Source: an optimization exercise on an open RTL-to-GDS flow (aim: small area). Production flows keep margins and buffers that such runs may drop. RTL that was checked went through simulation tests only; none was proved equivalent to the original. Not every run is shown, and edits may drop behaviour that the tests do not exercise. Function not checked in run 11: the RTL went through the layout flow alone.

[flow/config.mk]
export PLATFORM = sky130hd
export DESIGN_NAME = cordic_amplitude_angle
export DESIGN_NICKNAME = cordic_amplitude_angle
export VERILOG_FILES = /design/flow/design.v
export SDC_FILE = /design/flow/constraint.sdc
export NUM_CORES = 4
export LEC_CHECK = 0
export CAP_MARGIN = 20
export CORE_MARGIN = 2
export CORE_UTILIZATION = 40
export SLEW_MARGIN = 20
[flow/constraint.sdc]
create_clock -name core_clock -period 7.5 [get_ports {clk}]
set_input_delay 1.5000 -clock core_clock [delete_from_list [all_inputs] [get_ports {clk}]]
set_output_delay 1.5000 -clock core_clock [all_outputs]
set_load 0.01 [all_outputs]
[flow/design.v]
module  cordic_amplitude_angle
#(    
    parameter PIPELINE  = 16                         
)
(
    input                               clk         ,
    input                               rst_n       ,
    input       signed  [31:0]          x           ,    
    input       signed  [31:0]          y           ,
    input                               pre_vaild   ,
    output  reg signed  [31:0]          amplitude   ,   
    output  reg signed  [31:0]          angle       ,   
    output  reg                         post_vaild
); 
wire signed [31:0]  angle_array[15:0];
assign angle_array[0]  = 32'sd2949120;     
assign angle_array[1]  = 32'sd1740992;     
assign angle_array[2]  = 32'sd919872;      
assign angle_array[3]  = 32'sd466944;      
assign angle_array[4]  = 32'sd234368;      
assign angle_array[5]  = 32'sd117312;      
assign angle_array[6]  = 32'sd58688;       
assign angle_array[7]  = 32'sd29312;       
assign angle_array[8]  = 32'sd14656;       
assign angle_array[9]  = 32'sd7360;        
assign angle_array[10] = 32'sd3648;        
assign angle_array[11] = 32'sd1856;	      
assign angle_array[12] = 32'sd896;         
assign angle_array[13] = 32'sd448;         
assign angle_array[14] = 32'sd256;         
assign angle_array[15] = 32'sd128;         
localparam K        = 32'sh09b74;	   
reg signed  [31:0]  x_map;
reg signed  [31:0]  y_map;
reg         [1:0]   site ;
always@(posedge clk or negedge rst_n)begin 
    if(!rst_n)begin
        x_map   <=  0;
        y_map   <=  0;
        site    <=  2'd1;
    end
    else    if(x >= 0)begin
        x_map   <=  x;  
        y_map   <=  y;
        site    <=  2'd1;
    end
    else    if(x < 0 && y >= 0)begin
        x_map   <=  -x;  
        y_map   <=  y;
        site    <=  2'd2;
    end
    else    begin
        x_map   <=  -x;  
        y_map   <=  y;
        site    <=  2'd3;
    end
end
reg signed 	[31:0] 		currentX[PIPELINE:0];
reg signed 	[31:0] 		currentY[PIPELINE:0];
reg signed 	[31:0] 		currentZ[PIPELINE:0];
always@(posedge clk or negedge rst_n)begin
   if(!rst_n)begin
       currentX[0]    <=  32'sd0;
       currentY[0]    <=  32'sd0;
       currentZ[0]    <=  32'sd0;
   end
   else    begin
       currentX[0]    <=   x_map;
       currentY[0]    <=   y_map;
       currentZ[0]    <=   32'sd0;
   end
end
genvar i;
generate
    for(i = 1;i < PIPELINE + 1;i = i + 1)begin:cal_xyz
        always@(posedge clk or negedge rst_n)begin
            if(!rst_n)begin
                currentX[i]    <=  32'sd0;
                currentY[i]    <=  32'sd0;
                currentZ[i]    <=  32'sd0;
            end
            else    if(currentY[i-1][31])begin
                currentX[i]    <=  currentX[i-1] - (currentY[i-1] >>> (i-1));
                currentY[i]    <=  currentY[i-1] + (currentX[i-1] >>> (i-1));
                currentZ[i]    <=  currentZ[i-1] - angle_array[i-1];
            end
            else    begin
                currentX[i]    <=  currentX[i-1] + (currentY[i-1] >>> (i-1));
                currentY[i]    <=  currentY[i-1] - (currentX[i-1] >>> (i-1));
                currentZ[i]    <=  currentZ[i-1] + angle_array[i-1];
            end
        end 
    end
endgenerate
reg     [PIPELINE+2:0]      vaild_r;
reg     [2*PIPELINE+3:0]    site_r;
always@(posedge clk or negedge rst_n)begin
    if(!rst_n)
        vaild_r <=  {(PIPELINE+3){1'b0}};
    else
        vaild_r <=  {vaild_r[PIPELINE+1:0],pre_vaild};
end
always@(posedge clk )begin
    site_r  <=  {site_r[2*PIPELINE+1:0],site};   
end
always@(posedge clk or negedge rst_n)begin
    if(!rst_n)
        post_vaild  <=  0;
    else
        post_vaild  <=  vaild_r[PIPELINE+2];
end
reg signed [47:0]  K_mult_currentX;
reg signed [31:0]  currentZ_r;
always@(posedge clk)begin
    K_mult_currentX <=  K*currentX[PIPELINE];
    currentZ_r      <=  currentZ[PIPELINE];
end
always@(posedge clk or negedge rst_n)begin
    if(!rst_n)begin
        amplitude <=  0;
        angle     <=  0;
    end
    else    if(~vaild_r[PIPELINE+2])begin
        amplitude <=  0;
        angle     <=  0;
    end
    else    begin
        case(site_r[2*PIPELINE+3:2*PIPELINE+2])
            2'd1:begin
                amplitude <=  K_mult_currentX >>> 16;
                angle     <=  currentZ_r;
            end
            2'd2:begin
                amplitude <=  K_mult_currentX >>> 16;
                angle     <=  32'sd11796480 - currentZ_r;
            end
            2'd3:begin
                amplitude <=  K_mult_currentX >>> 16;
                angle     <=  -32'sd11796480 - currentZ_r;
            end      
            default:begin
                amplitude <=  K_mult_currentX >>> 16;
                angle     <=  currentZ_r;
            end
        endcase  
    end
end
endmodule
[flow/run.sh]
#!/bin/bash
# synth_recipe.tcl (not shown) runs the flow's synth.tcl, then flattens the netlist and writes it again
# the make line also repeats each setting of config.mk as NAME=value (left out here)
make -C /OpenROAD-flow-scripts/flow DESIGN_CONFIG=/design/flow/config.mk WORK_HOME=/design/flow/orfs CLKGATE_MAP_FILE= SYNTH_SCRIPT=/design/flow/synth_recipe.tcl finish
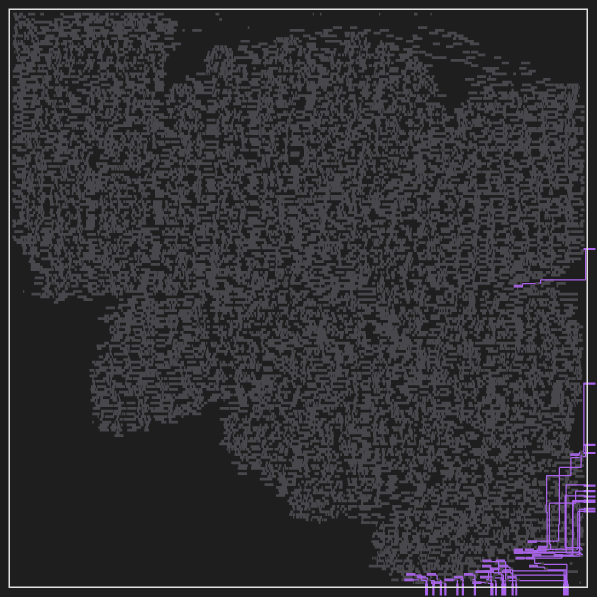
**Above:** run 1 (wires at chosen ports, followed through buffers).
(1 px per um)
- purple: amplitude (bits 32; direction output; edge 21 south, 11 east; end cells 32; buffers 32; wire 1800 um)

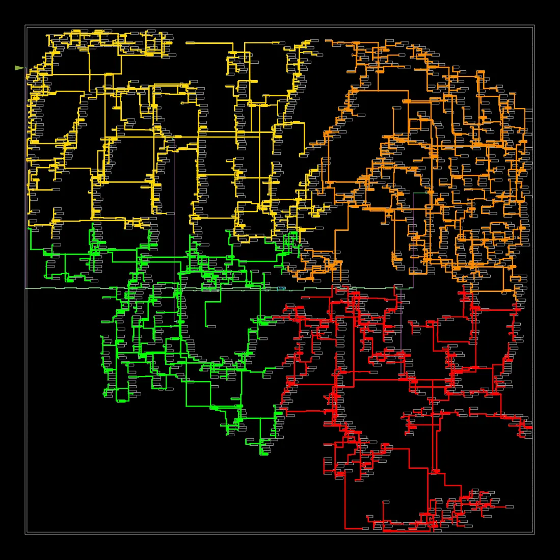
**Above:** run 1 (clock tree branches).
total CTS buffers: 195
# H-tree levels: 4
Sinks on Clock Net: 1663

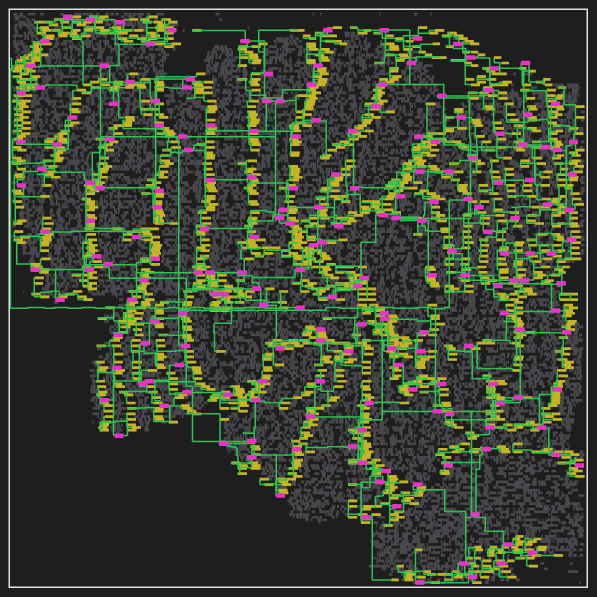
**Above:** run 1 (clock distribution).
(1 px per um)
- yellow: flip-flops (count 1663)
- green: clock wires (length 24.5 mm)
- magenta: clock-net drivers (count 195)
- flops lie: all over the die
- routed clock nets: 196

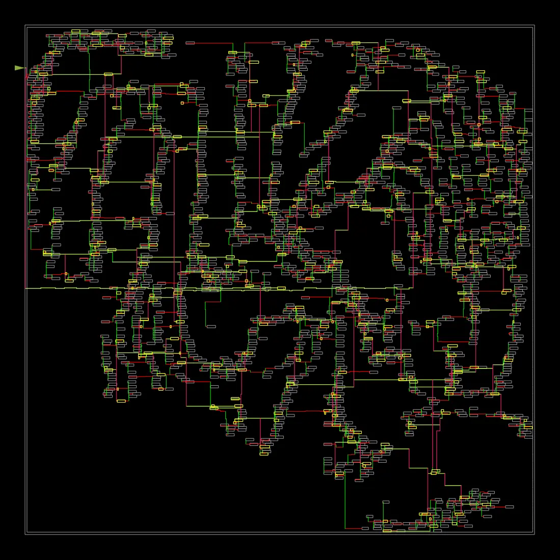
**Above:** run 1 (clock nets).
clk latency of the worst-skew pair: 0.94 ns
CLK BUF: 262

==> impl_metrics.ini, run 1 <==
[worst_setup_path]
crit_path_start_kind = register
cp_cell_sequence = ha_1, xor2_1, ha_1, a21o_1, fa_1, fa_1, fa_1, inv_1, fa_1, inv_1, ha_1, a21o_1, a21o_1, and3_1, a2111oi_0, o21ai_1, a21oi_2, o21bai_1, a31o_2, a21oi_1, xnor2_1
timing.rr.start = currentX[16][12]
cpPeakStageDelay_ns = 0.52
crit_fanout = 7

[status]
outcome = finished clean

[synthesis]
synth_commonest_cells = 1568 x dfrtp_1, 1560 x ha_1, 1335 x a21oi_1
synth_area_leader_cell = dfrtp_1
async_flop_share_pct = 94.3
synth.avg_cell_area_sq_um = 9.09
synth_cells = 14400
synth-compound-area-share_pct = 19.0
synth_ff_type = dfrtp_1
synth_area_leaders = dfrtp_1 30%, ha_1 15%, xnor2_1 8.3%

[timing]
finalSetupViolCount = 0
fmax_mhz = 155
finalCriticalPeriod_ns = 6.44
hold_viol = 0
setup_ws_ns = 1.06

[floorplan]
die_area_sq_um = 332000
start_util_pct = 40.1
die_w_um = 577

[min_path]
hold_path_end = site_r[14]
hold_path.class = reg2reg
min_from = site_r[12]

[final_layout]
top_register = currentX
nets = 16400
inverters_excl_clock = 967
seq_cell_count = 1663
fin_cells = 19100
seq_share_pct = 28.6
final_layout_size_suffix_gt1_share_pct = 3.83
area_growth_syn_to_layout_pct = 9.91
final_cell_area_sq_um = 144000
buffers = 184
fin_util_pct = 44.1

[drt]
wl_met2_um = 169000
topRoutingLayerUsed = met5
routedWlPerCell_um = 18.1
ant_nets = 0

[global_routing]
grt_max_degree = 161
busiest_layer = met2
grt_use_met1_pct = 26.1
met3_usage_pct = 2.01

[placed_design]
dp.cells = 18700
port_buffers = 125

[clock_network]
path_clk_slew_ns = 0.06
## Run 2: files that changed since run 1, shown whole
==> flow/design.v <==
module cordic_amplitude_angle (
    input clk, input rst_n,
    input signed [31:0] x, input signed [31:0] y, input pre_vaild,
    output signed [31:0] amplitude, output signed [31:0] angle, output reg post_vaild);
wire sx_i = x[31];
wire [28:0] ax_i = sx_i ? (~x[28:0] + 29'd1) : x[28:0];
reg [28:0] X_s0;
always @(posedge clk) X_s0 <= ax_i;
reg [29:0] Y_s0;
always @(posedge clk) Y_s0 <= y[29:0];
reg [0:0] sx_s0;
always @(posedge clk) sx_s0 <= sx_i;
wire d0 = Y_s0[29];
wire nd0 = ~d0;
wire e0 = d0 ^ ~sx_s0;
wire [28:0] xo0 = Y_s0[28:0] ^ {29{d0}};
wire [29:0] Xn0 = X_s0 + xo0 + d0;
wire [29:0] yo0 = {{1{1'b0}}, X_s0[28:0]} ^ {30{~d0}};
wire [29:0] Yn0 = Y_s0[29:0] + yo0 + nd0;
wire d1 = Yn0[29];
wire nd1 = ~d1;
wire e1 = d1 ^ ~sx_s0;
wire [27:0] xo1 = Yn0[28:1] ^ {28{d1}};
wire [30:0] Xn1 = Xn0 + xo1 + d1;
wire [29:0] yo1 = {{1{1'b0}}, Xn0[29:1]} ^ {30{~d1}};
wire [29:0] Yn1 = Yn0[29:0] + yo1 + nd1;
reg [30:0] X_s2;
always @(posedge clk) X_s2 <= Xn1;
reg [29:0] Y_s2;
always @(posedge clk) Y_s2 <= Yn1;
reg [0:0] e0_s2;
always @(posedge clk) e0_s2 <= e0;
reg [0:0] e1_s2;
always @(posedge clk) e1_s2 <= e1;
reg [0:0] sx_s2;
always @(posedge clk) sx_s2 <= sx_s0;
wire d2 = Y_s2[29];
wire nd2 = ~d2;
wire e2 = d2 ^ ~sx_s2;
wire [26:0] xo2 = Y_s2[28:2] ^ {27{d2}};
wire [30:0] Xn2 = X_s2 + xo2 + d2;
wire [29:0] yo2 = {{1{1'b0}}, X_s2[30:2]} ^ {30{~d2}};
wire [29:0] Yn2 = Y_s2[29:0] + yo2 + nd2;
wire d3 = Yn2[29];
wire nd3 = ~d3;
wire e3 = d3 ^ ~sx_s2;
wire [25:0] xo3 = Yn2[28:3] ^ {26{d3}};
wire [30:0] Xn3 = Xn2 + xo3 + d3;
wire [28:0] yo3 = {{1{1'b0}}, Xn2[30:3]} ^ {29{~d3}};
wire [28:0] Yn3 = Yn2[28:0] + yo3 + nd3;
reg [30:0] X_s4;
always @(posedge clk) X_s4 <= Xn3;
reg [28:0] Y_s4;
always @(posedge clk) Y_s4 <= Yn3;
reg [0:0] e0_s4;
always @(posedge clk) e0_s4 <= e0_s2;
reg [0:0] e1_s4;
always @(posedge clk) e1_s4 <= e1_s2;
reg [0:0] e2_s4;
always @(posedge clk) e2_s4 <= e2;
reg [0:0] e3_s4;
always @(posedge clk) e3_s4 <= e3;
reg [0:0] sx_s4;
always @(posedge clk) sx_s4 <= sx_s2;
wire d4 = Y_s4[28];
wire nd4 = ~d4;
wire e4 = d4 ^ ~sx_s4;
wire [23:0] xo4 = Y_s4[27:4] ^ {24{d4}};
wire [30:0] Xn4 = X_s4 + xo4 + d4;
wire [27:0] yo4 = {{1{1'b0}}, X_s4[30:4]} ^ {28{~d4}};
wire [27:0] Yn4 = Y_s4[27:0] + yo4 + nd4;
wire d5 = Yn4[27];
wire nd5 = ~d5;
wire e5 = d5 ^ ~sx_s4;
wire [21:0] xo5 = Yn4[26:5] ^ {22{d5}};
wire [30:0] Xn5 = Xn4 + xo5 + d5;
wire [26:0] yo5 = {{1{1'b0}}, Xn4[30:5]} ^ {27{~d5}};
wire [26:0] Yn5 = Yn4[26:0] + yo5 + nd5;
reg [30:0] X_s6;
always @(posedge clk) X_s6 <= Xn5;
reg [26:0] Y_s6;
always @(posedge clk) Y_s6 <= Yn5;
reg [0:0] e0_s6;
always @(posedge clk) e0_s6 <= e0_s4;
reg [0:0] e1_s6;
always @(posedge clk) e1_s6 <= e1_s4;
reg [0:0] e2_s6;
always @(posedge clk) e2_s6 <= e2_s4;
reg [0:0] e3_s6;
always @(posedge clk) e3_s6 <= e3_s4;
reg [0:0] e4_s6;
always @(posedge clk) e4_s6 <= e4;
reg [0:0] e5_s6;
always @(posedge clk) e5_s6 <= e5;
reg [0:0] sx_s6;
always @(posedge clk) sx_s6 <= sx_s4;
wire d6 = Y_s6[26];
wire nd6 = ~d6;
wire e6 = d6 ^ ~sx_s6;
wire [19:0] xo6 = Y_s6[25:6] ^ {20{d6}};
wire [30:0] Xn6 = X_s6 + xo6 + d6;
wire [25:0] yo6 = {{1{1'b0}}, X_s6[30:6]} ^ {26{~d6}};
wire [25:0] Yn6 = Y_s6[25:0] + yo6 + nd6;
wire d7 = Yn6[25];
wire nd7 = ~d7;
wire e7 = d7 ^ ~sx_s6;
wire [17:0] xo7 = Yn6[24:7] ^ {18{d7}};
wire [30:0] Xn7 = Xn6 + xo7 + d7;
wire [24:0] yo7 = {{1{1'b0}}, Xn6[30:7]} ^ {25{~d7}};
wire [24:0] Yn7 = Yn6[24:0] + yo7 + nd7;
reg [30:0] X_s8;
always @(posedge clk) X_s8 <= Xn7;
reg [24:0] Y_s8;
always @(posedge clk) Y_s8 <= Yn7;
reg [0:0] e0_s8;
always @(posedge clk) e0_s8 <= e0_s6;
reg [0:0] e1_s8;
always @(posedge clk) e1_s8 <= e1_s6;
reg [0:0] e2_s8;
always @(posedge clk) e2_s8 <= e2_s6;
reg [0:0] e3_s8;
always @(posedge clk) e3_s8 <= e3_s6;
reg [0:0] e4_s8;
always @(posedge clk) e4_s8 <= e4_s6;
reg [0:0] e5_s8;
always @(posedge clk) e5_s8 <= e5_s6;
reg [0:0] e6_s8;
always @(posedge clk) e6_s8 <= e6;
reg [0:0] e7_s8;
always @(posedge clk) e7_s8 <= e7;
reg [0:0] sx_s8;
always @(posedge clk) sx_s8 <= sx_s6;
wire d8 = Y_s8[24];
wire nd8 = ~d8;
wire e8 = d8 ^ ~sx_s8;
wire [15:0] xo8 = Y_s8[23:8] ^ {16{d8}};
wire [30:0] Xn8 = X_s8 + xo8 + d8;
wire [23:0] yo8 = {{1{1'b0}}, X_s8[30:8]} ^ {24{~d8}};
wire [23:0] Yn8 = Y_s8[23:0] + yo8 + nd8;
wire d9 = Yn8[23];
wire nd9 = ~d9;
wire e9 = d9 ^ ~sx_s8;
wire [13:0] xo9 = Yn8[22:9] ^ {14{d9}};
wire [30:0] Xn9 = Xn8 + xo9 + d9;
wire [22:0] yo9 = {{1{1'b0}}, Xn8[30:9]} ^ {23{~d9}};
wire [22:0] Yn9 = Yn8[22:0] + yo9 + nd9;
reg [30:0] X_s10;
always @(posedge clk) X_s10 <= Xn9;
reg [22:0] Y_s10;
always @(posedge clk) Y_s10 <= Yn9;
reg [0:0] e0_s10;
always @(posedge clk) e0_s10 <= e0_s8;
reg [0:0] e1_s10;
always @(posedge clk) e1_s10 <= e1_s8;
reg [0:0] e2_s10;
always @(posedge clk) e2_s10 <= e2_s8;
reg [0:0] e3_s10;
always @(posedge clk) e3_s10 <= e3_s8;
reg [0:0] e4_s10;
always @(posedge clk) e4_s10 <= e4_s8;
reg [0:0] e5_s10;
always @(posedge clk) e5_s10 <= e5_s8;
reg [0:0] e6_s10;
always @(posedge clk) e6_s10 <= e6_s8;
reg [0:0] e7_s10;
always @(posedge clk) e7_s10 <= e7_s8;
reg [0:0] e8_s10;
always @(posedge clk) e8_s10 <= e8;
reg [0:0] e9_s10;
always @(posedge clk) e9_s10 <= e9;
reg [0:0] sx_s10;
always @(posedge clk) sx_s10 <= sx_s8;
wire d10 = Y_s10[22];
wire nd10 = ~d10;
wire e10 = d10 ^ ~sx_s10;
wire [11:0] xo10 = Y_s10[21:10] ^ {12{d10}};
wire [30:0] Xn10 = X_s10 + xo10 + d10;
wire [21:0] yo10 = {{1{1'b0}}, X_s10[30:10]} ^ {22{~d10}};
wire [21:0] Yn10 = Y_s10[21:0] + yo10 + nd10;
wire d11 = Yn10[21];
wire nd11 = ~d11;
wire e11 = d11 ^ ~sx_s10;
wire [9:0] xo11 = Yn10[20:11] ^ {10{d11}};
wire [30:0] Xn11 = Xn10 + xo11 + d11;
wire [20:0] yo11 = {{1{1'b0}}, Xn10[30:11]} ^ {21{~d11}};
wire [20:0] Yn11 = Yn10[20:0] + yo11 + nd11;
reg [30:0] X_s12;
always @(posedge clk) X_s12 <= Xn11;
reg [20:0] Y_s12;
always @(posedge clk) Y_s12 <= Yn11;
reg [0:0] e0_s12;
always @(posedge clk) e0_s12 <= e0_s10;
reg [0:0] e1_s12;
always @(posedge clk) e1_s12 <= e1_s10;
reg [0:0] e2_s12;
always @(posedge clk) e2_s12 <= e2_s10;
reg [0:0] e3_s12;
always @(posedge clk) e3_s12 <= e3_s10;
reg [0:0] e4_s12;
always @(posedge clk) e4_s12 <= e4_s10;
reg [0:0] e5_s12;
always @(posedge clk) e5_s12 <= e5_s10;
reg [0:0] e6_s12;
always @(posedge clk) e6_s12 <= e6_s10;
reg [0:0] e7_s12;
always @(posedge clk) e7_s12 <= e7_s10;
reg [0:0] e8_s12;
always @(posedge clk) e8_s12 <= e8_s10;
reg [0:0] e9_s12;
always @(posedge clk) e9_s12 <= e9_s10;
reg [0:0] e10_s12;
always @(posedge clk) e10_s12 <= e10;
reg [0:0] e11_s12;
always @(posedge clk) e11_s12 <= e11;
reg [0:0] sx_s12;
always @(posedge clk) sx_s12 <= sx_s10;
wire d12 = Y_s12[20];
wire nd12 = ~d12;
wire e12 = d12 ^ ~sx_s12;
wire [7:0] xo12 = Y_s12[19:12] ^ {8{d12}};
wire [30:0] Xn12 = X_s12 + xo12 + d12;
wire [19:0] yo12 = {{1{1'b0}}, X_s12[30:12]} ^ {20{~d12}};
wire [19:0] Yn12 = Y_s12[19:0] + yo12 + nd12;
wire d13 = Yn12[19];
wire nd13 = ~d13;
wire e13 = d13 ^ ~sx_s12;
wire [5:0] xo13 = Yn12[18:13] ^ {6{d13}};
wire [30:0] Xn13 = Xn12 + xo13 + d13;
wire [18:0] yo13 = {{1{1'b0}}, Xn12[30:13]} ^ {19{~d13}};
wire [18:0] Yn13 = Yn12[18:0] + yo13 + nd13;
reg [30:0] X_s14;
always @(posedge clk) X_s14 <= Xn13;
reg [18:0] Y_s14;
always @(posedge clk) Y_s14 <= Yn13;
reg [0:0] e0_s14;
always @(posedge clk) e0_s14 <= e0_s12;
reg [0:0] e1_s14;
always @(posedge clk) e1_s14 <= e1_s12;
reg [0:0] e2_s14;
always @(posedge clk) e2_s14 <= e2_s12;
reg [0:0] e3_s14;
always @(posedge clk) e3_s14 <= e3_s12;
reg [0:0] e4_s14;
always @(posedge clk) e4_s14 <= e4_s12;
reg [0:0] e5_s14;
always @(posedge clk) e5_s14 <= e5_s12;
reg [0:0] e6_s14;
always @(posedge clk) e6_s14 <= e6_s12;
reg [0:0] e7_s14;
always @(posedge clk) e7_s14 <= e7_s12;
reg [0:0] e8_s14;
always @(posedge clk) e8_s14 <= e8_s12;
reg [0:0] e9_s14;
always @(posedge clk) e9_s14 <= e9_s12;
reg [0:0] e10_s14;
always @(posedge clk) e10_s14 <= e10_s12;
reg [0:0] e11_s14;
always @(posedge clk) e11_s14 <= e11_s12;
reg [0:0] e12_s14;
always @(posedge clk) e12_s14 <= e12;
reg [0:0] e13_s14;
always @(posedge clk) e13_s14 <= e13;
reg [0:0] sx_s14;
always @(posedge clk) sx_s14 <= sx_s12;
wire d14 = Y_s14[18];
wire nd14 = ~d14;
wire e14 = d14 ^ ~sx_s14;
wire [3:0] xo14 = Y_s14[17:14] ^ {4{d14}};
wire [30:0] Xn14 = X_s14 + xo14 + d14;
wire [17:0] yo14 = {{1{1'b0}}, X_s14[30:14]} ^ {18{~d14}};
wire [17:0] Yn14 = Y_s14[17:0] + yo14 + nd14;
wire d15 = Yn14[17];
wire nd15 = ~d15;
wire e15 = d15 ^ ~sx_s14;
wire [1:0] xo15 = Yn14[16:15] ^ {2{d15}};
wire [30:0] Xn15 = Xn14 + xo15 + d15;
reg [30:0] X_s16;
always @(posedge clk) X_s16 <= Xn15;
reg [0:0] e0_s16;
always @(posedge clk) e0_s16 <= e0_s14;
reg [0:0] e1_s16;
always @(posedge clk) e1_s16 <= e1_s14;
reg [0:0] e2_s16;
always @(posedge clk) e2_s16 <= e2_s14;
reg [0:0] e3_s16;
always @(posedge clk) e3_s16 <= e3_s14;
reg [0:0] e4_s16;
always @(posedge clk) e4_s16 <= e4_s14;
reg [0:0] e5_s16;
always @(posedge clk) e5_s16 <= e5_s14;
reg [0:0] e6_s16;
always @(posedge clk) e6_s16 <= e6_s14;
reg [0:0] e7_s16;
always @(posedge clk) e7_s16 <= e7_s14;
reg [0:0] e8_s16;
always @(posedge clk) e8_s16 <= e8_s14;
reg [0:0] e9_s16;
always @(posedge clk) e9_s16 <= e9_s14;
reg [0:0] e10_s16;
always @(posedge clk) e10_s16 <= e10_s14;
reg [0:0] e11_s16;
always @(posedge clk) e11_s16 <= e11_s14;
reg [0:0] e12_s16;
always @(posedge clk) e12_s16 <= e12_s14;
reg [0:0] e13_s16;
always @(posedge clk) e13_s16 <= e13_s14;
reg [0:0] e14_s16;
always @(posedge clk) e14_s16 <= e14;
reg [0:0] e15_s16;
always @(posedge clk) e15_s16 <= e15;
reg [0:0] sx_s16;
always @(posedge clk) sx_s16 <= sx_s14;
wire [46:0] prod = ({16'd0, X_s16} << 15) + ({16'd0, X_s16} << 13) - ({16'd0, X_s16} << 10) - ({16'd0, X_s16} << 7) - ({16'd0, X_s16} << 4) + ({16'd0, X_s16} << 2);
wire [16:0] tsum = (e1_s16 ? 17'd27203 : 17'd0) + (e2_s16 ? 17'd14373 : 17'd0) + (e3_s16 ? 17'd7296 : 17'd0) + (e4_s16 ? 17'd3662 : 17'd0) + (e5_s16 ? 17'd1833 : 17'd0) + (e6_s16 ? 17'd917 : 17'd0) + (e7_s16 ? 17'd458 : 17'd0) + (e8_s16 ? 17'd229 : 17'd0) + (e9_s16 ? 17'd115 : 17'd0) + (e10_s16 ? 17'd57 : 17'd0) + (e11_s16 ? 17'd29 : 17'd0) + (e12_s16 ? 17'd14 : 17'd0) + (e13_s16 ? 17'd7 : 17'd0) + (e14_s16 ? 17'd4 : 17'd0) + (e15_s16 ? 17'd2 : 17'd0);
wire d0f = e0_s16 ^ ~sx_s16;
wire [17:0] base = ~sx_s16 ? (d0f ? -18'sd51140 : -18'sd5060) : (d0f ? -18'sd97220 : 18'sd41020);
wire [17:0] ahi = base + {1'b0, tsum};
wire [31:0] amp_w = {2'b00, prod[45:16]};
wire [31:0] ang_w = {{7{ahi[17]}}, ahi, 7'b1000000};
assign amplitude = amp_w; assign angle = ang_w;
reg [7:0] vr;
always @(posedge clk or negedge rst_n)
  if (!rst_n) begin vr <= 0; post_vaild <= 1'b0; end
  else begin vr <= {vr[6:0], pre_vaild}; post_vaild <= vr[7]; end
endmodule
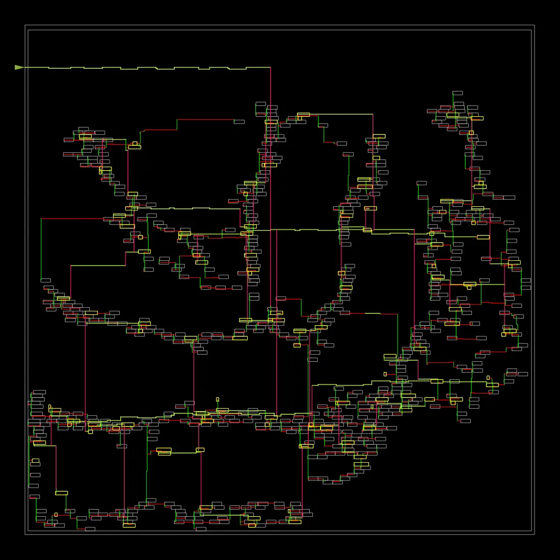
**Above:** run 2 (clock nets).
clk_skew: 0.0327 ns
Sinks on Clock Net: 571
FF+latch count: 571

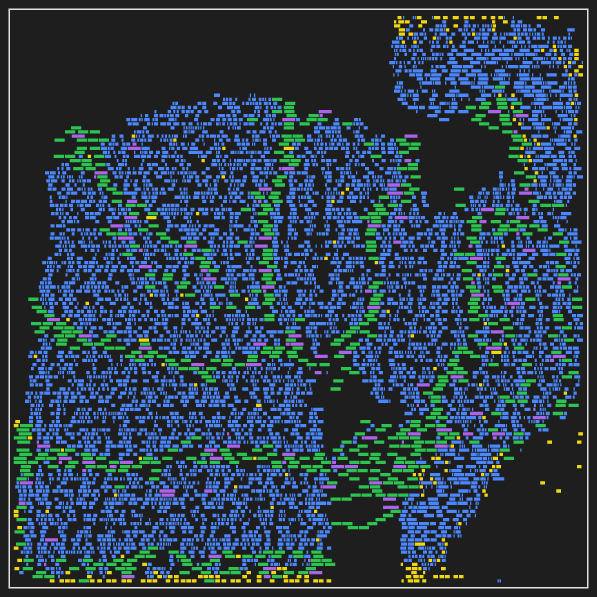
**Above:** run 2 (placement by cell class).
(1.5 px per um)
- purple: clock drivers and dummy loads (cells 124; share of their area 3.9%)
- yellow: remaining buffers and delay cells (cells 235; share of their area 3.4%)
- blue: remaining logic cells (cells 6102; share of their area 74%)
- green: registers (cells 571; share of their area 19%)

==> run 2 against run 1 <==
Critical path depth increased by 4. Highest routed layer is now met4. Utilization rose by 0.76 points. Setup slack got worse by 0.88 ns.
==> impl_metrics.ini, run 2 <==
[final_layout]
nets = 7954
area_growth_syn_to_layout_pct = 11.2
seq_share_pct = 17.8
final_cell_area_sq_um = 64400
fin_cells = 8935
buffers = 235

[synthesis]
synth.avg_cell_area_sq_um = 8.50
synth_cells = 6816
synth_area_leaders = dfxtp_1 19%, ha_1 16%, xnor2_1 14%
synth-compound-area-share_pct = 19.1

[global_routing]
met3_usage_pct = 2.10
grt_use_met1_pct = 25.7

[timing]
fmax_mhz = 137
finalCriticalPeriod_ns = 7.32
setup_ws_ns = 0.182

[status]
outcome = finished clean

[drt]
ant_nets = 0
wl_met2_um = 72800

[placed_design]
dp.cells = 8800
port_buffers = 118

[worst_setup_path]
crit_fanout = 4
cpPeakStageDelay_ns = 0.53
timing.rr.start = Y_s2[29]

[min_path]
hold_path_end = e1_s14
hold_path.class = reg2reg

[floorplan]
start_util_pct = 40.3
die_area_sq_um = 148000

[clock_network]
cts_made_buffers = 70
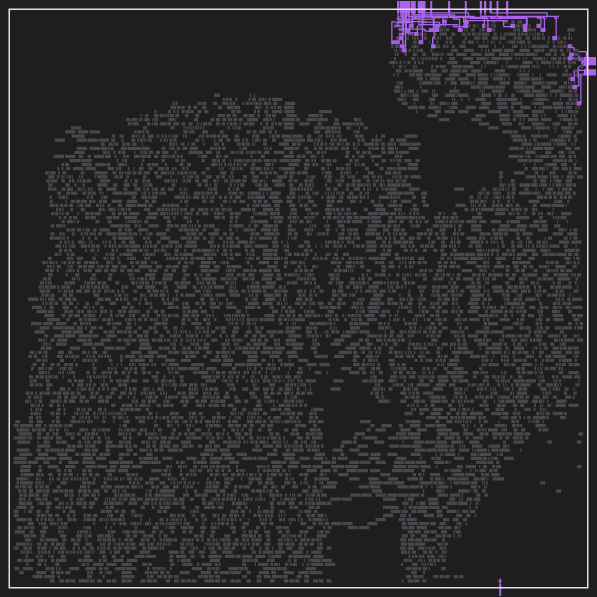
**Above:** run 2 (wires at chosen ports, followed through buffers).
(1.5 px per um)
- purple: amplitude (bits 32; direction output; edge 24 north, 7 east, 1 south; end cells 32; buffers 30; wire 992 um)

## Run 3: large edit since run 2, in outline
flow/design.v: 325 -> 4566 lines; modules unchanged: 0
  cordic_amplitude_angle: edited, 325 -> 4566 lines
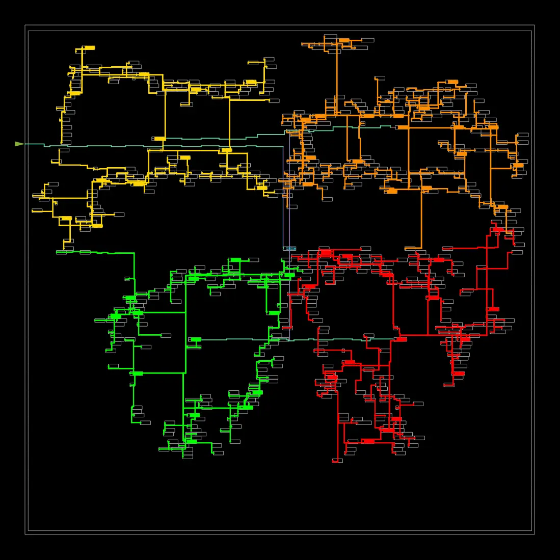
**Above:** run 3 (clock tree branches).
# H-tree levels: 2
CTS root buf: clkbuf_16
total CTS buffers: 61

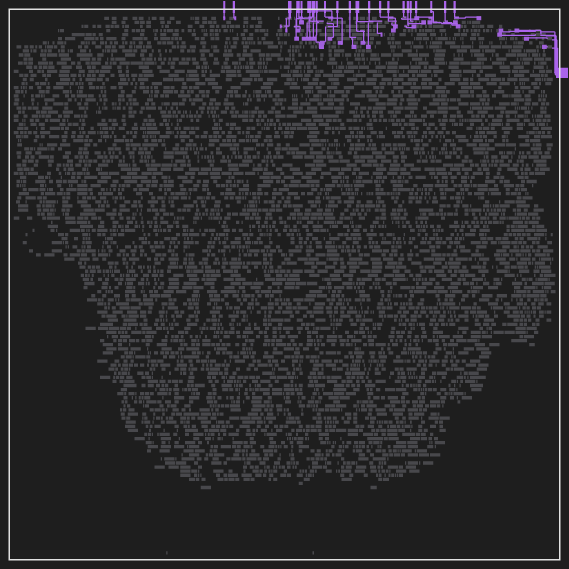
**Above:** run 3 (wires at chosen ports, followed through buffers).
(1.5 px per um)
- purple: amplitude (bits 32; direction output; edge 27 north, 5 east; end cells 32; buffers 30; wire 858 um)

==> run 3 against run 2 <==
Cell area shrank 8.8%. Final cell count fell by 17%. Largest cell class unchanged. Synthesized cell count decreased by 21%.
==> impl_metrics.ini, run 3 <==
[final_layout]
final_cell_area_sq_um = 58800
inverters_excl_clock = 471
final_layout_size_suffix_gt1_share_pct = 6.50
nets = 6861
fin_cells = 7420
seq_share_pct = 19.2
buffers = 235
clock_buffer_count = 77
buffer_area_share_pct = 3.51
fin_util_pct = 45.3
num_antenna_cells = 1
seq_cell_count = 559
area_growth_syn_to_layout_pct = 12.2

[clock_network]
path_clk_slew_ns = 0.07
cts.sinks = 559

[status]
outcome = finished clean

[drt]
ant_nets = 0
drt_iter0_markers = 1641
routedWlPerCell_um = 16.4

[synthesis]
async_flop_share_pct = 1.61
synth_ff_type = dfxtp_1
synth-compound-area-share_pct = 12.0
synth.avg_cell_area_sq_um = 9.69
synth_commonest_cells = 835 x ha_1, 697 x xnor2_1, 550 x dfxtp_1
synth_area_leaders = dfxtp_1 21%, ha_1 20%, fa_1 13%
synth_area_leader_cell = dfxtp_1

[floorplan]
start_util_pct = 40.4
die_w_um = 366

[global_routing]
grt_use_met1_pct = 23.7
grt_max_degree = 60
met3_usage_pct = 2.22

[timing]
fmax_mhz = 134
finalCriticalPeriod_ns = 7.44
finalSetupViolCount = 0

[worst_setup_path]
crit_fanout = 6
timing.rr.start = Y_s3[29]
cpPeakStageDelay_ns = 0.54
crit_path_start_kind = register

[placed_design]
port_buffers = 118

[min_path]
min_from = e5_s13
hold_path.class = reg2reg
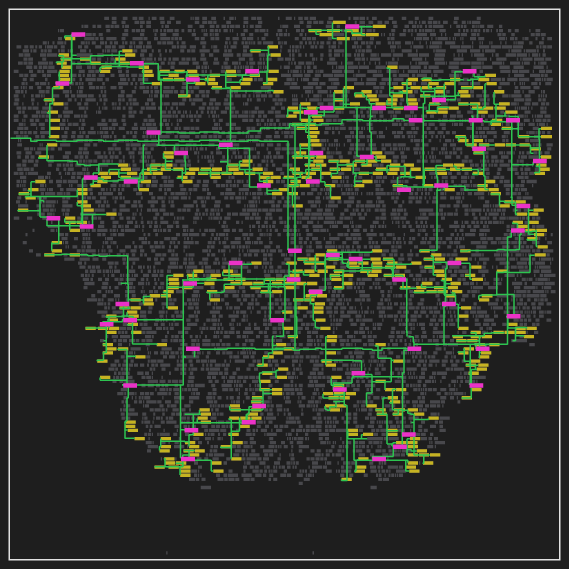
**Above:** run 3 (clock distribution).
(1.5 px per um)
- yellow: flip-flops (count 559)
- green: clock wires (length 7680 um)
- magenta: clock-net drivers (count 61)
- routed clock nets: 62

## Run 4: what changed since run 3
--- a/flow/design.v
+++ b/flow/design.v
@@ -4338,76 +4338,40 @@
 assign Yn14[16] = Yn14_p[16] ^ Yn14_G34;
 assign Yn14[17] = Yn14_p[17] ^ Yn14_G35;
-reg [30:0] X_s15;
-always @(posedge clk) X_s15 <= Xn14;
-reg [17:0] Y_s15;
-always @(posedge clk) Y_s15 <= Yn14;
-reg [0:0] sx_s15;
-always @(posedge clk) sx_s15 <= sx_s13;
-reg [0:0] e0_s15;
-always @(posedge clk) e0_s15 <= e0_s13;
-reg [0:0] e1_s15;
-always @(posedge clk) e1_s15 <= e1_s13;
-reg [0:0] e2_s15;
-always @(posedge clk) e2_s15 <= e2_s13;
-reg [0:0] e3_s15;
-always @(posedge clk) e3_s15 <= e3_s13;
-reg [0:0] e4_s15;
-always @(posedge clk) e4_s15 <= e4_s13;
-reg [0:0] e5_s15;
-always @(posedge clk) e5_s15 <= e5_s13;
-reg [0:0] e6_s15;
-always @(posedge clk) e6_s15 <= e6_s13;
-reg [0:0] e7_s15;
-always @(posedge clk) e7_s15 <= e7_s13;
-reg [0:0] e8_s15;
-always @(posedge clk) e8_s15 <= e8_s13;
-reg [0:0] e9_s15;
-always @(posedge clk) e9_s15 <= e9_s13;
-reg [0:0] e10_s15;
-always @(posedge clk) e10_s15 <= e10_s13;
-reg [0:0] e11_s15;
-always @(posedge clk) e11_s15 <= e11_s13;
-reg [0:0] e12_s15;
-always @(posedge clk) e12_s15 <= e12_s13;
-reg [0:0] e13_s15;
-always @(posedge clk) e13_s15 <= e13;
-reg [0:0] e14_s15;
-always @(posedge clk) e14_s15 <= e14;
-wire d15 = Y_s15[17];
+wire d15 = Yn14[17];
 wire nd15 = ~d15;
-wire e15 = d15 ^ ~sx_s15;
-wire [1:0] xo15 = Y_s15[16:15] ^ {2{d15}};
+wire e15 = d15 ^ ~sx_s13;
+wire [1:0] xo15 = Yn14[16:15] ^ {2{d15}};
 wire [30:0] Xn15_p, Xn15_g;
-assign Xn15_p[0] = X_s15[0] ^ xo15[0]; assign Xn15_g[0] = X_s15[0] & xo15[0];
-assign Xn15_p[1] = X_s15[1] ^ xo15[1]; assign Xn15_g[1] = X_s15[1] & xo15[1];
-assign Xn15_p[2] = X_s15[2] ^ 1'b0; assign Xn15_g[2] = X_s15[2] & 1'b0;
-assign Xn15_p[3] = X_s15[3] ^ 1'b0; assign Xn15_g[3] = X_s15[3] & 1'b0;
-assign Xn15_p[4] = X_s15[4] ^ 1'b0; assign Xn15_g[4] = X_s15[4] & 1'b0;
-assign Xn15_p[5] = X_s15[5] ^ 1'b0; assign Xn15_g[5] = X_s15[5] & 1'b0;
-assign Xn15_p[6] = X_s15[6] ^ 1'b0; assign Xn15_g[6] = X_s15[6] & 1'b0;
-assign Xn15_p[7] = X_s15[7] ^ 1'b0; assign Xn15_g[7] = X_s15[7] & 1'b0;
-assign Xn15_p[8] = X_s15[8] ^ 1'b0; assign Xn15_g[8] = X_s15[8] & 1'b0;
-assign Xn15_p[9] = X_s15[9] ^ 1'b0; assign Xn15_g[9] = X_s15[9] & 1'b0;
-assign Xn15_p[10] = X_s15[10] ^ 1'b0; assign Xn15_g[10] = X_s15[10] & 1'b0;
-assign Xn15_p[11] = X_s15[11] ^ 1'b0; assign Xn15_g[11] = X_s15[11] & 1'b0;
-assign Xn15_p[12] = X_s15[12] ^ 1'b0; assign Xn15_g[12] = X_s15[12] & 1'b0;
-assign Xn15_p[13] = X_s15[13] ^ 1'b0; assign Xn15_g[13] = X_s15[13] & 1'b0;
-assign Xn15_p[14] = X_s15[14] ^ 1'b0; assign Xn15_g[14] = X_s15[14] & 1'b0;
-assign Xn15_p[15] = X_s15[15] ^ 1'b0; assign Xn15_g[15] = X_s15[15] & 1'b0;
-assign Xn15_p[16] = X_s15[16] ^ 1'b0; assign Xn15_g[16] = X_s15[16] & 1'b0;
-assign Xn15_p[17] = X_s15[17] ^ 1'b0; assign Xn15_g[17] = X_s15[17] & 1'b0;
-assign Xn15_p[18] = X_s15[18] ^ 1'b0; assign Xn15_g[18] = X_s15[18] & 1'b0;
-assign Xn15_p[19] = X_s15[19] ^ 1'b0; assign Xn15_g[19] = X_s15[19] & 1'b0;
-assign Xn15_p[20] = X_s15[20] ^ 1'b0; assign Xn15_g[20] = X_s15[20] & 1'b0;
-assign Xn15_p[21] = X_s15[21] ^ 1'b0; assign Xn15_g[21] = X_s15[21] & 1'b0;
-assign Xn15_p[22] = X_s15[22] ^ 1'b0; assign Xn15_g[22] = X_s15[22] & 1'b0;
-assign Xn15_p[23] = X_s15[23] ^ 1'b0; assign Xn15_g[23] = X_s15[23] & 1'b0;
-assign Xn15_p[24] = X_s15[24] ^ 1'b0; assign Xn15_g[24] = X_s15[24] & 1'b0;
-assign Xn15_p[25] = X_s15[25] ^ 1'b0; assign Xn15_g[25] = X_s15[25] & 1'b0;
-assign Xn15_p[26] = X_s15[26] ^ 1'b0; assign Xn15_g[26] = X_s15[26] & 1'b0;
-assign Xn15_p[27] = X_s15[27] ^ 1'b0; assign Xn15_g[27] = X_s15[27] & 1'b0;
-assign Xn15_p[28] = X_s15[28] ^ 1'b0; assign Xn15_g[28] = X_s15[28] & 1'b0;
-assign Xn15_p[29] = X_s15[29] ^ 1'b0; assign Xn15_g[29] = X_s15[29] & 1'b0;
-assign Xn15_p[30] = X_s15[30] ^ 1'b0; assign Xn15_g[30] = X_s15[30] & 1'b0;
+assign Xn15_p[0] = Xn14[0] ^ xo15[0]; assign Xn15_g[0] = Xn14[0] & xo15[0];
+assign Xn15_p[1] = Xn14[1] ^ xo15[1]; assign Xn15_g[1] = Xn14[1] & xo15[1];
+assign Xn15_p[2] = Xn14[2] ^ 1'b0; assign Xn15_g[2] = Xn14[2] & 1'b0;
+assign Xn15_p[3] = Xn14[3] ^ 1'b0; assign Xn15_g[3] = Xn14[3] & 1'b0;
+assign Xn15_p[4] = Xn14[4] ^ 1'b0; assign Xn15_g[4] = Xn14[4] & 1'b0;
+assign Xn15_p[5] = Xn14[5] ^ 1'b0; assign Xn15_g[5] = Xn14[5] & 1'b0;
+assign Xn15_p[6] = Xn14[6] ^ 1'b0; assign Xn15_g[6] = Xn14[6] & 1'b0;
+assign Xn15_p[7] = Xn14[7] ^ 1'b0; assign Xn15_g[7] = Xn14[7] & 1'b0;
+assign Xn15_p[8] = Xn14[8] ^ 1'b0; assign Xn15_g[8] = Xn14[8] & 1'b0;
+assign Xn15_p[9] = Xn14[9] ^ 1'b0; assign Xn15_g[9] = Xn14[9] & 1'b0;
+assign Xn15_p[10] = Xn14[10] ^ 1'b0; assign Xn15_g[10] = Xn14[10] & 1'b0;
+assign Xn15_p[11] = Xn14[11] ^ 1'b0; assign Xn15_g[11] = Xn14[11] & 1'b0;
+assign Xn15_p[12] = Xn14[12] ^ 1'b0; assign Xn15_g[12] = Xn14[12] & 1'b0;
+assign Xn15_p[13] = Xn14[13] ^ 1'b0; assign Xn15_g[13] = Xn14[13] & 1'b0;
+assign Xn15_p[14] = Xn14[14] ^ 1'b0; assign Xn15_g[14] = Xn14[14] & 1'b0;
+assign Xn15_p[15] = Xn14[15] ^ 1'b0; assign Xn15_g[15] = Xn14[15] & 1'b0;
+assign Xn15_p[16] = Xn14[16] ^ 1'b0; assign Xn15_g[16] = Xn14[16] & 1'b0;
+assign Xn15_p[17] = Xn14[17] ^ 1'b0; assign Xn15_g[17] = Xn14[17] & 1'b0;
+assign Xn15_p[18] = Xn14[18] ^ 1'b0; assign Xn15_g[18] = Xn14[18] & 1'b0;
+assign Xn15_p[19] = Xn14[19] ^ 1'b0; assign Xn15_g[19] = Xn14[19] & 1'b0;
+assign Xn15_p[20] = Xn14[20] ^ 1'b0; assign Xn15_g[20] = Xn14[20] & 1'b0;
+assign Xn15_p[21] = Xn14[21] ^ 1'b0; assign Xn15_g[21] = Xn14[21] & 1'b0;
+assign Xn15_p[22] = Xn14[22] ^ 1'b0; assign Xn15_g[22] = Xn14[22] & 1'b0;
+assign Xn15_p[23] = Xn14[23] ^ 1'b0; assign Xn15_g[23] = Xn14[23] & 1'b0;
+assign Xn15_p[24] = Xn14[24] ^ 1'b0; assign Xn15_g[24] = Xn14[24] & 1'b0;
+assign Xn15_p[25] = Xn14[25] ^ 1'b0; assign Xn15_g[25] = Xn14[25] & 1'b0;
+assign Xn15_p[26] = Xn14[26] ^ 1'b0; assign Xn15_g[26] = Xn14[26] & 1'b0;
+assign Xn15_p[27] = Xn14[27] ^ 1'b0; assign Xn15_g[27] = Xn14[27] & 1'b0;
+assign Xn15_p[28] = Xn14[28] ^ 1'b0; assign Xn15_g[28] = Xn14[28] & 1'b0;
+assign Xn15_p[29] = Xn14[29] ^ 1'b0; assign Xn15_g[29] = Xn14[29] & 1'b0;
+assign Xn15_p[30] = Xn14[30] ^ 1'b0; assign Xn15_g[30] = Xn14[30] & 1'b0;
 wire Xn15_G1 = Xn15_g[0] | (Xn15_p[0] & d15);
 wire Xn15_G2 = Xn15_g[2] | (Xn15_p[2] & Xn15_g[1]);
@@ -4519,35 +4483,35 @@
 always @(posedge clk) X_s16 <= Xn15;
 reg [0:0] sx_s16;
-always @(posedge clk) sx_s16 <= sx_s15;
+always @(posedge clk) sx_s16 <= sx_s13;
 reg [0:0] e0_s16;
-always @(posedge clk) e0_s16 <= e0_s15;
+always @(posedge clk) e0_s16 <= e0_s13;
 reg [0:0] e1_s16;
-always @(posedge clk) e1_s16 <= e1_s15;
+always @(posedge clk) e1_s16 <= e1_s13;
 reg [0:0] e2_s16;
-always @(posedge clk) e2_s16 <= e2_s15;
+always @(posedge clk) e2_s16 <= e2_s13;
 reg [0:0] e3_s16;
-always @(posedge clk) e3_s16 <= e3_s15;
+always @(posedge clk) e3_s16 <= e3_s13;
 reg [0:0] e4_s16;
-always @(posedge clk) e4_s16 <= e4_s15;
+always @(posedge clk) e4_s16 <= e4_s13;
 reg [0:0] e5_s16;
-always @(posedge clk) e5_s16 <= e5_s15;
+always @(posedge clk) e5_s16 <= e5_s13;
 reg [0:0] e6_s16;
-always @(posedge clk) e6_s16 <= e6_s15;
+always @(posedge clk) e6_s16 <= e6_s13;
 reg [0:0] e7_s16;
-always @(posedge clk) e7_s16 <= e7_s15;
+always @(posedge clk) e7_s16 <= e7_s13;
 reg [0:0] e8_s16;
-always @(posedge clk) e8_s16 <= e8_s15;
+always @(posedge clk) e8_s16 <= e8_s13;
 reg [0:0] e9_s16;
-always @(posedge clk) e9_s16 <= e9_s15;
+always @(posedge clk) e9_s16 <= e9_s13;
 reg [0:0] e10_s16;
-always @(posedge clk) e10_s16 <= e10_s15;
+always @(posedge clk) e10_s16 <= e10_s13;
 reg [0:0] e11_s16;
-always @(posedge clk) e11_s16 <= e11_s15;
+always @(posedge clk) e11_s16 <= e11_s13;
 reg [0:0] e12_s16;
-always @(posedge clk) e12_s16 <= e12_s15;
+always @(posedge clk) e12_s16 <= e12_s13;
 reg [0:0] e13_s16;
-always @(posedge clk) e13_s16 <= e13_s15;
+always @(posedge clk) e13_s16 <= e13;
 reg [0:0] e14_s16;
-always @(posedge clk) e14_s16 <= e14_s15;
+always @(posedge clk) e14_s16 <= e14;
 reg [0:0] e15_s16;
 always @(posedge clk) e15_s16 <= e15;
@@ -4560,7 +4524,7 @@
 assign amplitude = {2'b00, prod[45:16]};
 assign angle = {{7{ahi[17]}}, ahi, 7'b1000000};
-reg [7:0] vr;
+reg [6:0] vr;
 always @(posedge clk or negedge rst_n)
   if (!rst_n) begin vr <= 0; post_vaild <= 1'b0; end
-  else begin vr <= {vr[6:0], pre_vaild}; post_vaild <= vr[7]; end
+  else begin vr <= {vr[5:0], pre_vaild}; post_vaild <= vr[6]; end
 endmodule
--- a/flow/config.mk
+++ b/flow/config.mk
@@ -8,4 +8,5 @@
 export CAP_MARGIN = 20
 export CORE_MARGIN = 2
-export CORE_UTILIZATION = 40
+export CORE_UTILIZATION = 65
+export PLACE_DENSITY = 0.75
 export SLEW_MARGIN = 20
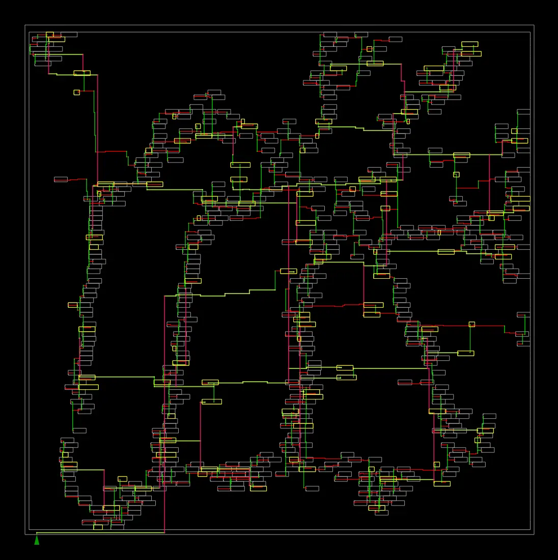
**Above:** run 4 (clock nets).
total CTS buffers: 57
Sinks on Clock Net: 508

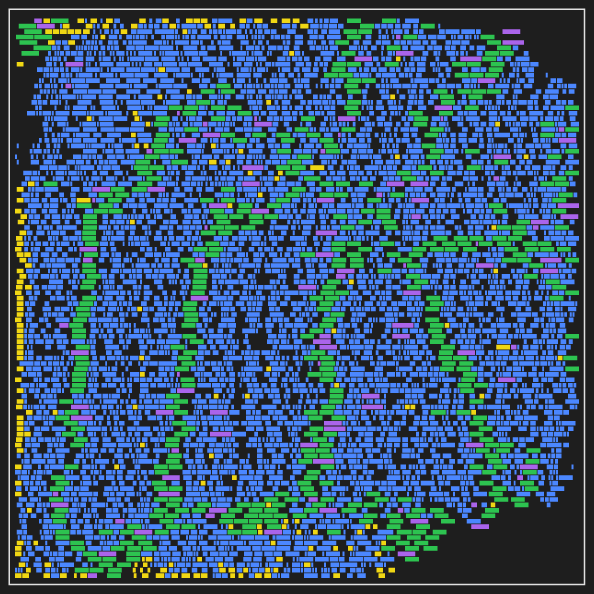
**Above:** run 4 (placement by cell class).
(2 px per um)
- green: registers (cells 508; share of their area 18%)
- blue: remaining logic cells (cells 4875; share of their area 75%)
- yellow: remaining buffers and delay cells (cells 205; share of their area 3.3%)
- purple: clock drivers and dummy loads (cells 106; share of their area 3.8%)

==> run 4 against run 3 <==
Still clean. Sequential share of layout area decreased by 1.3 points. Global-route usage increased by 10 points. Sequential cell count decreased by 51. Largest cell class unchanged.
==> impl_metrics.ini, run 4 <==
[status]
outcome = finished clean

[synthesis]
async_flop_share_pct = 1.57
synth_cells = 5466
synth_commonest_cells = 835 x ha_1, 692 x xnor2_1, 533 x inv_1
synth.avg_cell_area_sq_um = 9.52
synth-compound-area-share_pct = 12.8

[min_path]
hold_path_end = e2_s9
hold_path.class = reg2reg

[timing]
finalCriticalPeriod_ns = 7.28
finalSetupViolCount = 0
hold_viol = 0

[drt]
ant_nets = 0

[worst_setup_path]
crit_path_start_kind = register
cp_cell_sequence = buf_4, fa_1, inv_1, fa_1, fa_1, inv_1, fa_1, ha_1, a21o_1, a21oi_2, o21ai_0, a21oi_1, o21ai_0, a21oi_1, o21ai_0, a21oi_2, buf_4, buf_4, xnor2_1, clkdlybuf4s50_1
crit_fanout = 4
cpPeakStageDelay_ns = 0.55

[final_layout]
inverters_excl_clock = 533
clock_buffer_count = 68
buffer_area_share_pct = 3.24
final_layout_size_suffix_gt1_share_pct = 5.97
final_cell_area_sq_um = 57200

[global_routing]
grt_use_met1_pct = 37.4
busiest_layer = met2
grt_max_degree = 59

[clock_network]
insertion_delay_ns = 0.67
htree_levels = 2
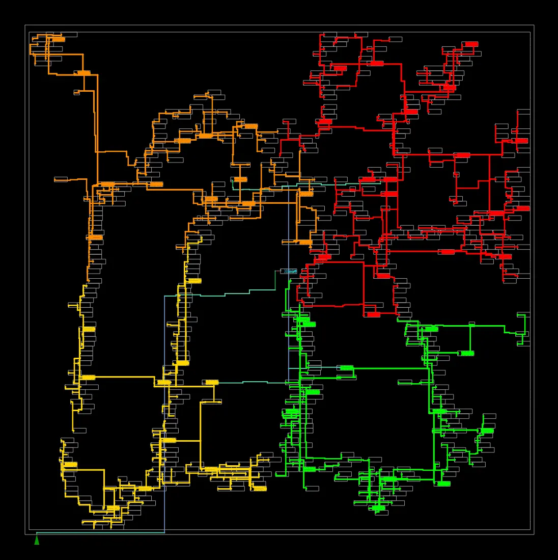
**Above:** run 4 (clock tree branches).
FF+latch count: 508

## Run 5: what changed since run 4
--- a/flow/config.mk
+++ b/flow/config.mk
@@ -8,5 +8,6 @@
 export CAP_MARGIN = 20
 export CORE_MARGIN = 2
-export CORE_UTILIZATION = 65
-export PLACE_DENSITY = 0.75
+export CORE_UTILIZATION = 55
+export CTS_CLUSTER_SIZE = 50
+export PLACE_DENSITY = 0.65
 export SLEW_MARGIN = 20
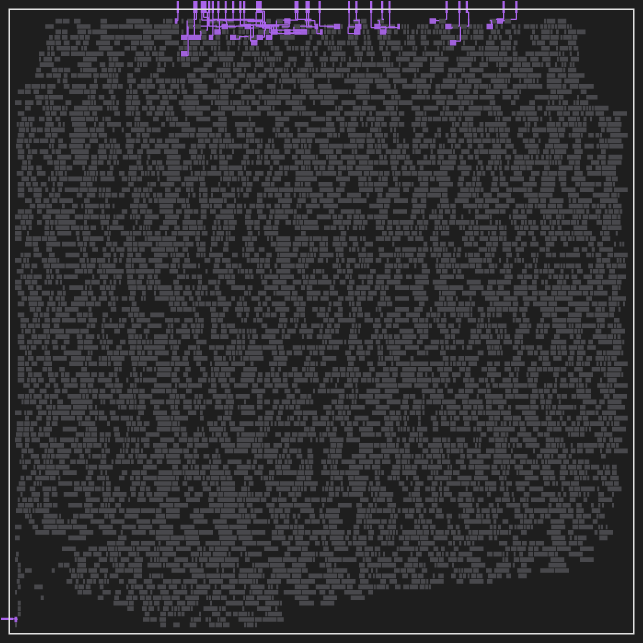
**Above:** run 5 (wires at chosen ports, followed through buffers).
(2 px per um)
- purple: amplitude (bits 32; direction output; edge 31 north, 1 west; end cells 32; buffers 30; wire 636 um)

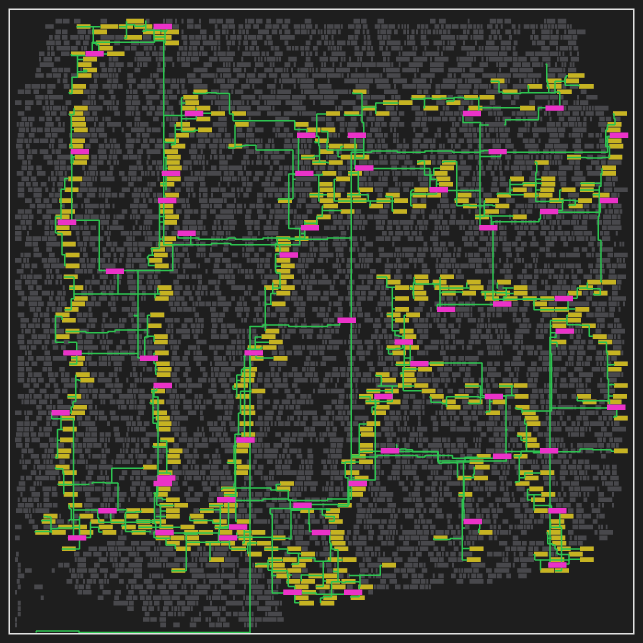
**Above:** run 5 (clock distribution).
(2 px per um)
- green: clock wires (length 6950 um)
- magenta: clock-net drivers (count 58)
- yellow: flip-flops (count 508)
- flops lie: all over the die
- routed clock nets: 59

==> run 5 against run 4 <==
Worst hold slack worse by 0.0026 ns. Non-clock buffer count down 8. Die area up 18%. Sequential cell count unchanged. Clock-buffer cell count unchanged. Area after synthesis unchanged. Setup slack better by 0.045 ns. Critical path type unchanged. Utilization down 11 points. Sequential share of layout area about the same. Still clean on timing, DRC and antenna.
==> impl_metrics.ini, run 5 <==
[min_path]
hold_path.class = reg2reg
min_from = e1_s11
hold_path_end = e1_s13

[final_layout]
buffer_area_share_pct = 3.12
fin_cells = 6944
final_layout_size_suffix_gt1_share_pct = 6.27
area_growth_syn_to_layout_pct = 10.3
inverters_excl_clock = 533
nets = 6876

[drt]
wl_met2_um = 58400
routedWlPerCell_um = 16.7
topRoutingLayerUsed = met4
drt_iter0_markers = 1476

[synthesis]
synth.avg_cell_area_sq_um = 9.52
synth_cells = 5466
synth_commonest_cells = 835 x ha_1, 692 x xnor2_1, 533 x inv_1
synth-compound-area-share_pct = 12.8
synth_ff_type = dfxtp_1

[worst_setup_path]
crit_fanout = 8
cpPeakStageDelay_ns = 0.56

[timing]
finalSetupViolCount = 0
fmax_mhz = 138
hold_viol = 0

[global_routing]
busiest_layer = met2
met3_usage_pct = 2.95
grt_max_degree = 59

[floorplan]
die_area_sq_um = 97100

[status]
outcome = finished clean
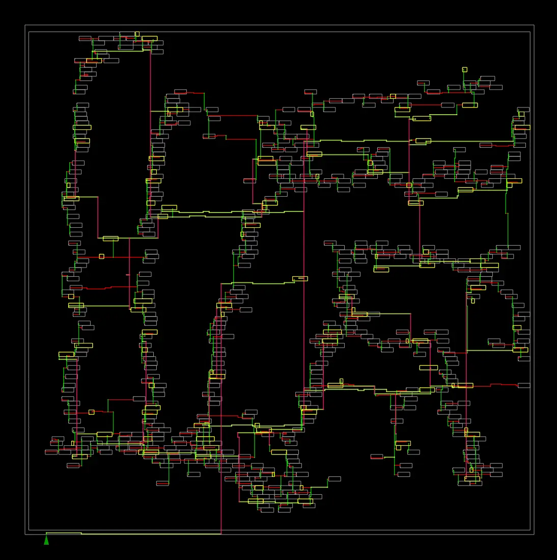
**Above:** run 5 (clock nets).
CLK BUF: 68
total CTS buffers: 58
clk latency of the worst-skew pair: 0.69 ns

## Run 6: what changed since run 5
--- a/flow/config.mk
+++ b/flow/config.mk
@@ -8,6 +8,4 @@
 export CAP_MARGIN = 20
 export CORE_MARGIN = 2
-export CORE_UTILIZATION = 55
-export CTS_CLUSTER_SIZE = 50
-export PLACE_DENSITY = 0.65
+export CORE_UTILIZATION = 40
 export SLEW_MARGIN = 20
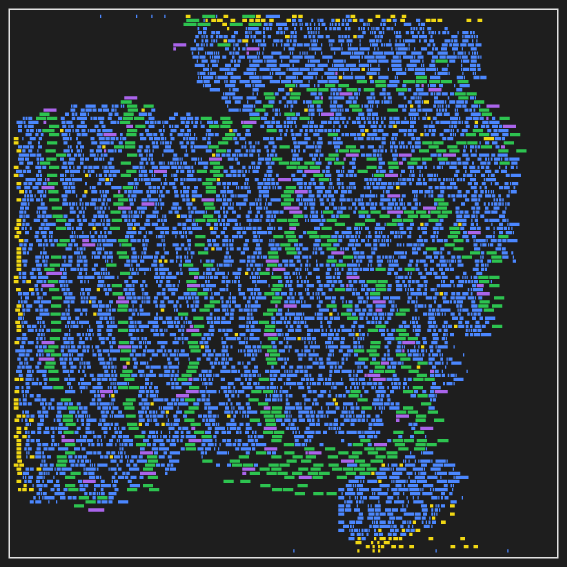
**Above:** run 6 (placement by cell class).
(1.5 px per um)
- green: registers (cells 508; share of their area 18%)
- purple: clock drivers and dummy loads (cells 109; share of their area 3.7%)
- yellow: remaining buffers and delay cells (cells 196; share of their area 3.1%)
- blue: remaining logic cells (cells 4875; share of their area 75%)

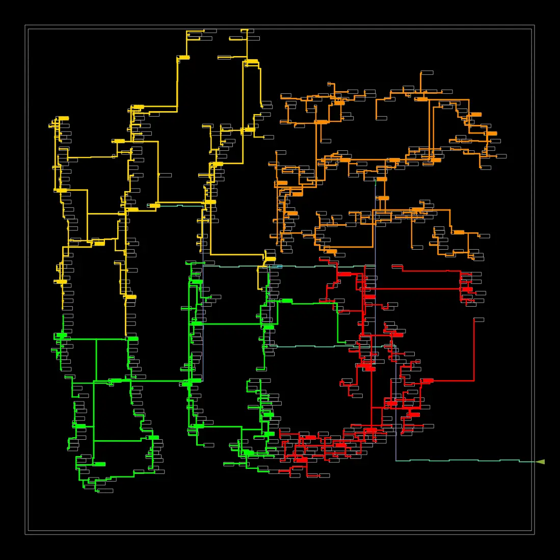
**Above:** run 6 (clock tree branches).
total CTS buffers: 61

==> run 6 against run 5 <==
Still clean. Synthesized cell count did not move. Clock skew fell by 0.0044 ns. First-iteration DRC count fell by 9.6%. Fmax fell by 0.14%. Area after synthesis did not move. Sequential share of layout area fell by 0.15 points. Sequential cell count did not move. Worst hold slack improved by 0.0012 ns. Clock-buffer cell count rose by 5. Largest cell class unchanged.
==> impl_metrics.ini, run 6 <==
[global_routing]
grt_max_degree = 54
busiest_layer = met2
grt_use_met1_pct = 20.5
met3_usage_pct = 1.84

[final_layout]
inverters_excl_clock = 533
num_antenna_cells = 0
buffer_area_share_pct = 3.00
final_cell_area_sq_um = 57900
buffers = 196
fin_cells = 7430
fin_util_pct = 44.8
seq_cell_count = 508
area_growth_syn_to_layout_pct = 11.4

[worst_setup_path]
timing.rr.start = Y_s13[19]
crit_fanout = 6
crit_path_start_kind = register
cpPeakStageDelay_ns = 0.55

[floorplan]
die_area_sq_um = 133000
start_util_pct = 40.2
die_w_um = 365

[synthesis]
synth.avg_cell_area_sq_um = 9.52
synth_commonest_cells = 835 x ha_1, 692 x xnor2_1, 533 x inv_1
synth-compound-area-share_pct = 12.8
synth_seq_cells = 508
synth_ff_type = dfxtp_1
async_flop_share_pct = 1.57
synth_cells = 5466
syn_area_sq_um = 52000
synth_area_leaders = ha_1 20%, dfxtp_1 19%, fa_1 13%
synth_area_leader_cell = ha_1

[timing]
worstMarginPinSlew_ns = 0.880
slew_violations = 0
hold_viol = 0
fmax_mhz = 138
finalCriticalPeriod_ns = 7.25
finalSetupViolCount = 0
setup_ws_ns = 0.252

[clock_network]
cts.sinks = 508
cts_root_buf = clkbuf_16
htree_levels = 2

[drt]
ant_nets = 0
topRoutingLayerUsed = met4
wl_met2_um = 60600

[status]
outcome = finished clean

[min_path]
hold_path.class = reg2reg
hold_path_end = e1_s5

[placed_design]
dp.cells = 7313
port_buffers = 118
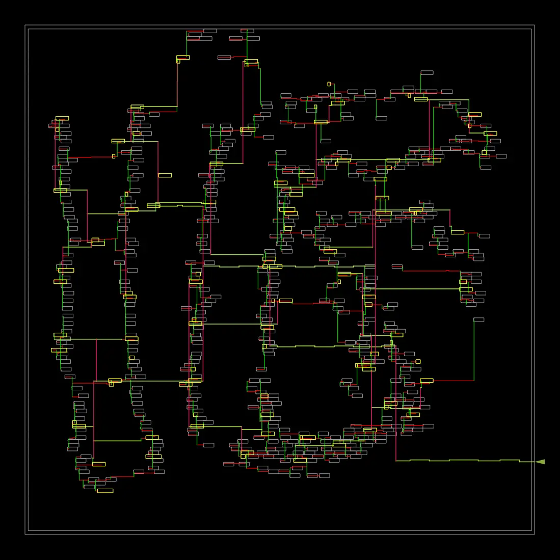
**Above:** run 6 (clock nets).
CLK BUF: 73
clk latency of the worst-skew pair: 0.68 ns
clk_skew: 0.0469 ns

## Run 7: what changed since run 6
--- a/flow/config.mk
+++ b/flow/config.mk
@@ -9,3 +9,4 @@
 export CORE_MARGIN = 2
 export CORE_UTILIZATION = 40
+export CTS_BUF_LIST = sky130_fd_sc_hd__clkbuf_4 sky130_fd_sc_hd__clkbuf_8
 export SLEW_MARGIN = 20
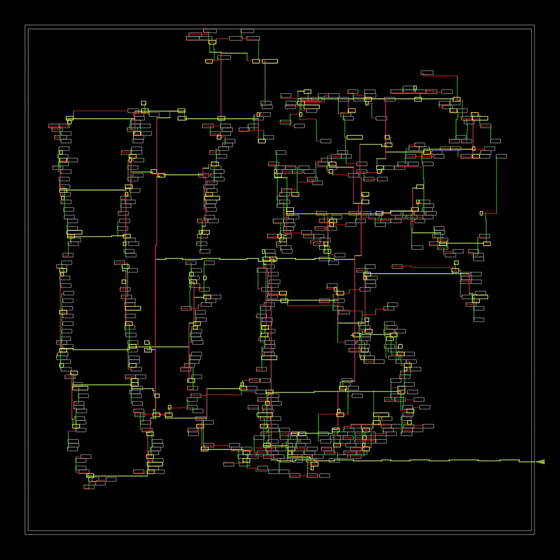
**Above:** run 7 (clock nets).
CLK BUF: 124
total CTS buffers: 93
clk_skew: 0.0417 ns

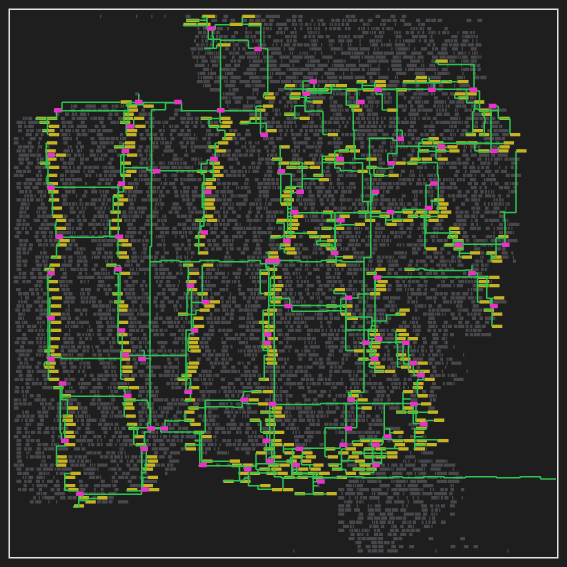
**Above:** run 7 (clock distribution).
(1.5 px per um)
- green: clock wires (length 8100 um)
- yellow: flip-flops (count 508)
- magenta: clock-net drivers (count 93)
- flops lie: all over the die
- routed clock nets: 94

==> run 7 against run 6 <==
Still clean. Sequential cell count unchanged. Critical path depth did not move. Routed wire length rose by 0.65%. Clock skew decreased by 0.0052 ns. Sequential share of layout area decreased by 0.063 points. Setup slack lost 0.011 ns. Final cell count increased by 0.90%. Critical path type unchanged. Largest cell class unchanged.
==> impl_metrics.ini, run 7 <==
[final_layout]
inverters_excl_clock = 533
fin_util_pct = 45.0
nets = 6915
final_cell_area_sq_um = 58200
final_layout_size_suffix_gt1_share_pct = 7.28
seq_cell_count = 508
seq_share_pct = 17.6
area_growth_syn_to_layout_pct = 11.8

[floorplan]
die_w_um = 365
die_area_sq_um = 133000
start_util_pct = 40.2

[global_routing]
busiest_layer = met2
grt_use_met1_pct = 20.5
met3_usage_pct = 2.09
grt_max_degree = 54

[min_path]
min_from = e2_s13
hold_path.class = reg2reg
hold_path_end = e2_s16

[synthesis]
synth_area_leaders = ha_1 20%, dfxtp_1 19%, fa_1 13%
async_flop_share_pct = 1.57
synth_area_leader_cell = ha_1
synth_seq_cells = 508
synth_cells = 5466
synth_commonest_cells = 835 x ha_1, 692 x xnor2_1, 533 x inv_1
synth.avg_cell_area_sq_um = 9.52

[worst_setup_path]
crit_path_start_kind = register
timing.rr.start = Y_s13[19]

[clock_network]
cts.sinks = 508

[timing]
worstMarginPinSlew_ns = 0.877
hold_viol = 0
fmax_mhz = 138
setup_ws_ns = 0.240

[drt]
drt_iter0_markers = 1291
wl_met2_um = 61000
topRoutingLayerUsed = met4

[status]
outcome = finished clean

[placed_design]
dp.cells = 7313
port_buffers = 118
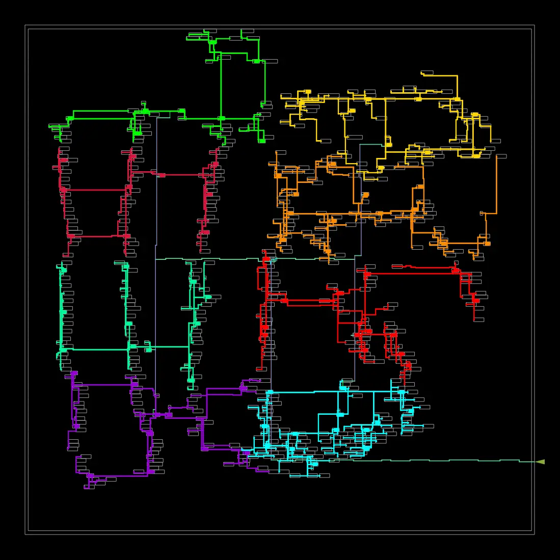
**Above:** run 7 (clock tree branches).
CTS root buf: clkbuf_8
# H-tree levels: 3

## Run 8: what changed since run 7
--- a/flow/config.mk
+++ b/flow/config.mk
@@ -9,4 +9,5 @@
 export CORE_MARGIN = 2
 export CORE_UTILIZATION = 40
-export CTS_BUF_LIST = sky130_fd_sc_hd__clkbuf_4 sky130_fd_sc_hd__clkbuf_8
+export CTS_BUF_LIST = sky130_fd_sc_hd__clkbuf_2 sky130_fd_sc_hd__clkbuf_4
+export CTS_CLUSTER_SIZE = 16
 export SLEW_MARGIN = 20
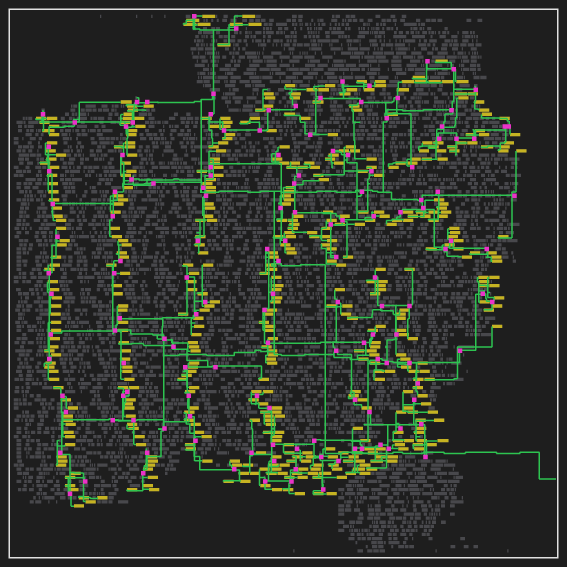
**Above:** run 8 (clock distribution).
(1.5 px per um)
- yellow: flip-flops (count 508)
- green: clock wires (length 8080 um)
- magenta: clock-net drivers (count 143)
- routed clock nets: 144

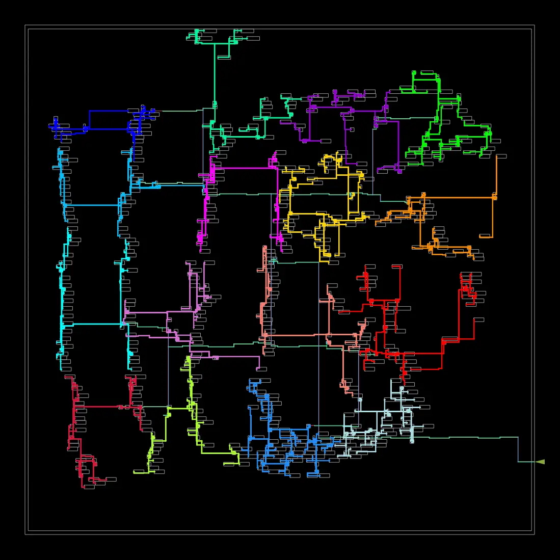
**Above:** run 8 (clock tree branches).
total CTS buffers: 143
CTS root buf: clkbuf_4
# H-tree levels: 4

==> run 8 against run 7 <==
Setup slack worse by 0.19 ns. Clock-buffer cell count up 74. Global-route usage up 0.13 points. Highest routed layer unchanged. Still clean on timing, DRC and antenna. Via count up 1.6%.
==> impl_metrics.ini, run 8 <==
[timing]
finalSetupViolCount = 0
slew_violations = 0
skew_ns = 0.0637
setup_ws_ns = 0.0544
worstMarginPinSlew_ns = 0.877
fmax_mhz = 134
finalCriticalPeriod_ns = 7.45

[synthesis]
async_flop_share_pct = 1.57
synth_area_leaders = ha_1 20%, dfxtp_1 19%, fa_1 13%
synth.avg_cell_area_sq_um = 9.52
synth_area_leader_cell = ha_1

[final_layout]
final_cell_area_sq_um = 58300
seq_cell_count = 508
buffers = 227
num_antenna_cells = 4

[global_routing]
grt_use_met1_pct = 20.4
met3_usage_pct = 2.68

[drt]
drt_iter0_markers = 1292
ant_nets = 0

[min_path]
min_from = e2_s3

[status]
outcome = finished clean

[worst_setup_path]
crit_fanout = 5
crit_path_start_kind = register

[floorplan]
die_w_um = 365

[clock_network]
path_clk_slew_ns = 0.07
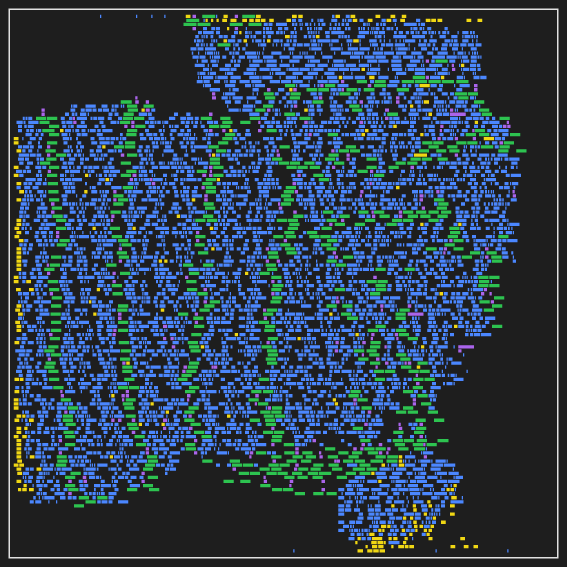
**Above:** run 8 (placement by cell class).
(1.5 px per um)
- blue: remaining logic cells (cells 4875; share of their area 75%)
- purple: clock drivers and dummy loads (cells 257; share of their area 3.3%)
- yellow: remaining buffers and delay cells (cells 227; share of their area 3.6%)
- green: registers (cells 508; share of their area 18%)

--- run 9: outline of the changes from run 8 ---
flow/design.v: 4530 -> 5294 lines; modules unchanged: 0
  cordic_amplitude_angle: edited, 4530 -> 5294 lines
--- a/flow/config.mk
+++ b/flow/config.mk
@@ -9,5 +9,3 @@
 export CORE_MARGIN = 2
 export CORE_UTILIZATION = 40
-export CTS_BUF_LIST = sky130_fd_sc_hd__clkbuf_2 sky130_fd_sc_hd__clkbuf_4
-export CTS_CLUSTER_SIZE = 16
 export SLEW_MARGIN = 20
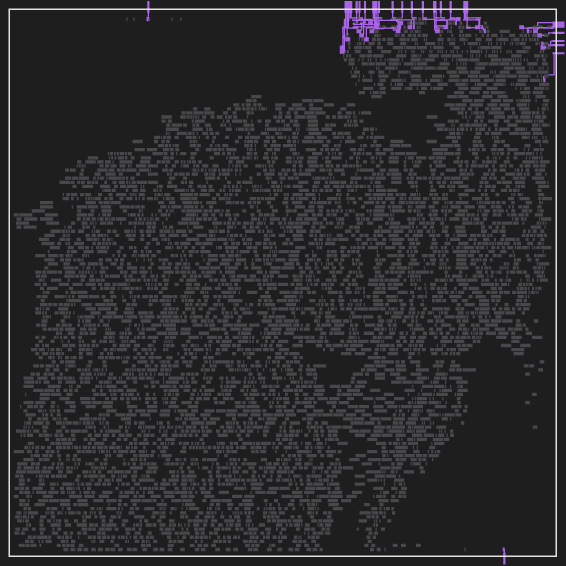
**Above:** run 9 (wires at chosen ports, followed through buffers).
(1.5 px per um)
- purple: amplitude (bits 32; direction output; edge 24 north, 7 east, 1 south; end cells 32; buffers 30; wire 642 um)

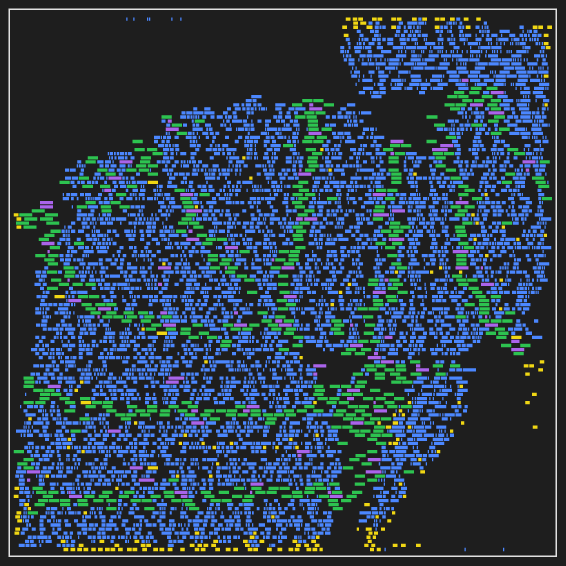
**Above:** run 9 (placement by cell class).
(1.5 px per um)
- blue: remaining logic cells (cells 4858; share of their area 75%)
- purple: clock drivers and dummy loads (cells 103; share of their area 3.6%)
- green: registers (cells 508; share of their area 18%)
- yellow: remaining buffers and delay cells (cells 202; share of their area 3.4%)

==> run 9 against run 8 <==
Still clean on timing, DRC and antenna. Area after synthesis is 0.48% lower. Global-route usage fell by 0.45 points. Routed wire length down 1.8%. Die area is 0.48% lower. First-iteration DRC count rose by 14%. Critical endpoint is now angle[23]. Largest cell class unchanged. Highest routed layer unchanged.
==> impl_metrics.ini, run 9 <==
[final_layout]
seq_share_pct = 17.8
buffer_area_share_pct = 3.27
final_cell_area_sq_um = 57700
num_antenna_cells = 0
inverters_excl_clock = 581
nets = 6831
clock_buffer_count = 71
area_growth_syn_to_layout_pct = 11.4
buffers = 202
fin_util_pct = 45.0
seq_cell_count = 508

[drt]
topRoutingLayerUsed = met4
routedWlPerCell_um = 15.8
drt_iter0_markers = 1472

[synthesis]
synth_top_family_by_area = adder cells
synth_area_leader_cell = ha_1
synth_area_leaders = ha_1 19%, dfxtp_1 19%, fa_1 13%
synth-compound-area-share_pct = 12.8
synth_commonest_cells = 801 x ha_1, 714 x xnor2_1, 575 x inv_1
synth.avg_cell_area_sq_um = 9.49
synth_ff_type = dfxtp_1
synth-edff-count = 0
synth_cells = 5454
async_flop_share_pct = 1.57
syn_area_sq_um = 51800

[timing]
slew_violations = 0
skew_ns = 0.0411
fmax_mhz = 138
finalSetupViolCount = 0
hold_viol = 0
setup_ws_ns = 0.244
worstMarginPinSlew_ns = 1.01
finalCriticalPeriod_ns = 7.26

[placed_design]
port_buffers = 118
dp.cells = 7292

[worst_setup_path]
cpPeakStageDelay_ns = 0.55
timing.rr.start = Y_s13[19]
cp_cell_sequence = inv_2, ha_4, fa_2, fa_1, fa_2, inv_2, ha_4, ha_4, fa_2, a21o_1, a21o_1, a21oi_2, o21bai_2, a21oi_1, inv_1, a21oi_2, o21ba_4, nor2b_4, o21ai_4, a21oi_2, a21o_1, fa_2, xnor2_2, buf_2
arrival_ns = 5.76
crit_path_start_kind = register

[global_routing]
grt_use_met1_pct = 23.3

[status]
outcome = finished clean

[clock_network]
cts_made_buffers = 55
cts_root_buf = clkbuf_16
cts.sinks = 508
path_clk_slew_ns = 0.07
insertion_delay_ns = 0.65
htree_levels = 2

[floorplan]
die_w_um = 364
start_util_pct = 40.4

[min_path]
min_from = e0_s5
hold_path.class = reg2reg
hold_path_end = e0_s7
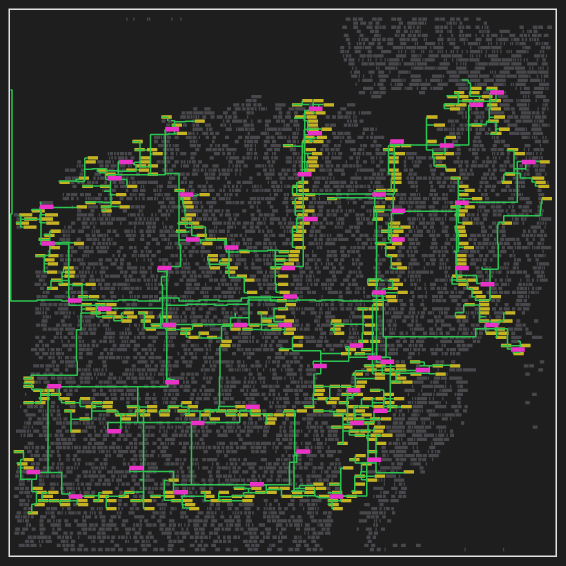
**Above:** run 9 (clock distribution).
(1.5 px per um)
- magenta: clock-net drivers (count 55)
- green: clock wires (length 7050 um)
- yellow: flip-flops (count 508)
- routed clock nets: 56
- flops lie: all over the die

## Run 10: large edit since run 9, in outline
flow/design.v: 5294 -> 5000 lines; modules unchanged: 0
  cordic_amplitude_angle: edited, 5294 -> 5000 lines
--- a/flow/config.mk
+++ b/flow/config.mk
@@ -9,3 +9,4 @@
 export CORE_MARGIN = 2
 export CORE_UTILIZATION = 40
+export SETUP_SLACK_MARGIN = 0.1
 export SLEW_MARGIN = 20
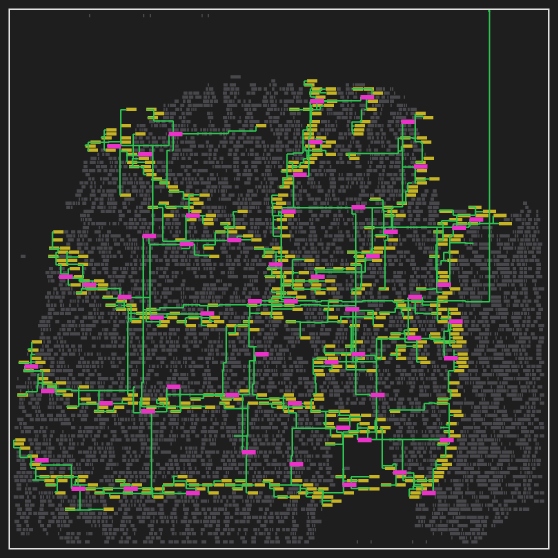
**Above:** run 10 (clock distribution).
(1.5 px per um)
- yellow: flip-flops (count 510)
- green: clock wires (length 7090 um)
- magenta: clock-net drivers (count 57)
- routed clock nets: 58

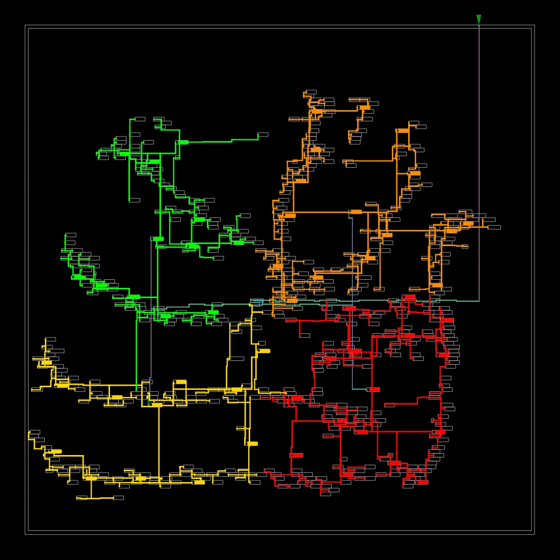
**Above:** run 10 (clock tree branches).
CTS root buf: clkbuf_16
Sinks on Clock Net: 510
# H-tree levels: 2
FF+latch count: 510

==> run 10 against run 9 <==
Die area shrank 2.8%. Critical endpoint is now angle[22]. Clock skew fell by 0.0026 ns. Cell area fell by 2.3%. Clock-buffer cell count rose by 3. Global-route usage about the same. Still clean. Fmax down 2.5%. Utilization decreased by 0.060 points.
==> impl_metrics.ini, run 10 <==
[timing]
finalCriticalPeriod_ns = 7.44
worstMarginPinSlew_ns = 0.825
slew_violations = 0
fmax_mhz = 134

[final_layout]
inverters_excl_clock = 597
area_growth_syn_to_layout_pct = 12.0
buffer_area_share_pct = 3.50
num_antenna_cells = 0
fin_cells = 7161
buffers = 218
fin_util_pct = 45.0

[min_path]
hold_path.class = reg2reg
min_from = e7_s9

[drt]
wl_met2_um = 54600
routedWlPerCell_um = 15.8
drt_iter0_markers = 1378

[worst_setup_path]
crit_fanout = 2
timing.rr.start = Y_s13[19]
cpPeakStageDelay_ns = 0.56
arrival_ns = 5.94

[synthesis]
synth_commonest_cells = 782 x ha_1, 708 x xnor2_1, 597 x inv_1
synth_area_leader_cell = dfxtp_1
synth-edff-count = 0
synth_area_leaders = dfxtp_1 20%, ha_1 19%, fa_1 14%
synth_cells = 5270
async_flop_share_pct = 1.57
synth_ff_type = dfxtp_1

[status]
outcome = finished clean

[global_routing]
grt_use_met1_pct = 22.8
grt_max_degree = 46

[floorplan]
start_util_pct = 40.2
die_w_um = 359
die_area_sq_um = 129000

[placed_design]
dp.cells = 7028

[clock_network]
path_clk_slew_ns = 0.06
cts_made_buffers = 57
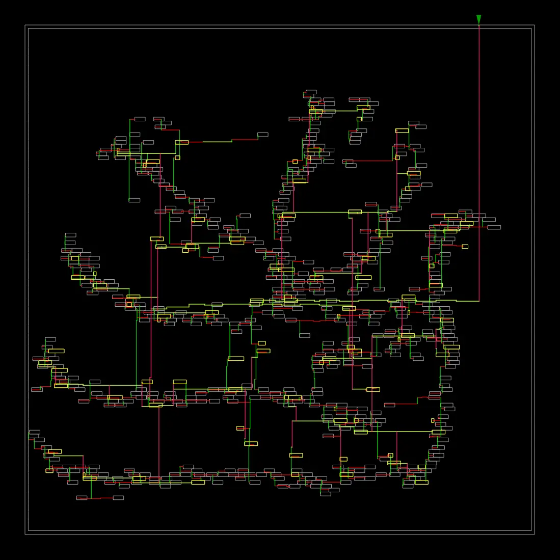
**Above:** run 10 (clock nets).
CLK BUF: 74
clk_skew: 0.0384 ns
clk latency of the worst-skew pair: 0.66 ns

## Run 11: large edit since run 10, in outline
flow/design.v: 5000 -> 4974 lines; modules unchanged: 0
  cordic_amplitude_angle: edited, 5000 -> 4974 lines
--- a/flow/config.mk
+++ b/flow/config.mk
@@ -9,4 +9,3 @@
 export CORE_MARGIN = 2
 export CORE_UTILIZATION = 40
-export SETUP_SLACK_MARGIN = 0.1
 export SLEW_MARGIN = 20
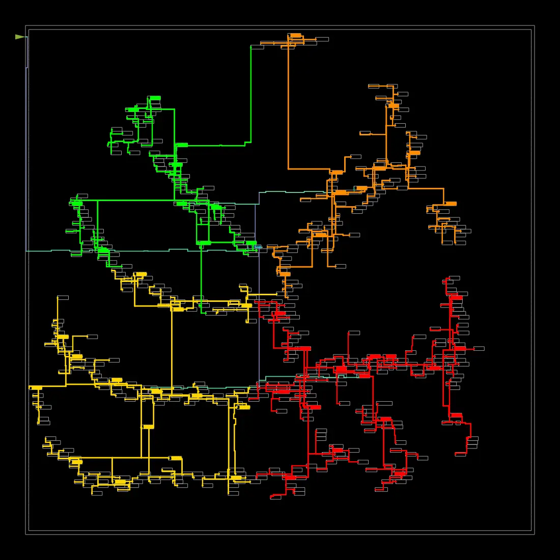
**Above:** run 11 (clock tree branches).
FF+latch count: 444
total CTS buffers: 52

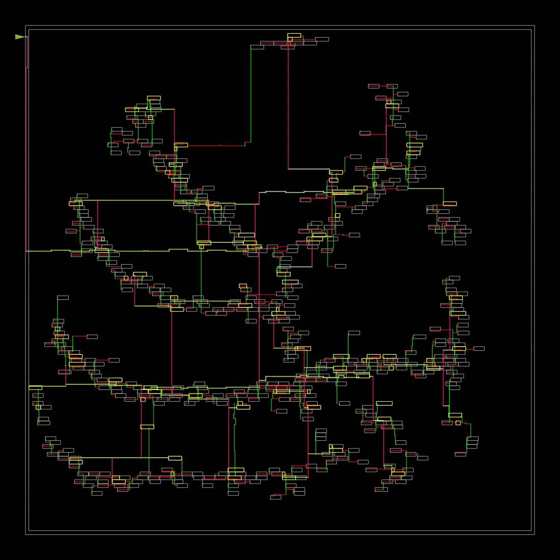
**Above:** run 11 (clock nets).
Sinks on Clock Net: 444
CLK BUF: 59
clk_skew: 0.0493 ns

==> run 11 against run 10 <==
Now fails the layout checks on negative setup slack. Register-to-register slack got worse by 1.2 ns. Die area decreased by 2.8%. Utilization increased by 5.1 points. Synthesized cell count decreased by 1.7%. Routed wire length increased by 5.3%. Critical path type is now reg2reg. Critical endpoint is now X_s10[22]. Largest cell class unchanged.
==> impl_metrics.ini, run 11 <==
[min_path]
min_from = e12_s13
hold_path.class = reg2reg

[floorplan]
die_w_um = 354
die_area_sq_um = 125000
start_util_pct = 40.2

[worst_setup_path]
crit_path_start_kind = register
arrival_ns = 8.66
timing.rr.start = Y_s7[8]

[timing]
fmax_mhz = 123
finalCriticalPeriod_ns = 8.15
finalSetupViolCount = 70
hold_viol = 0
setup_ws_ns = -0.647
slew_violations = 0

[final_layout]
nets = 7190
final_layout_size_suffix_gt1_share_pct = 19.2
buffers = 845
seq_share_pct = 14.7
fin_cells = 7662
num_antenna_cells = 1
fin_util_pct = 50.1

[clock_network]
insertion_delay_ns = 0.65

[status]
outcome = finished with violations
violatedChecks = negative setup slack

[synthesis]
synth_area_leader_cell = ha_1
synth_area_leaders = ha_1 20%, dfxtp_1 18%, fa_1 14%
synth_top_family_by_area = adder cells

[drt]
drt_iter0_markers = 1568
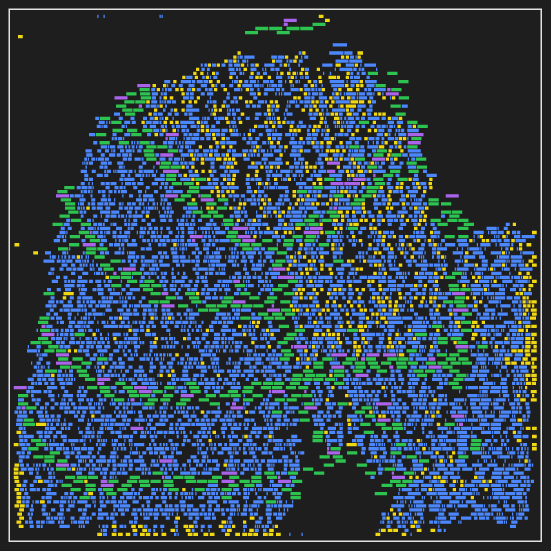
**Above:** run 11 (placement by cell class).
(1.5 px per um)
- blue: remaining logic cells (cells 4651; share of their area 70%)
- yellow: remaining buffers and delay cells (cells 845; share of their area 12%)
- green: registers (cells 444; share of their area 15%)
- purple: clock drivers and dummy loads (cells 96; share of their area 3.3%)


==> layout pictures side by side <==
Clock tree branches.
shot_01.png
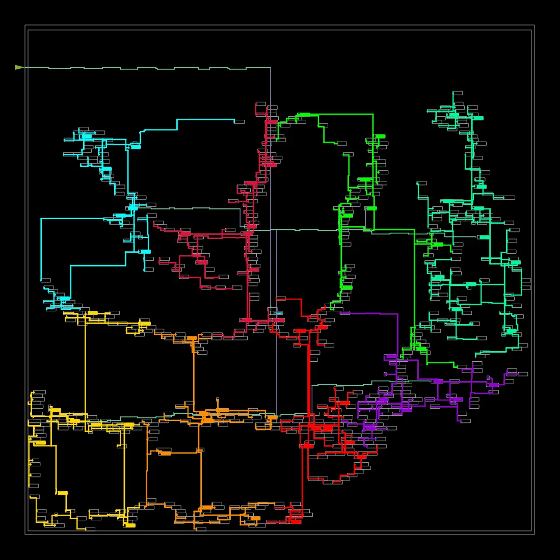
shot_02.png
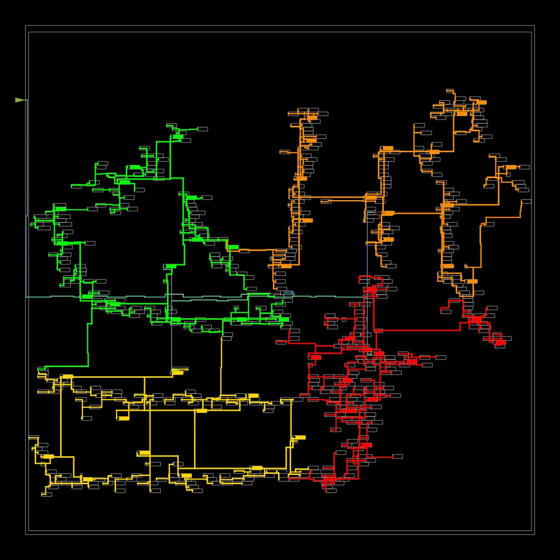
shot_03.png
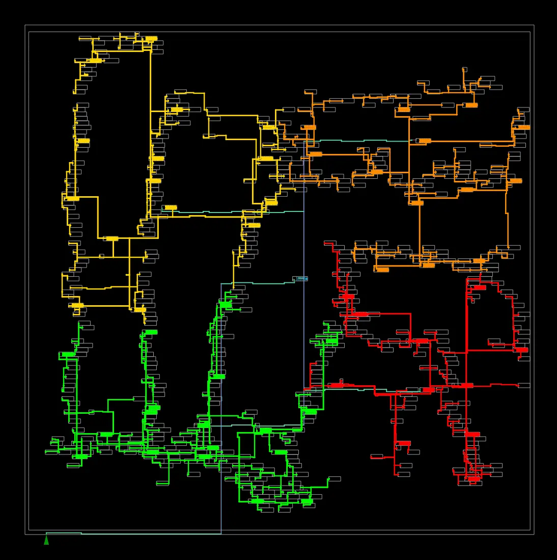
| from | picture |
|---|---|
| run 5 | shot_03.png |
| run 2 | shot_01.png |
| run 9 | shot_02.png |


==> layout pictures side by side <==
Clock nets.
Plate I
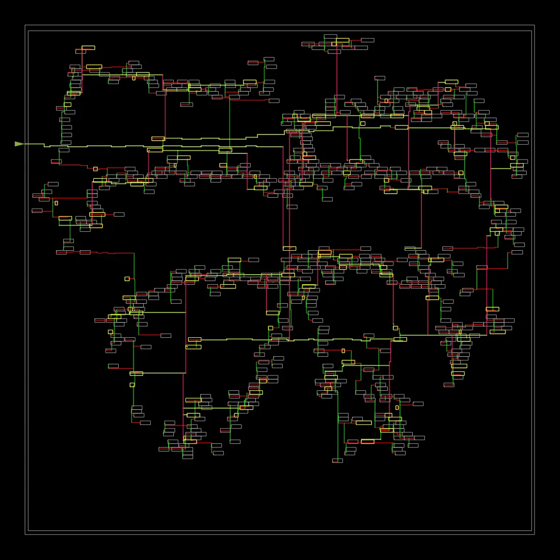
Plate II
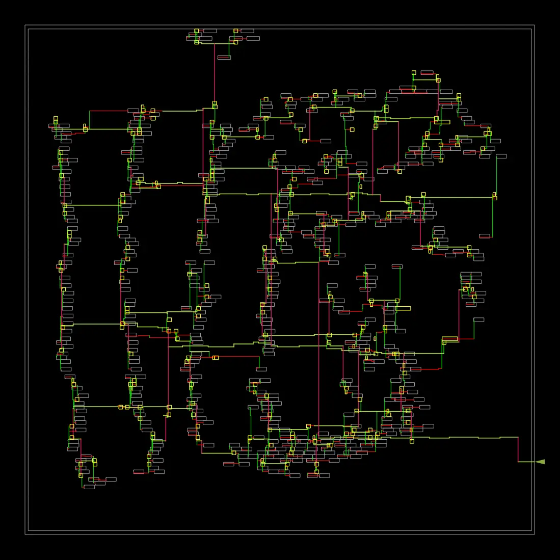
Plate III
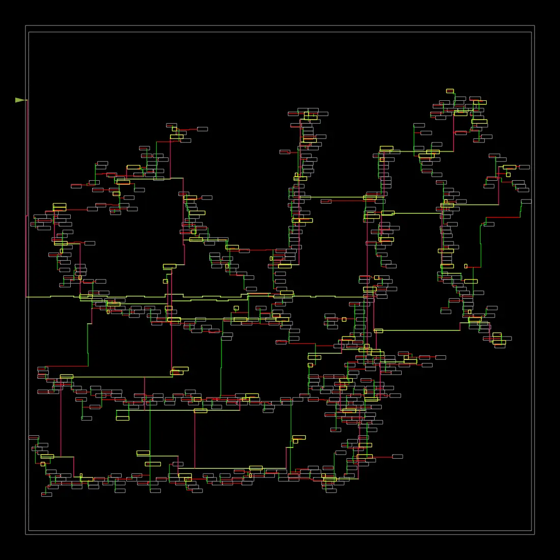
| picture | from |
|---|---|
| Plate III | run 9 |
| Plate II | run 8 |
| Plate I | run 3 |
- most clock buffers: Plate II

-- afterwards: timing with drivers on the ports --
The flow's constraints put no driver on any port. The routed layouts listed below were extracted and timed again, unchanged, in two steps. Step 1, drivers: a clkbuf_16 drives clk and a buf_2 each remaining input, both assumed. Step 2 times the ports against the registers' clock, not the clock port: input delays grow and output delays shrink by t, the midpoint of the rising clock arrivals with the driver on. a / b / c = no drivers / after step 1 / after step 2; a / b = the first two.
| run | shift t [ns] | setup WS [ns] | worst hold slack (ns) | worst setup path after step 2 | worst data-port slew with drivers (ns) |
|---|---|---|---|---|---|
| run 1 | 0.988 | 1.063 / 1.063 / 1.063 | 0.324 / 0.324 / 0.324 | register to register | 0.09 |
| run 2 | 0.734 | 0.182 / 0.107 / 0.461 | 0.317 / 0.317 / 0.317 | register to register | 0.04 |
| run 3 | 0.743 | 0.063 / -0.005 / 0.514 | 0.298 / 0.298 / 0.298 | input to register | 0.07 |
| run 4 | 0.708 | 0.217 / 0.152 / 0.437 | 0.323 / 0.323 / 0.323 | register to register | 0.04 |
| run 5 | 0.734 | 0.262 / 0.196 / 0.353 | 0.320 / 0.320 / 0.320 | register to register | 0.06 |
| run 6 | 0.735 | 0.252 / 0.177 / 0.357 | 0.322 / 0.322 / 0.322 | register to register | 0.05 |
| run 7 | 0.804 | 0.240 / 0.169 / 0.332 | 0.325 / 0.325 / 0.325 | register to register | 0.05 |
| run 8 | 1.087 | 0.054 / -0.019 / 0.347 | 0.318 / 0.318 / 0.318 | register to register | 0.05 |
| run 9 | 0.695 | 0.244 / 0.176 / 0.140 | 0.324 / 0.324 / 0.324 | input to register | 0.04 |
| run 10 | 0.714 | 0.059 / -0.017 / 0.590 | 0.324 / 0.324 / 0.324 | register to register | 0.04 |
| run 11 | 0.695 | -0.647 / -0.647 / -0.647 | 0.326 / 0.326 / 0.326 | register to register | 0.08 |
For run 9, which loses most, drivers alone change the setup slack by -0.068 ns; drivers and shift together by -0.104 ns.
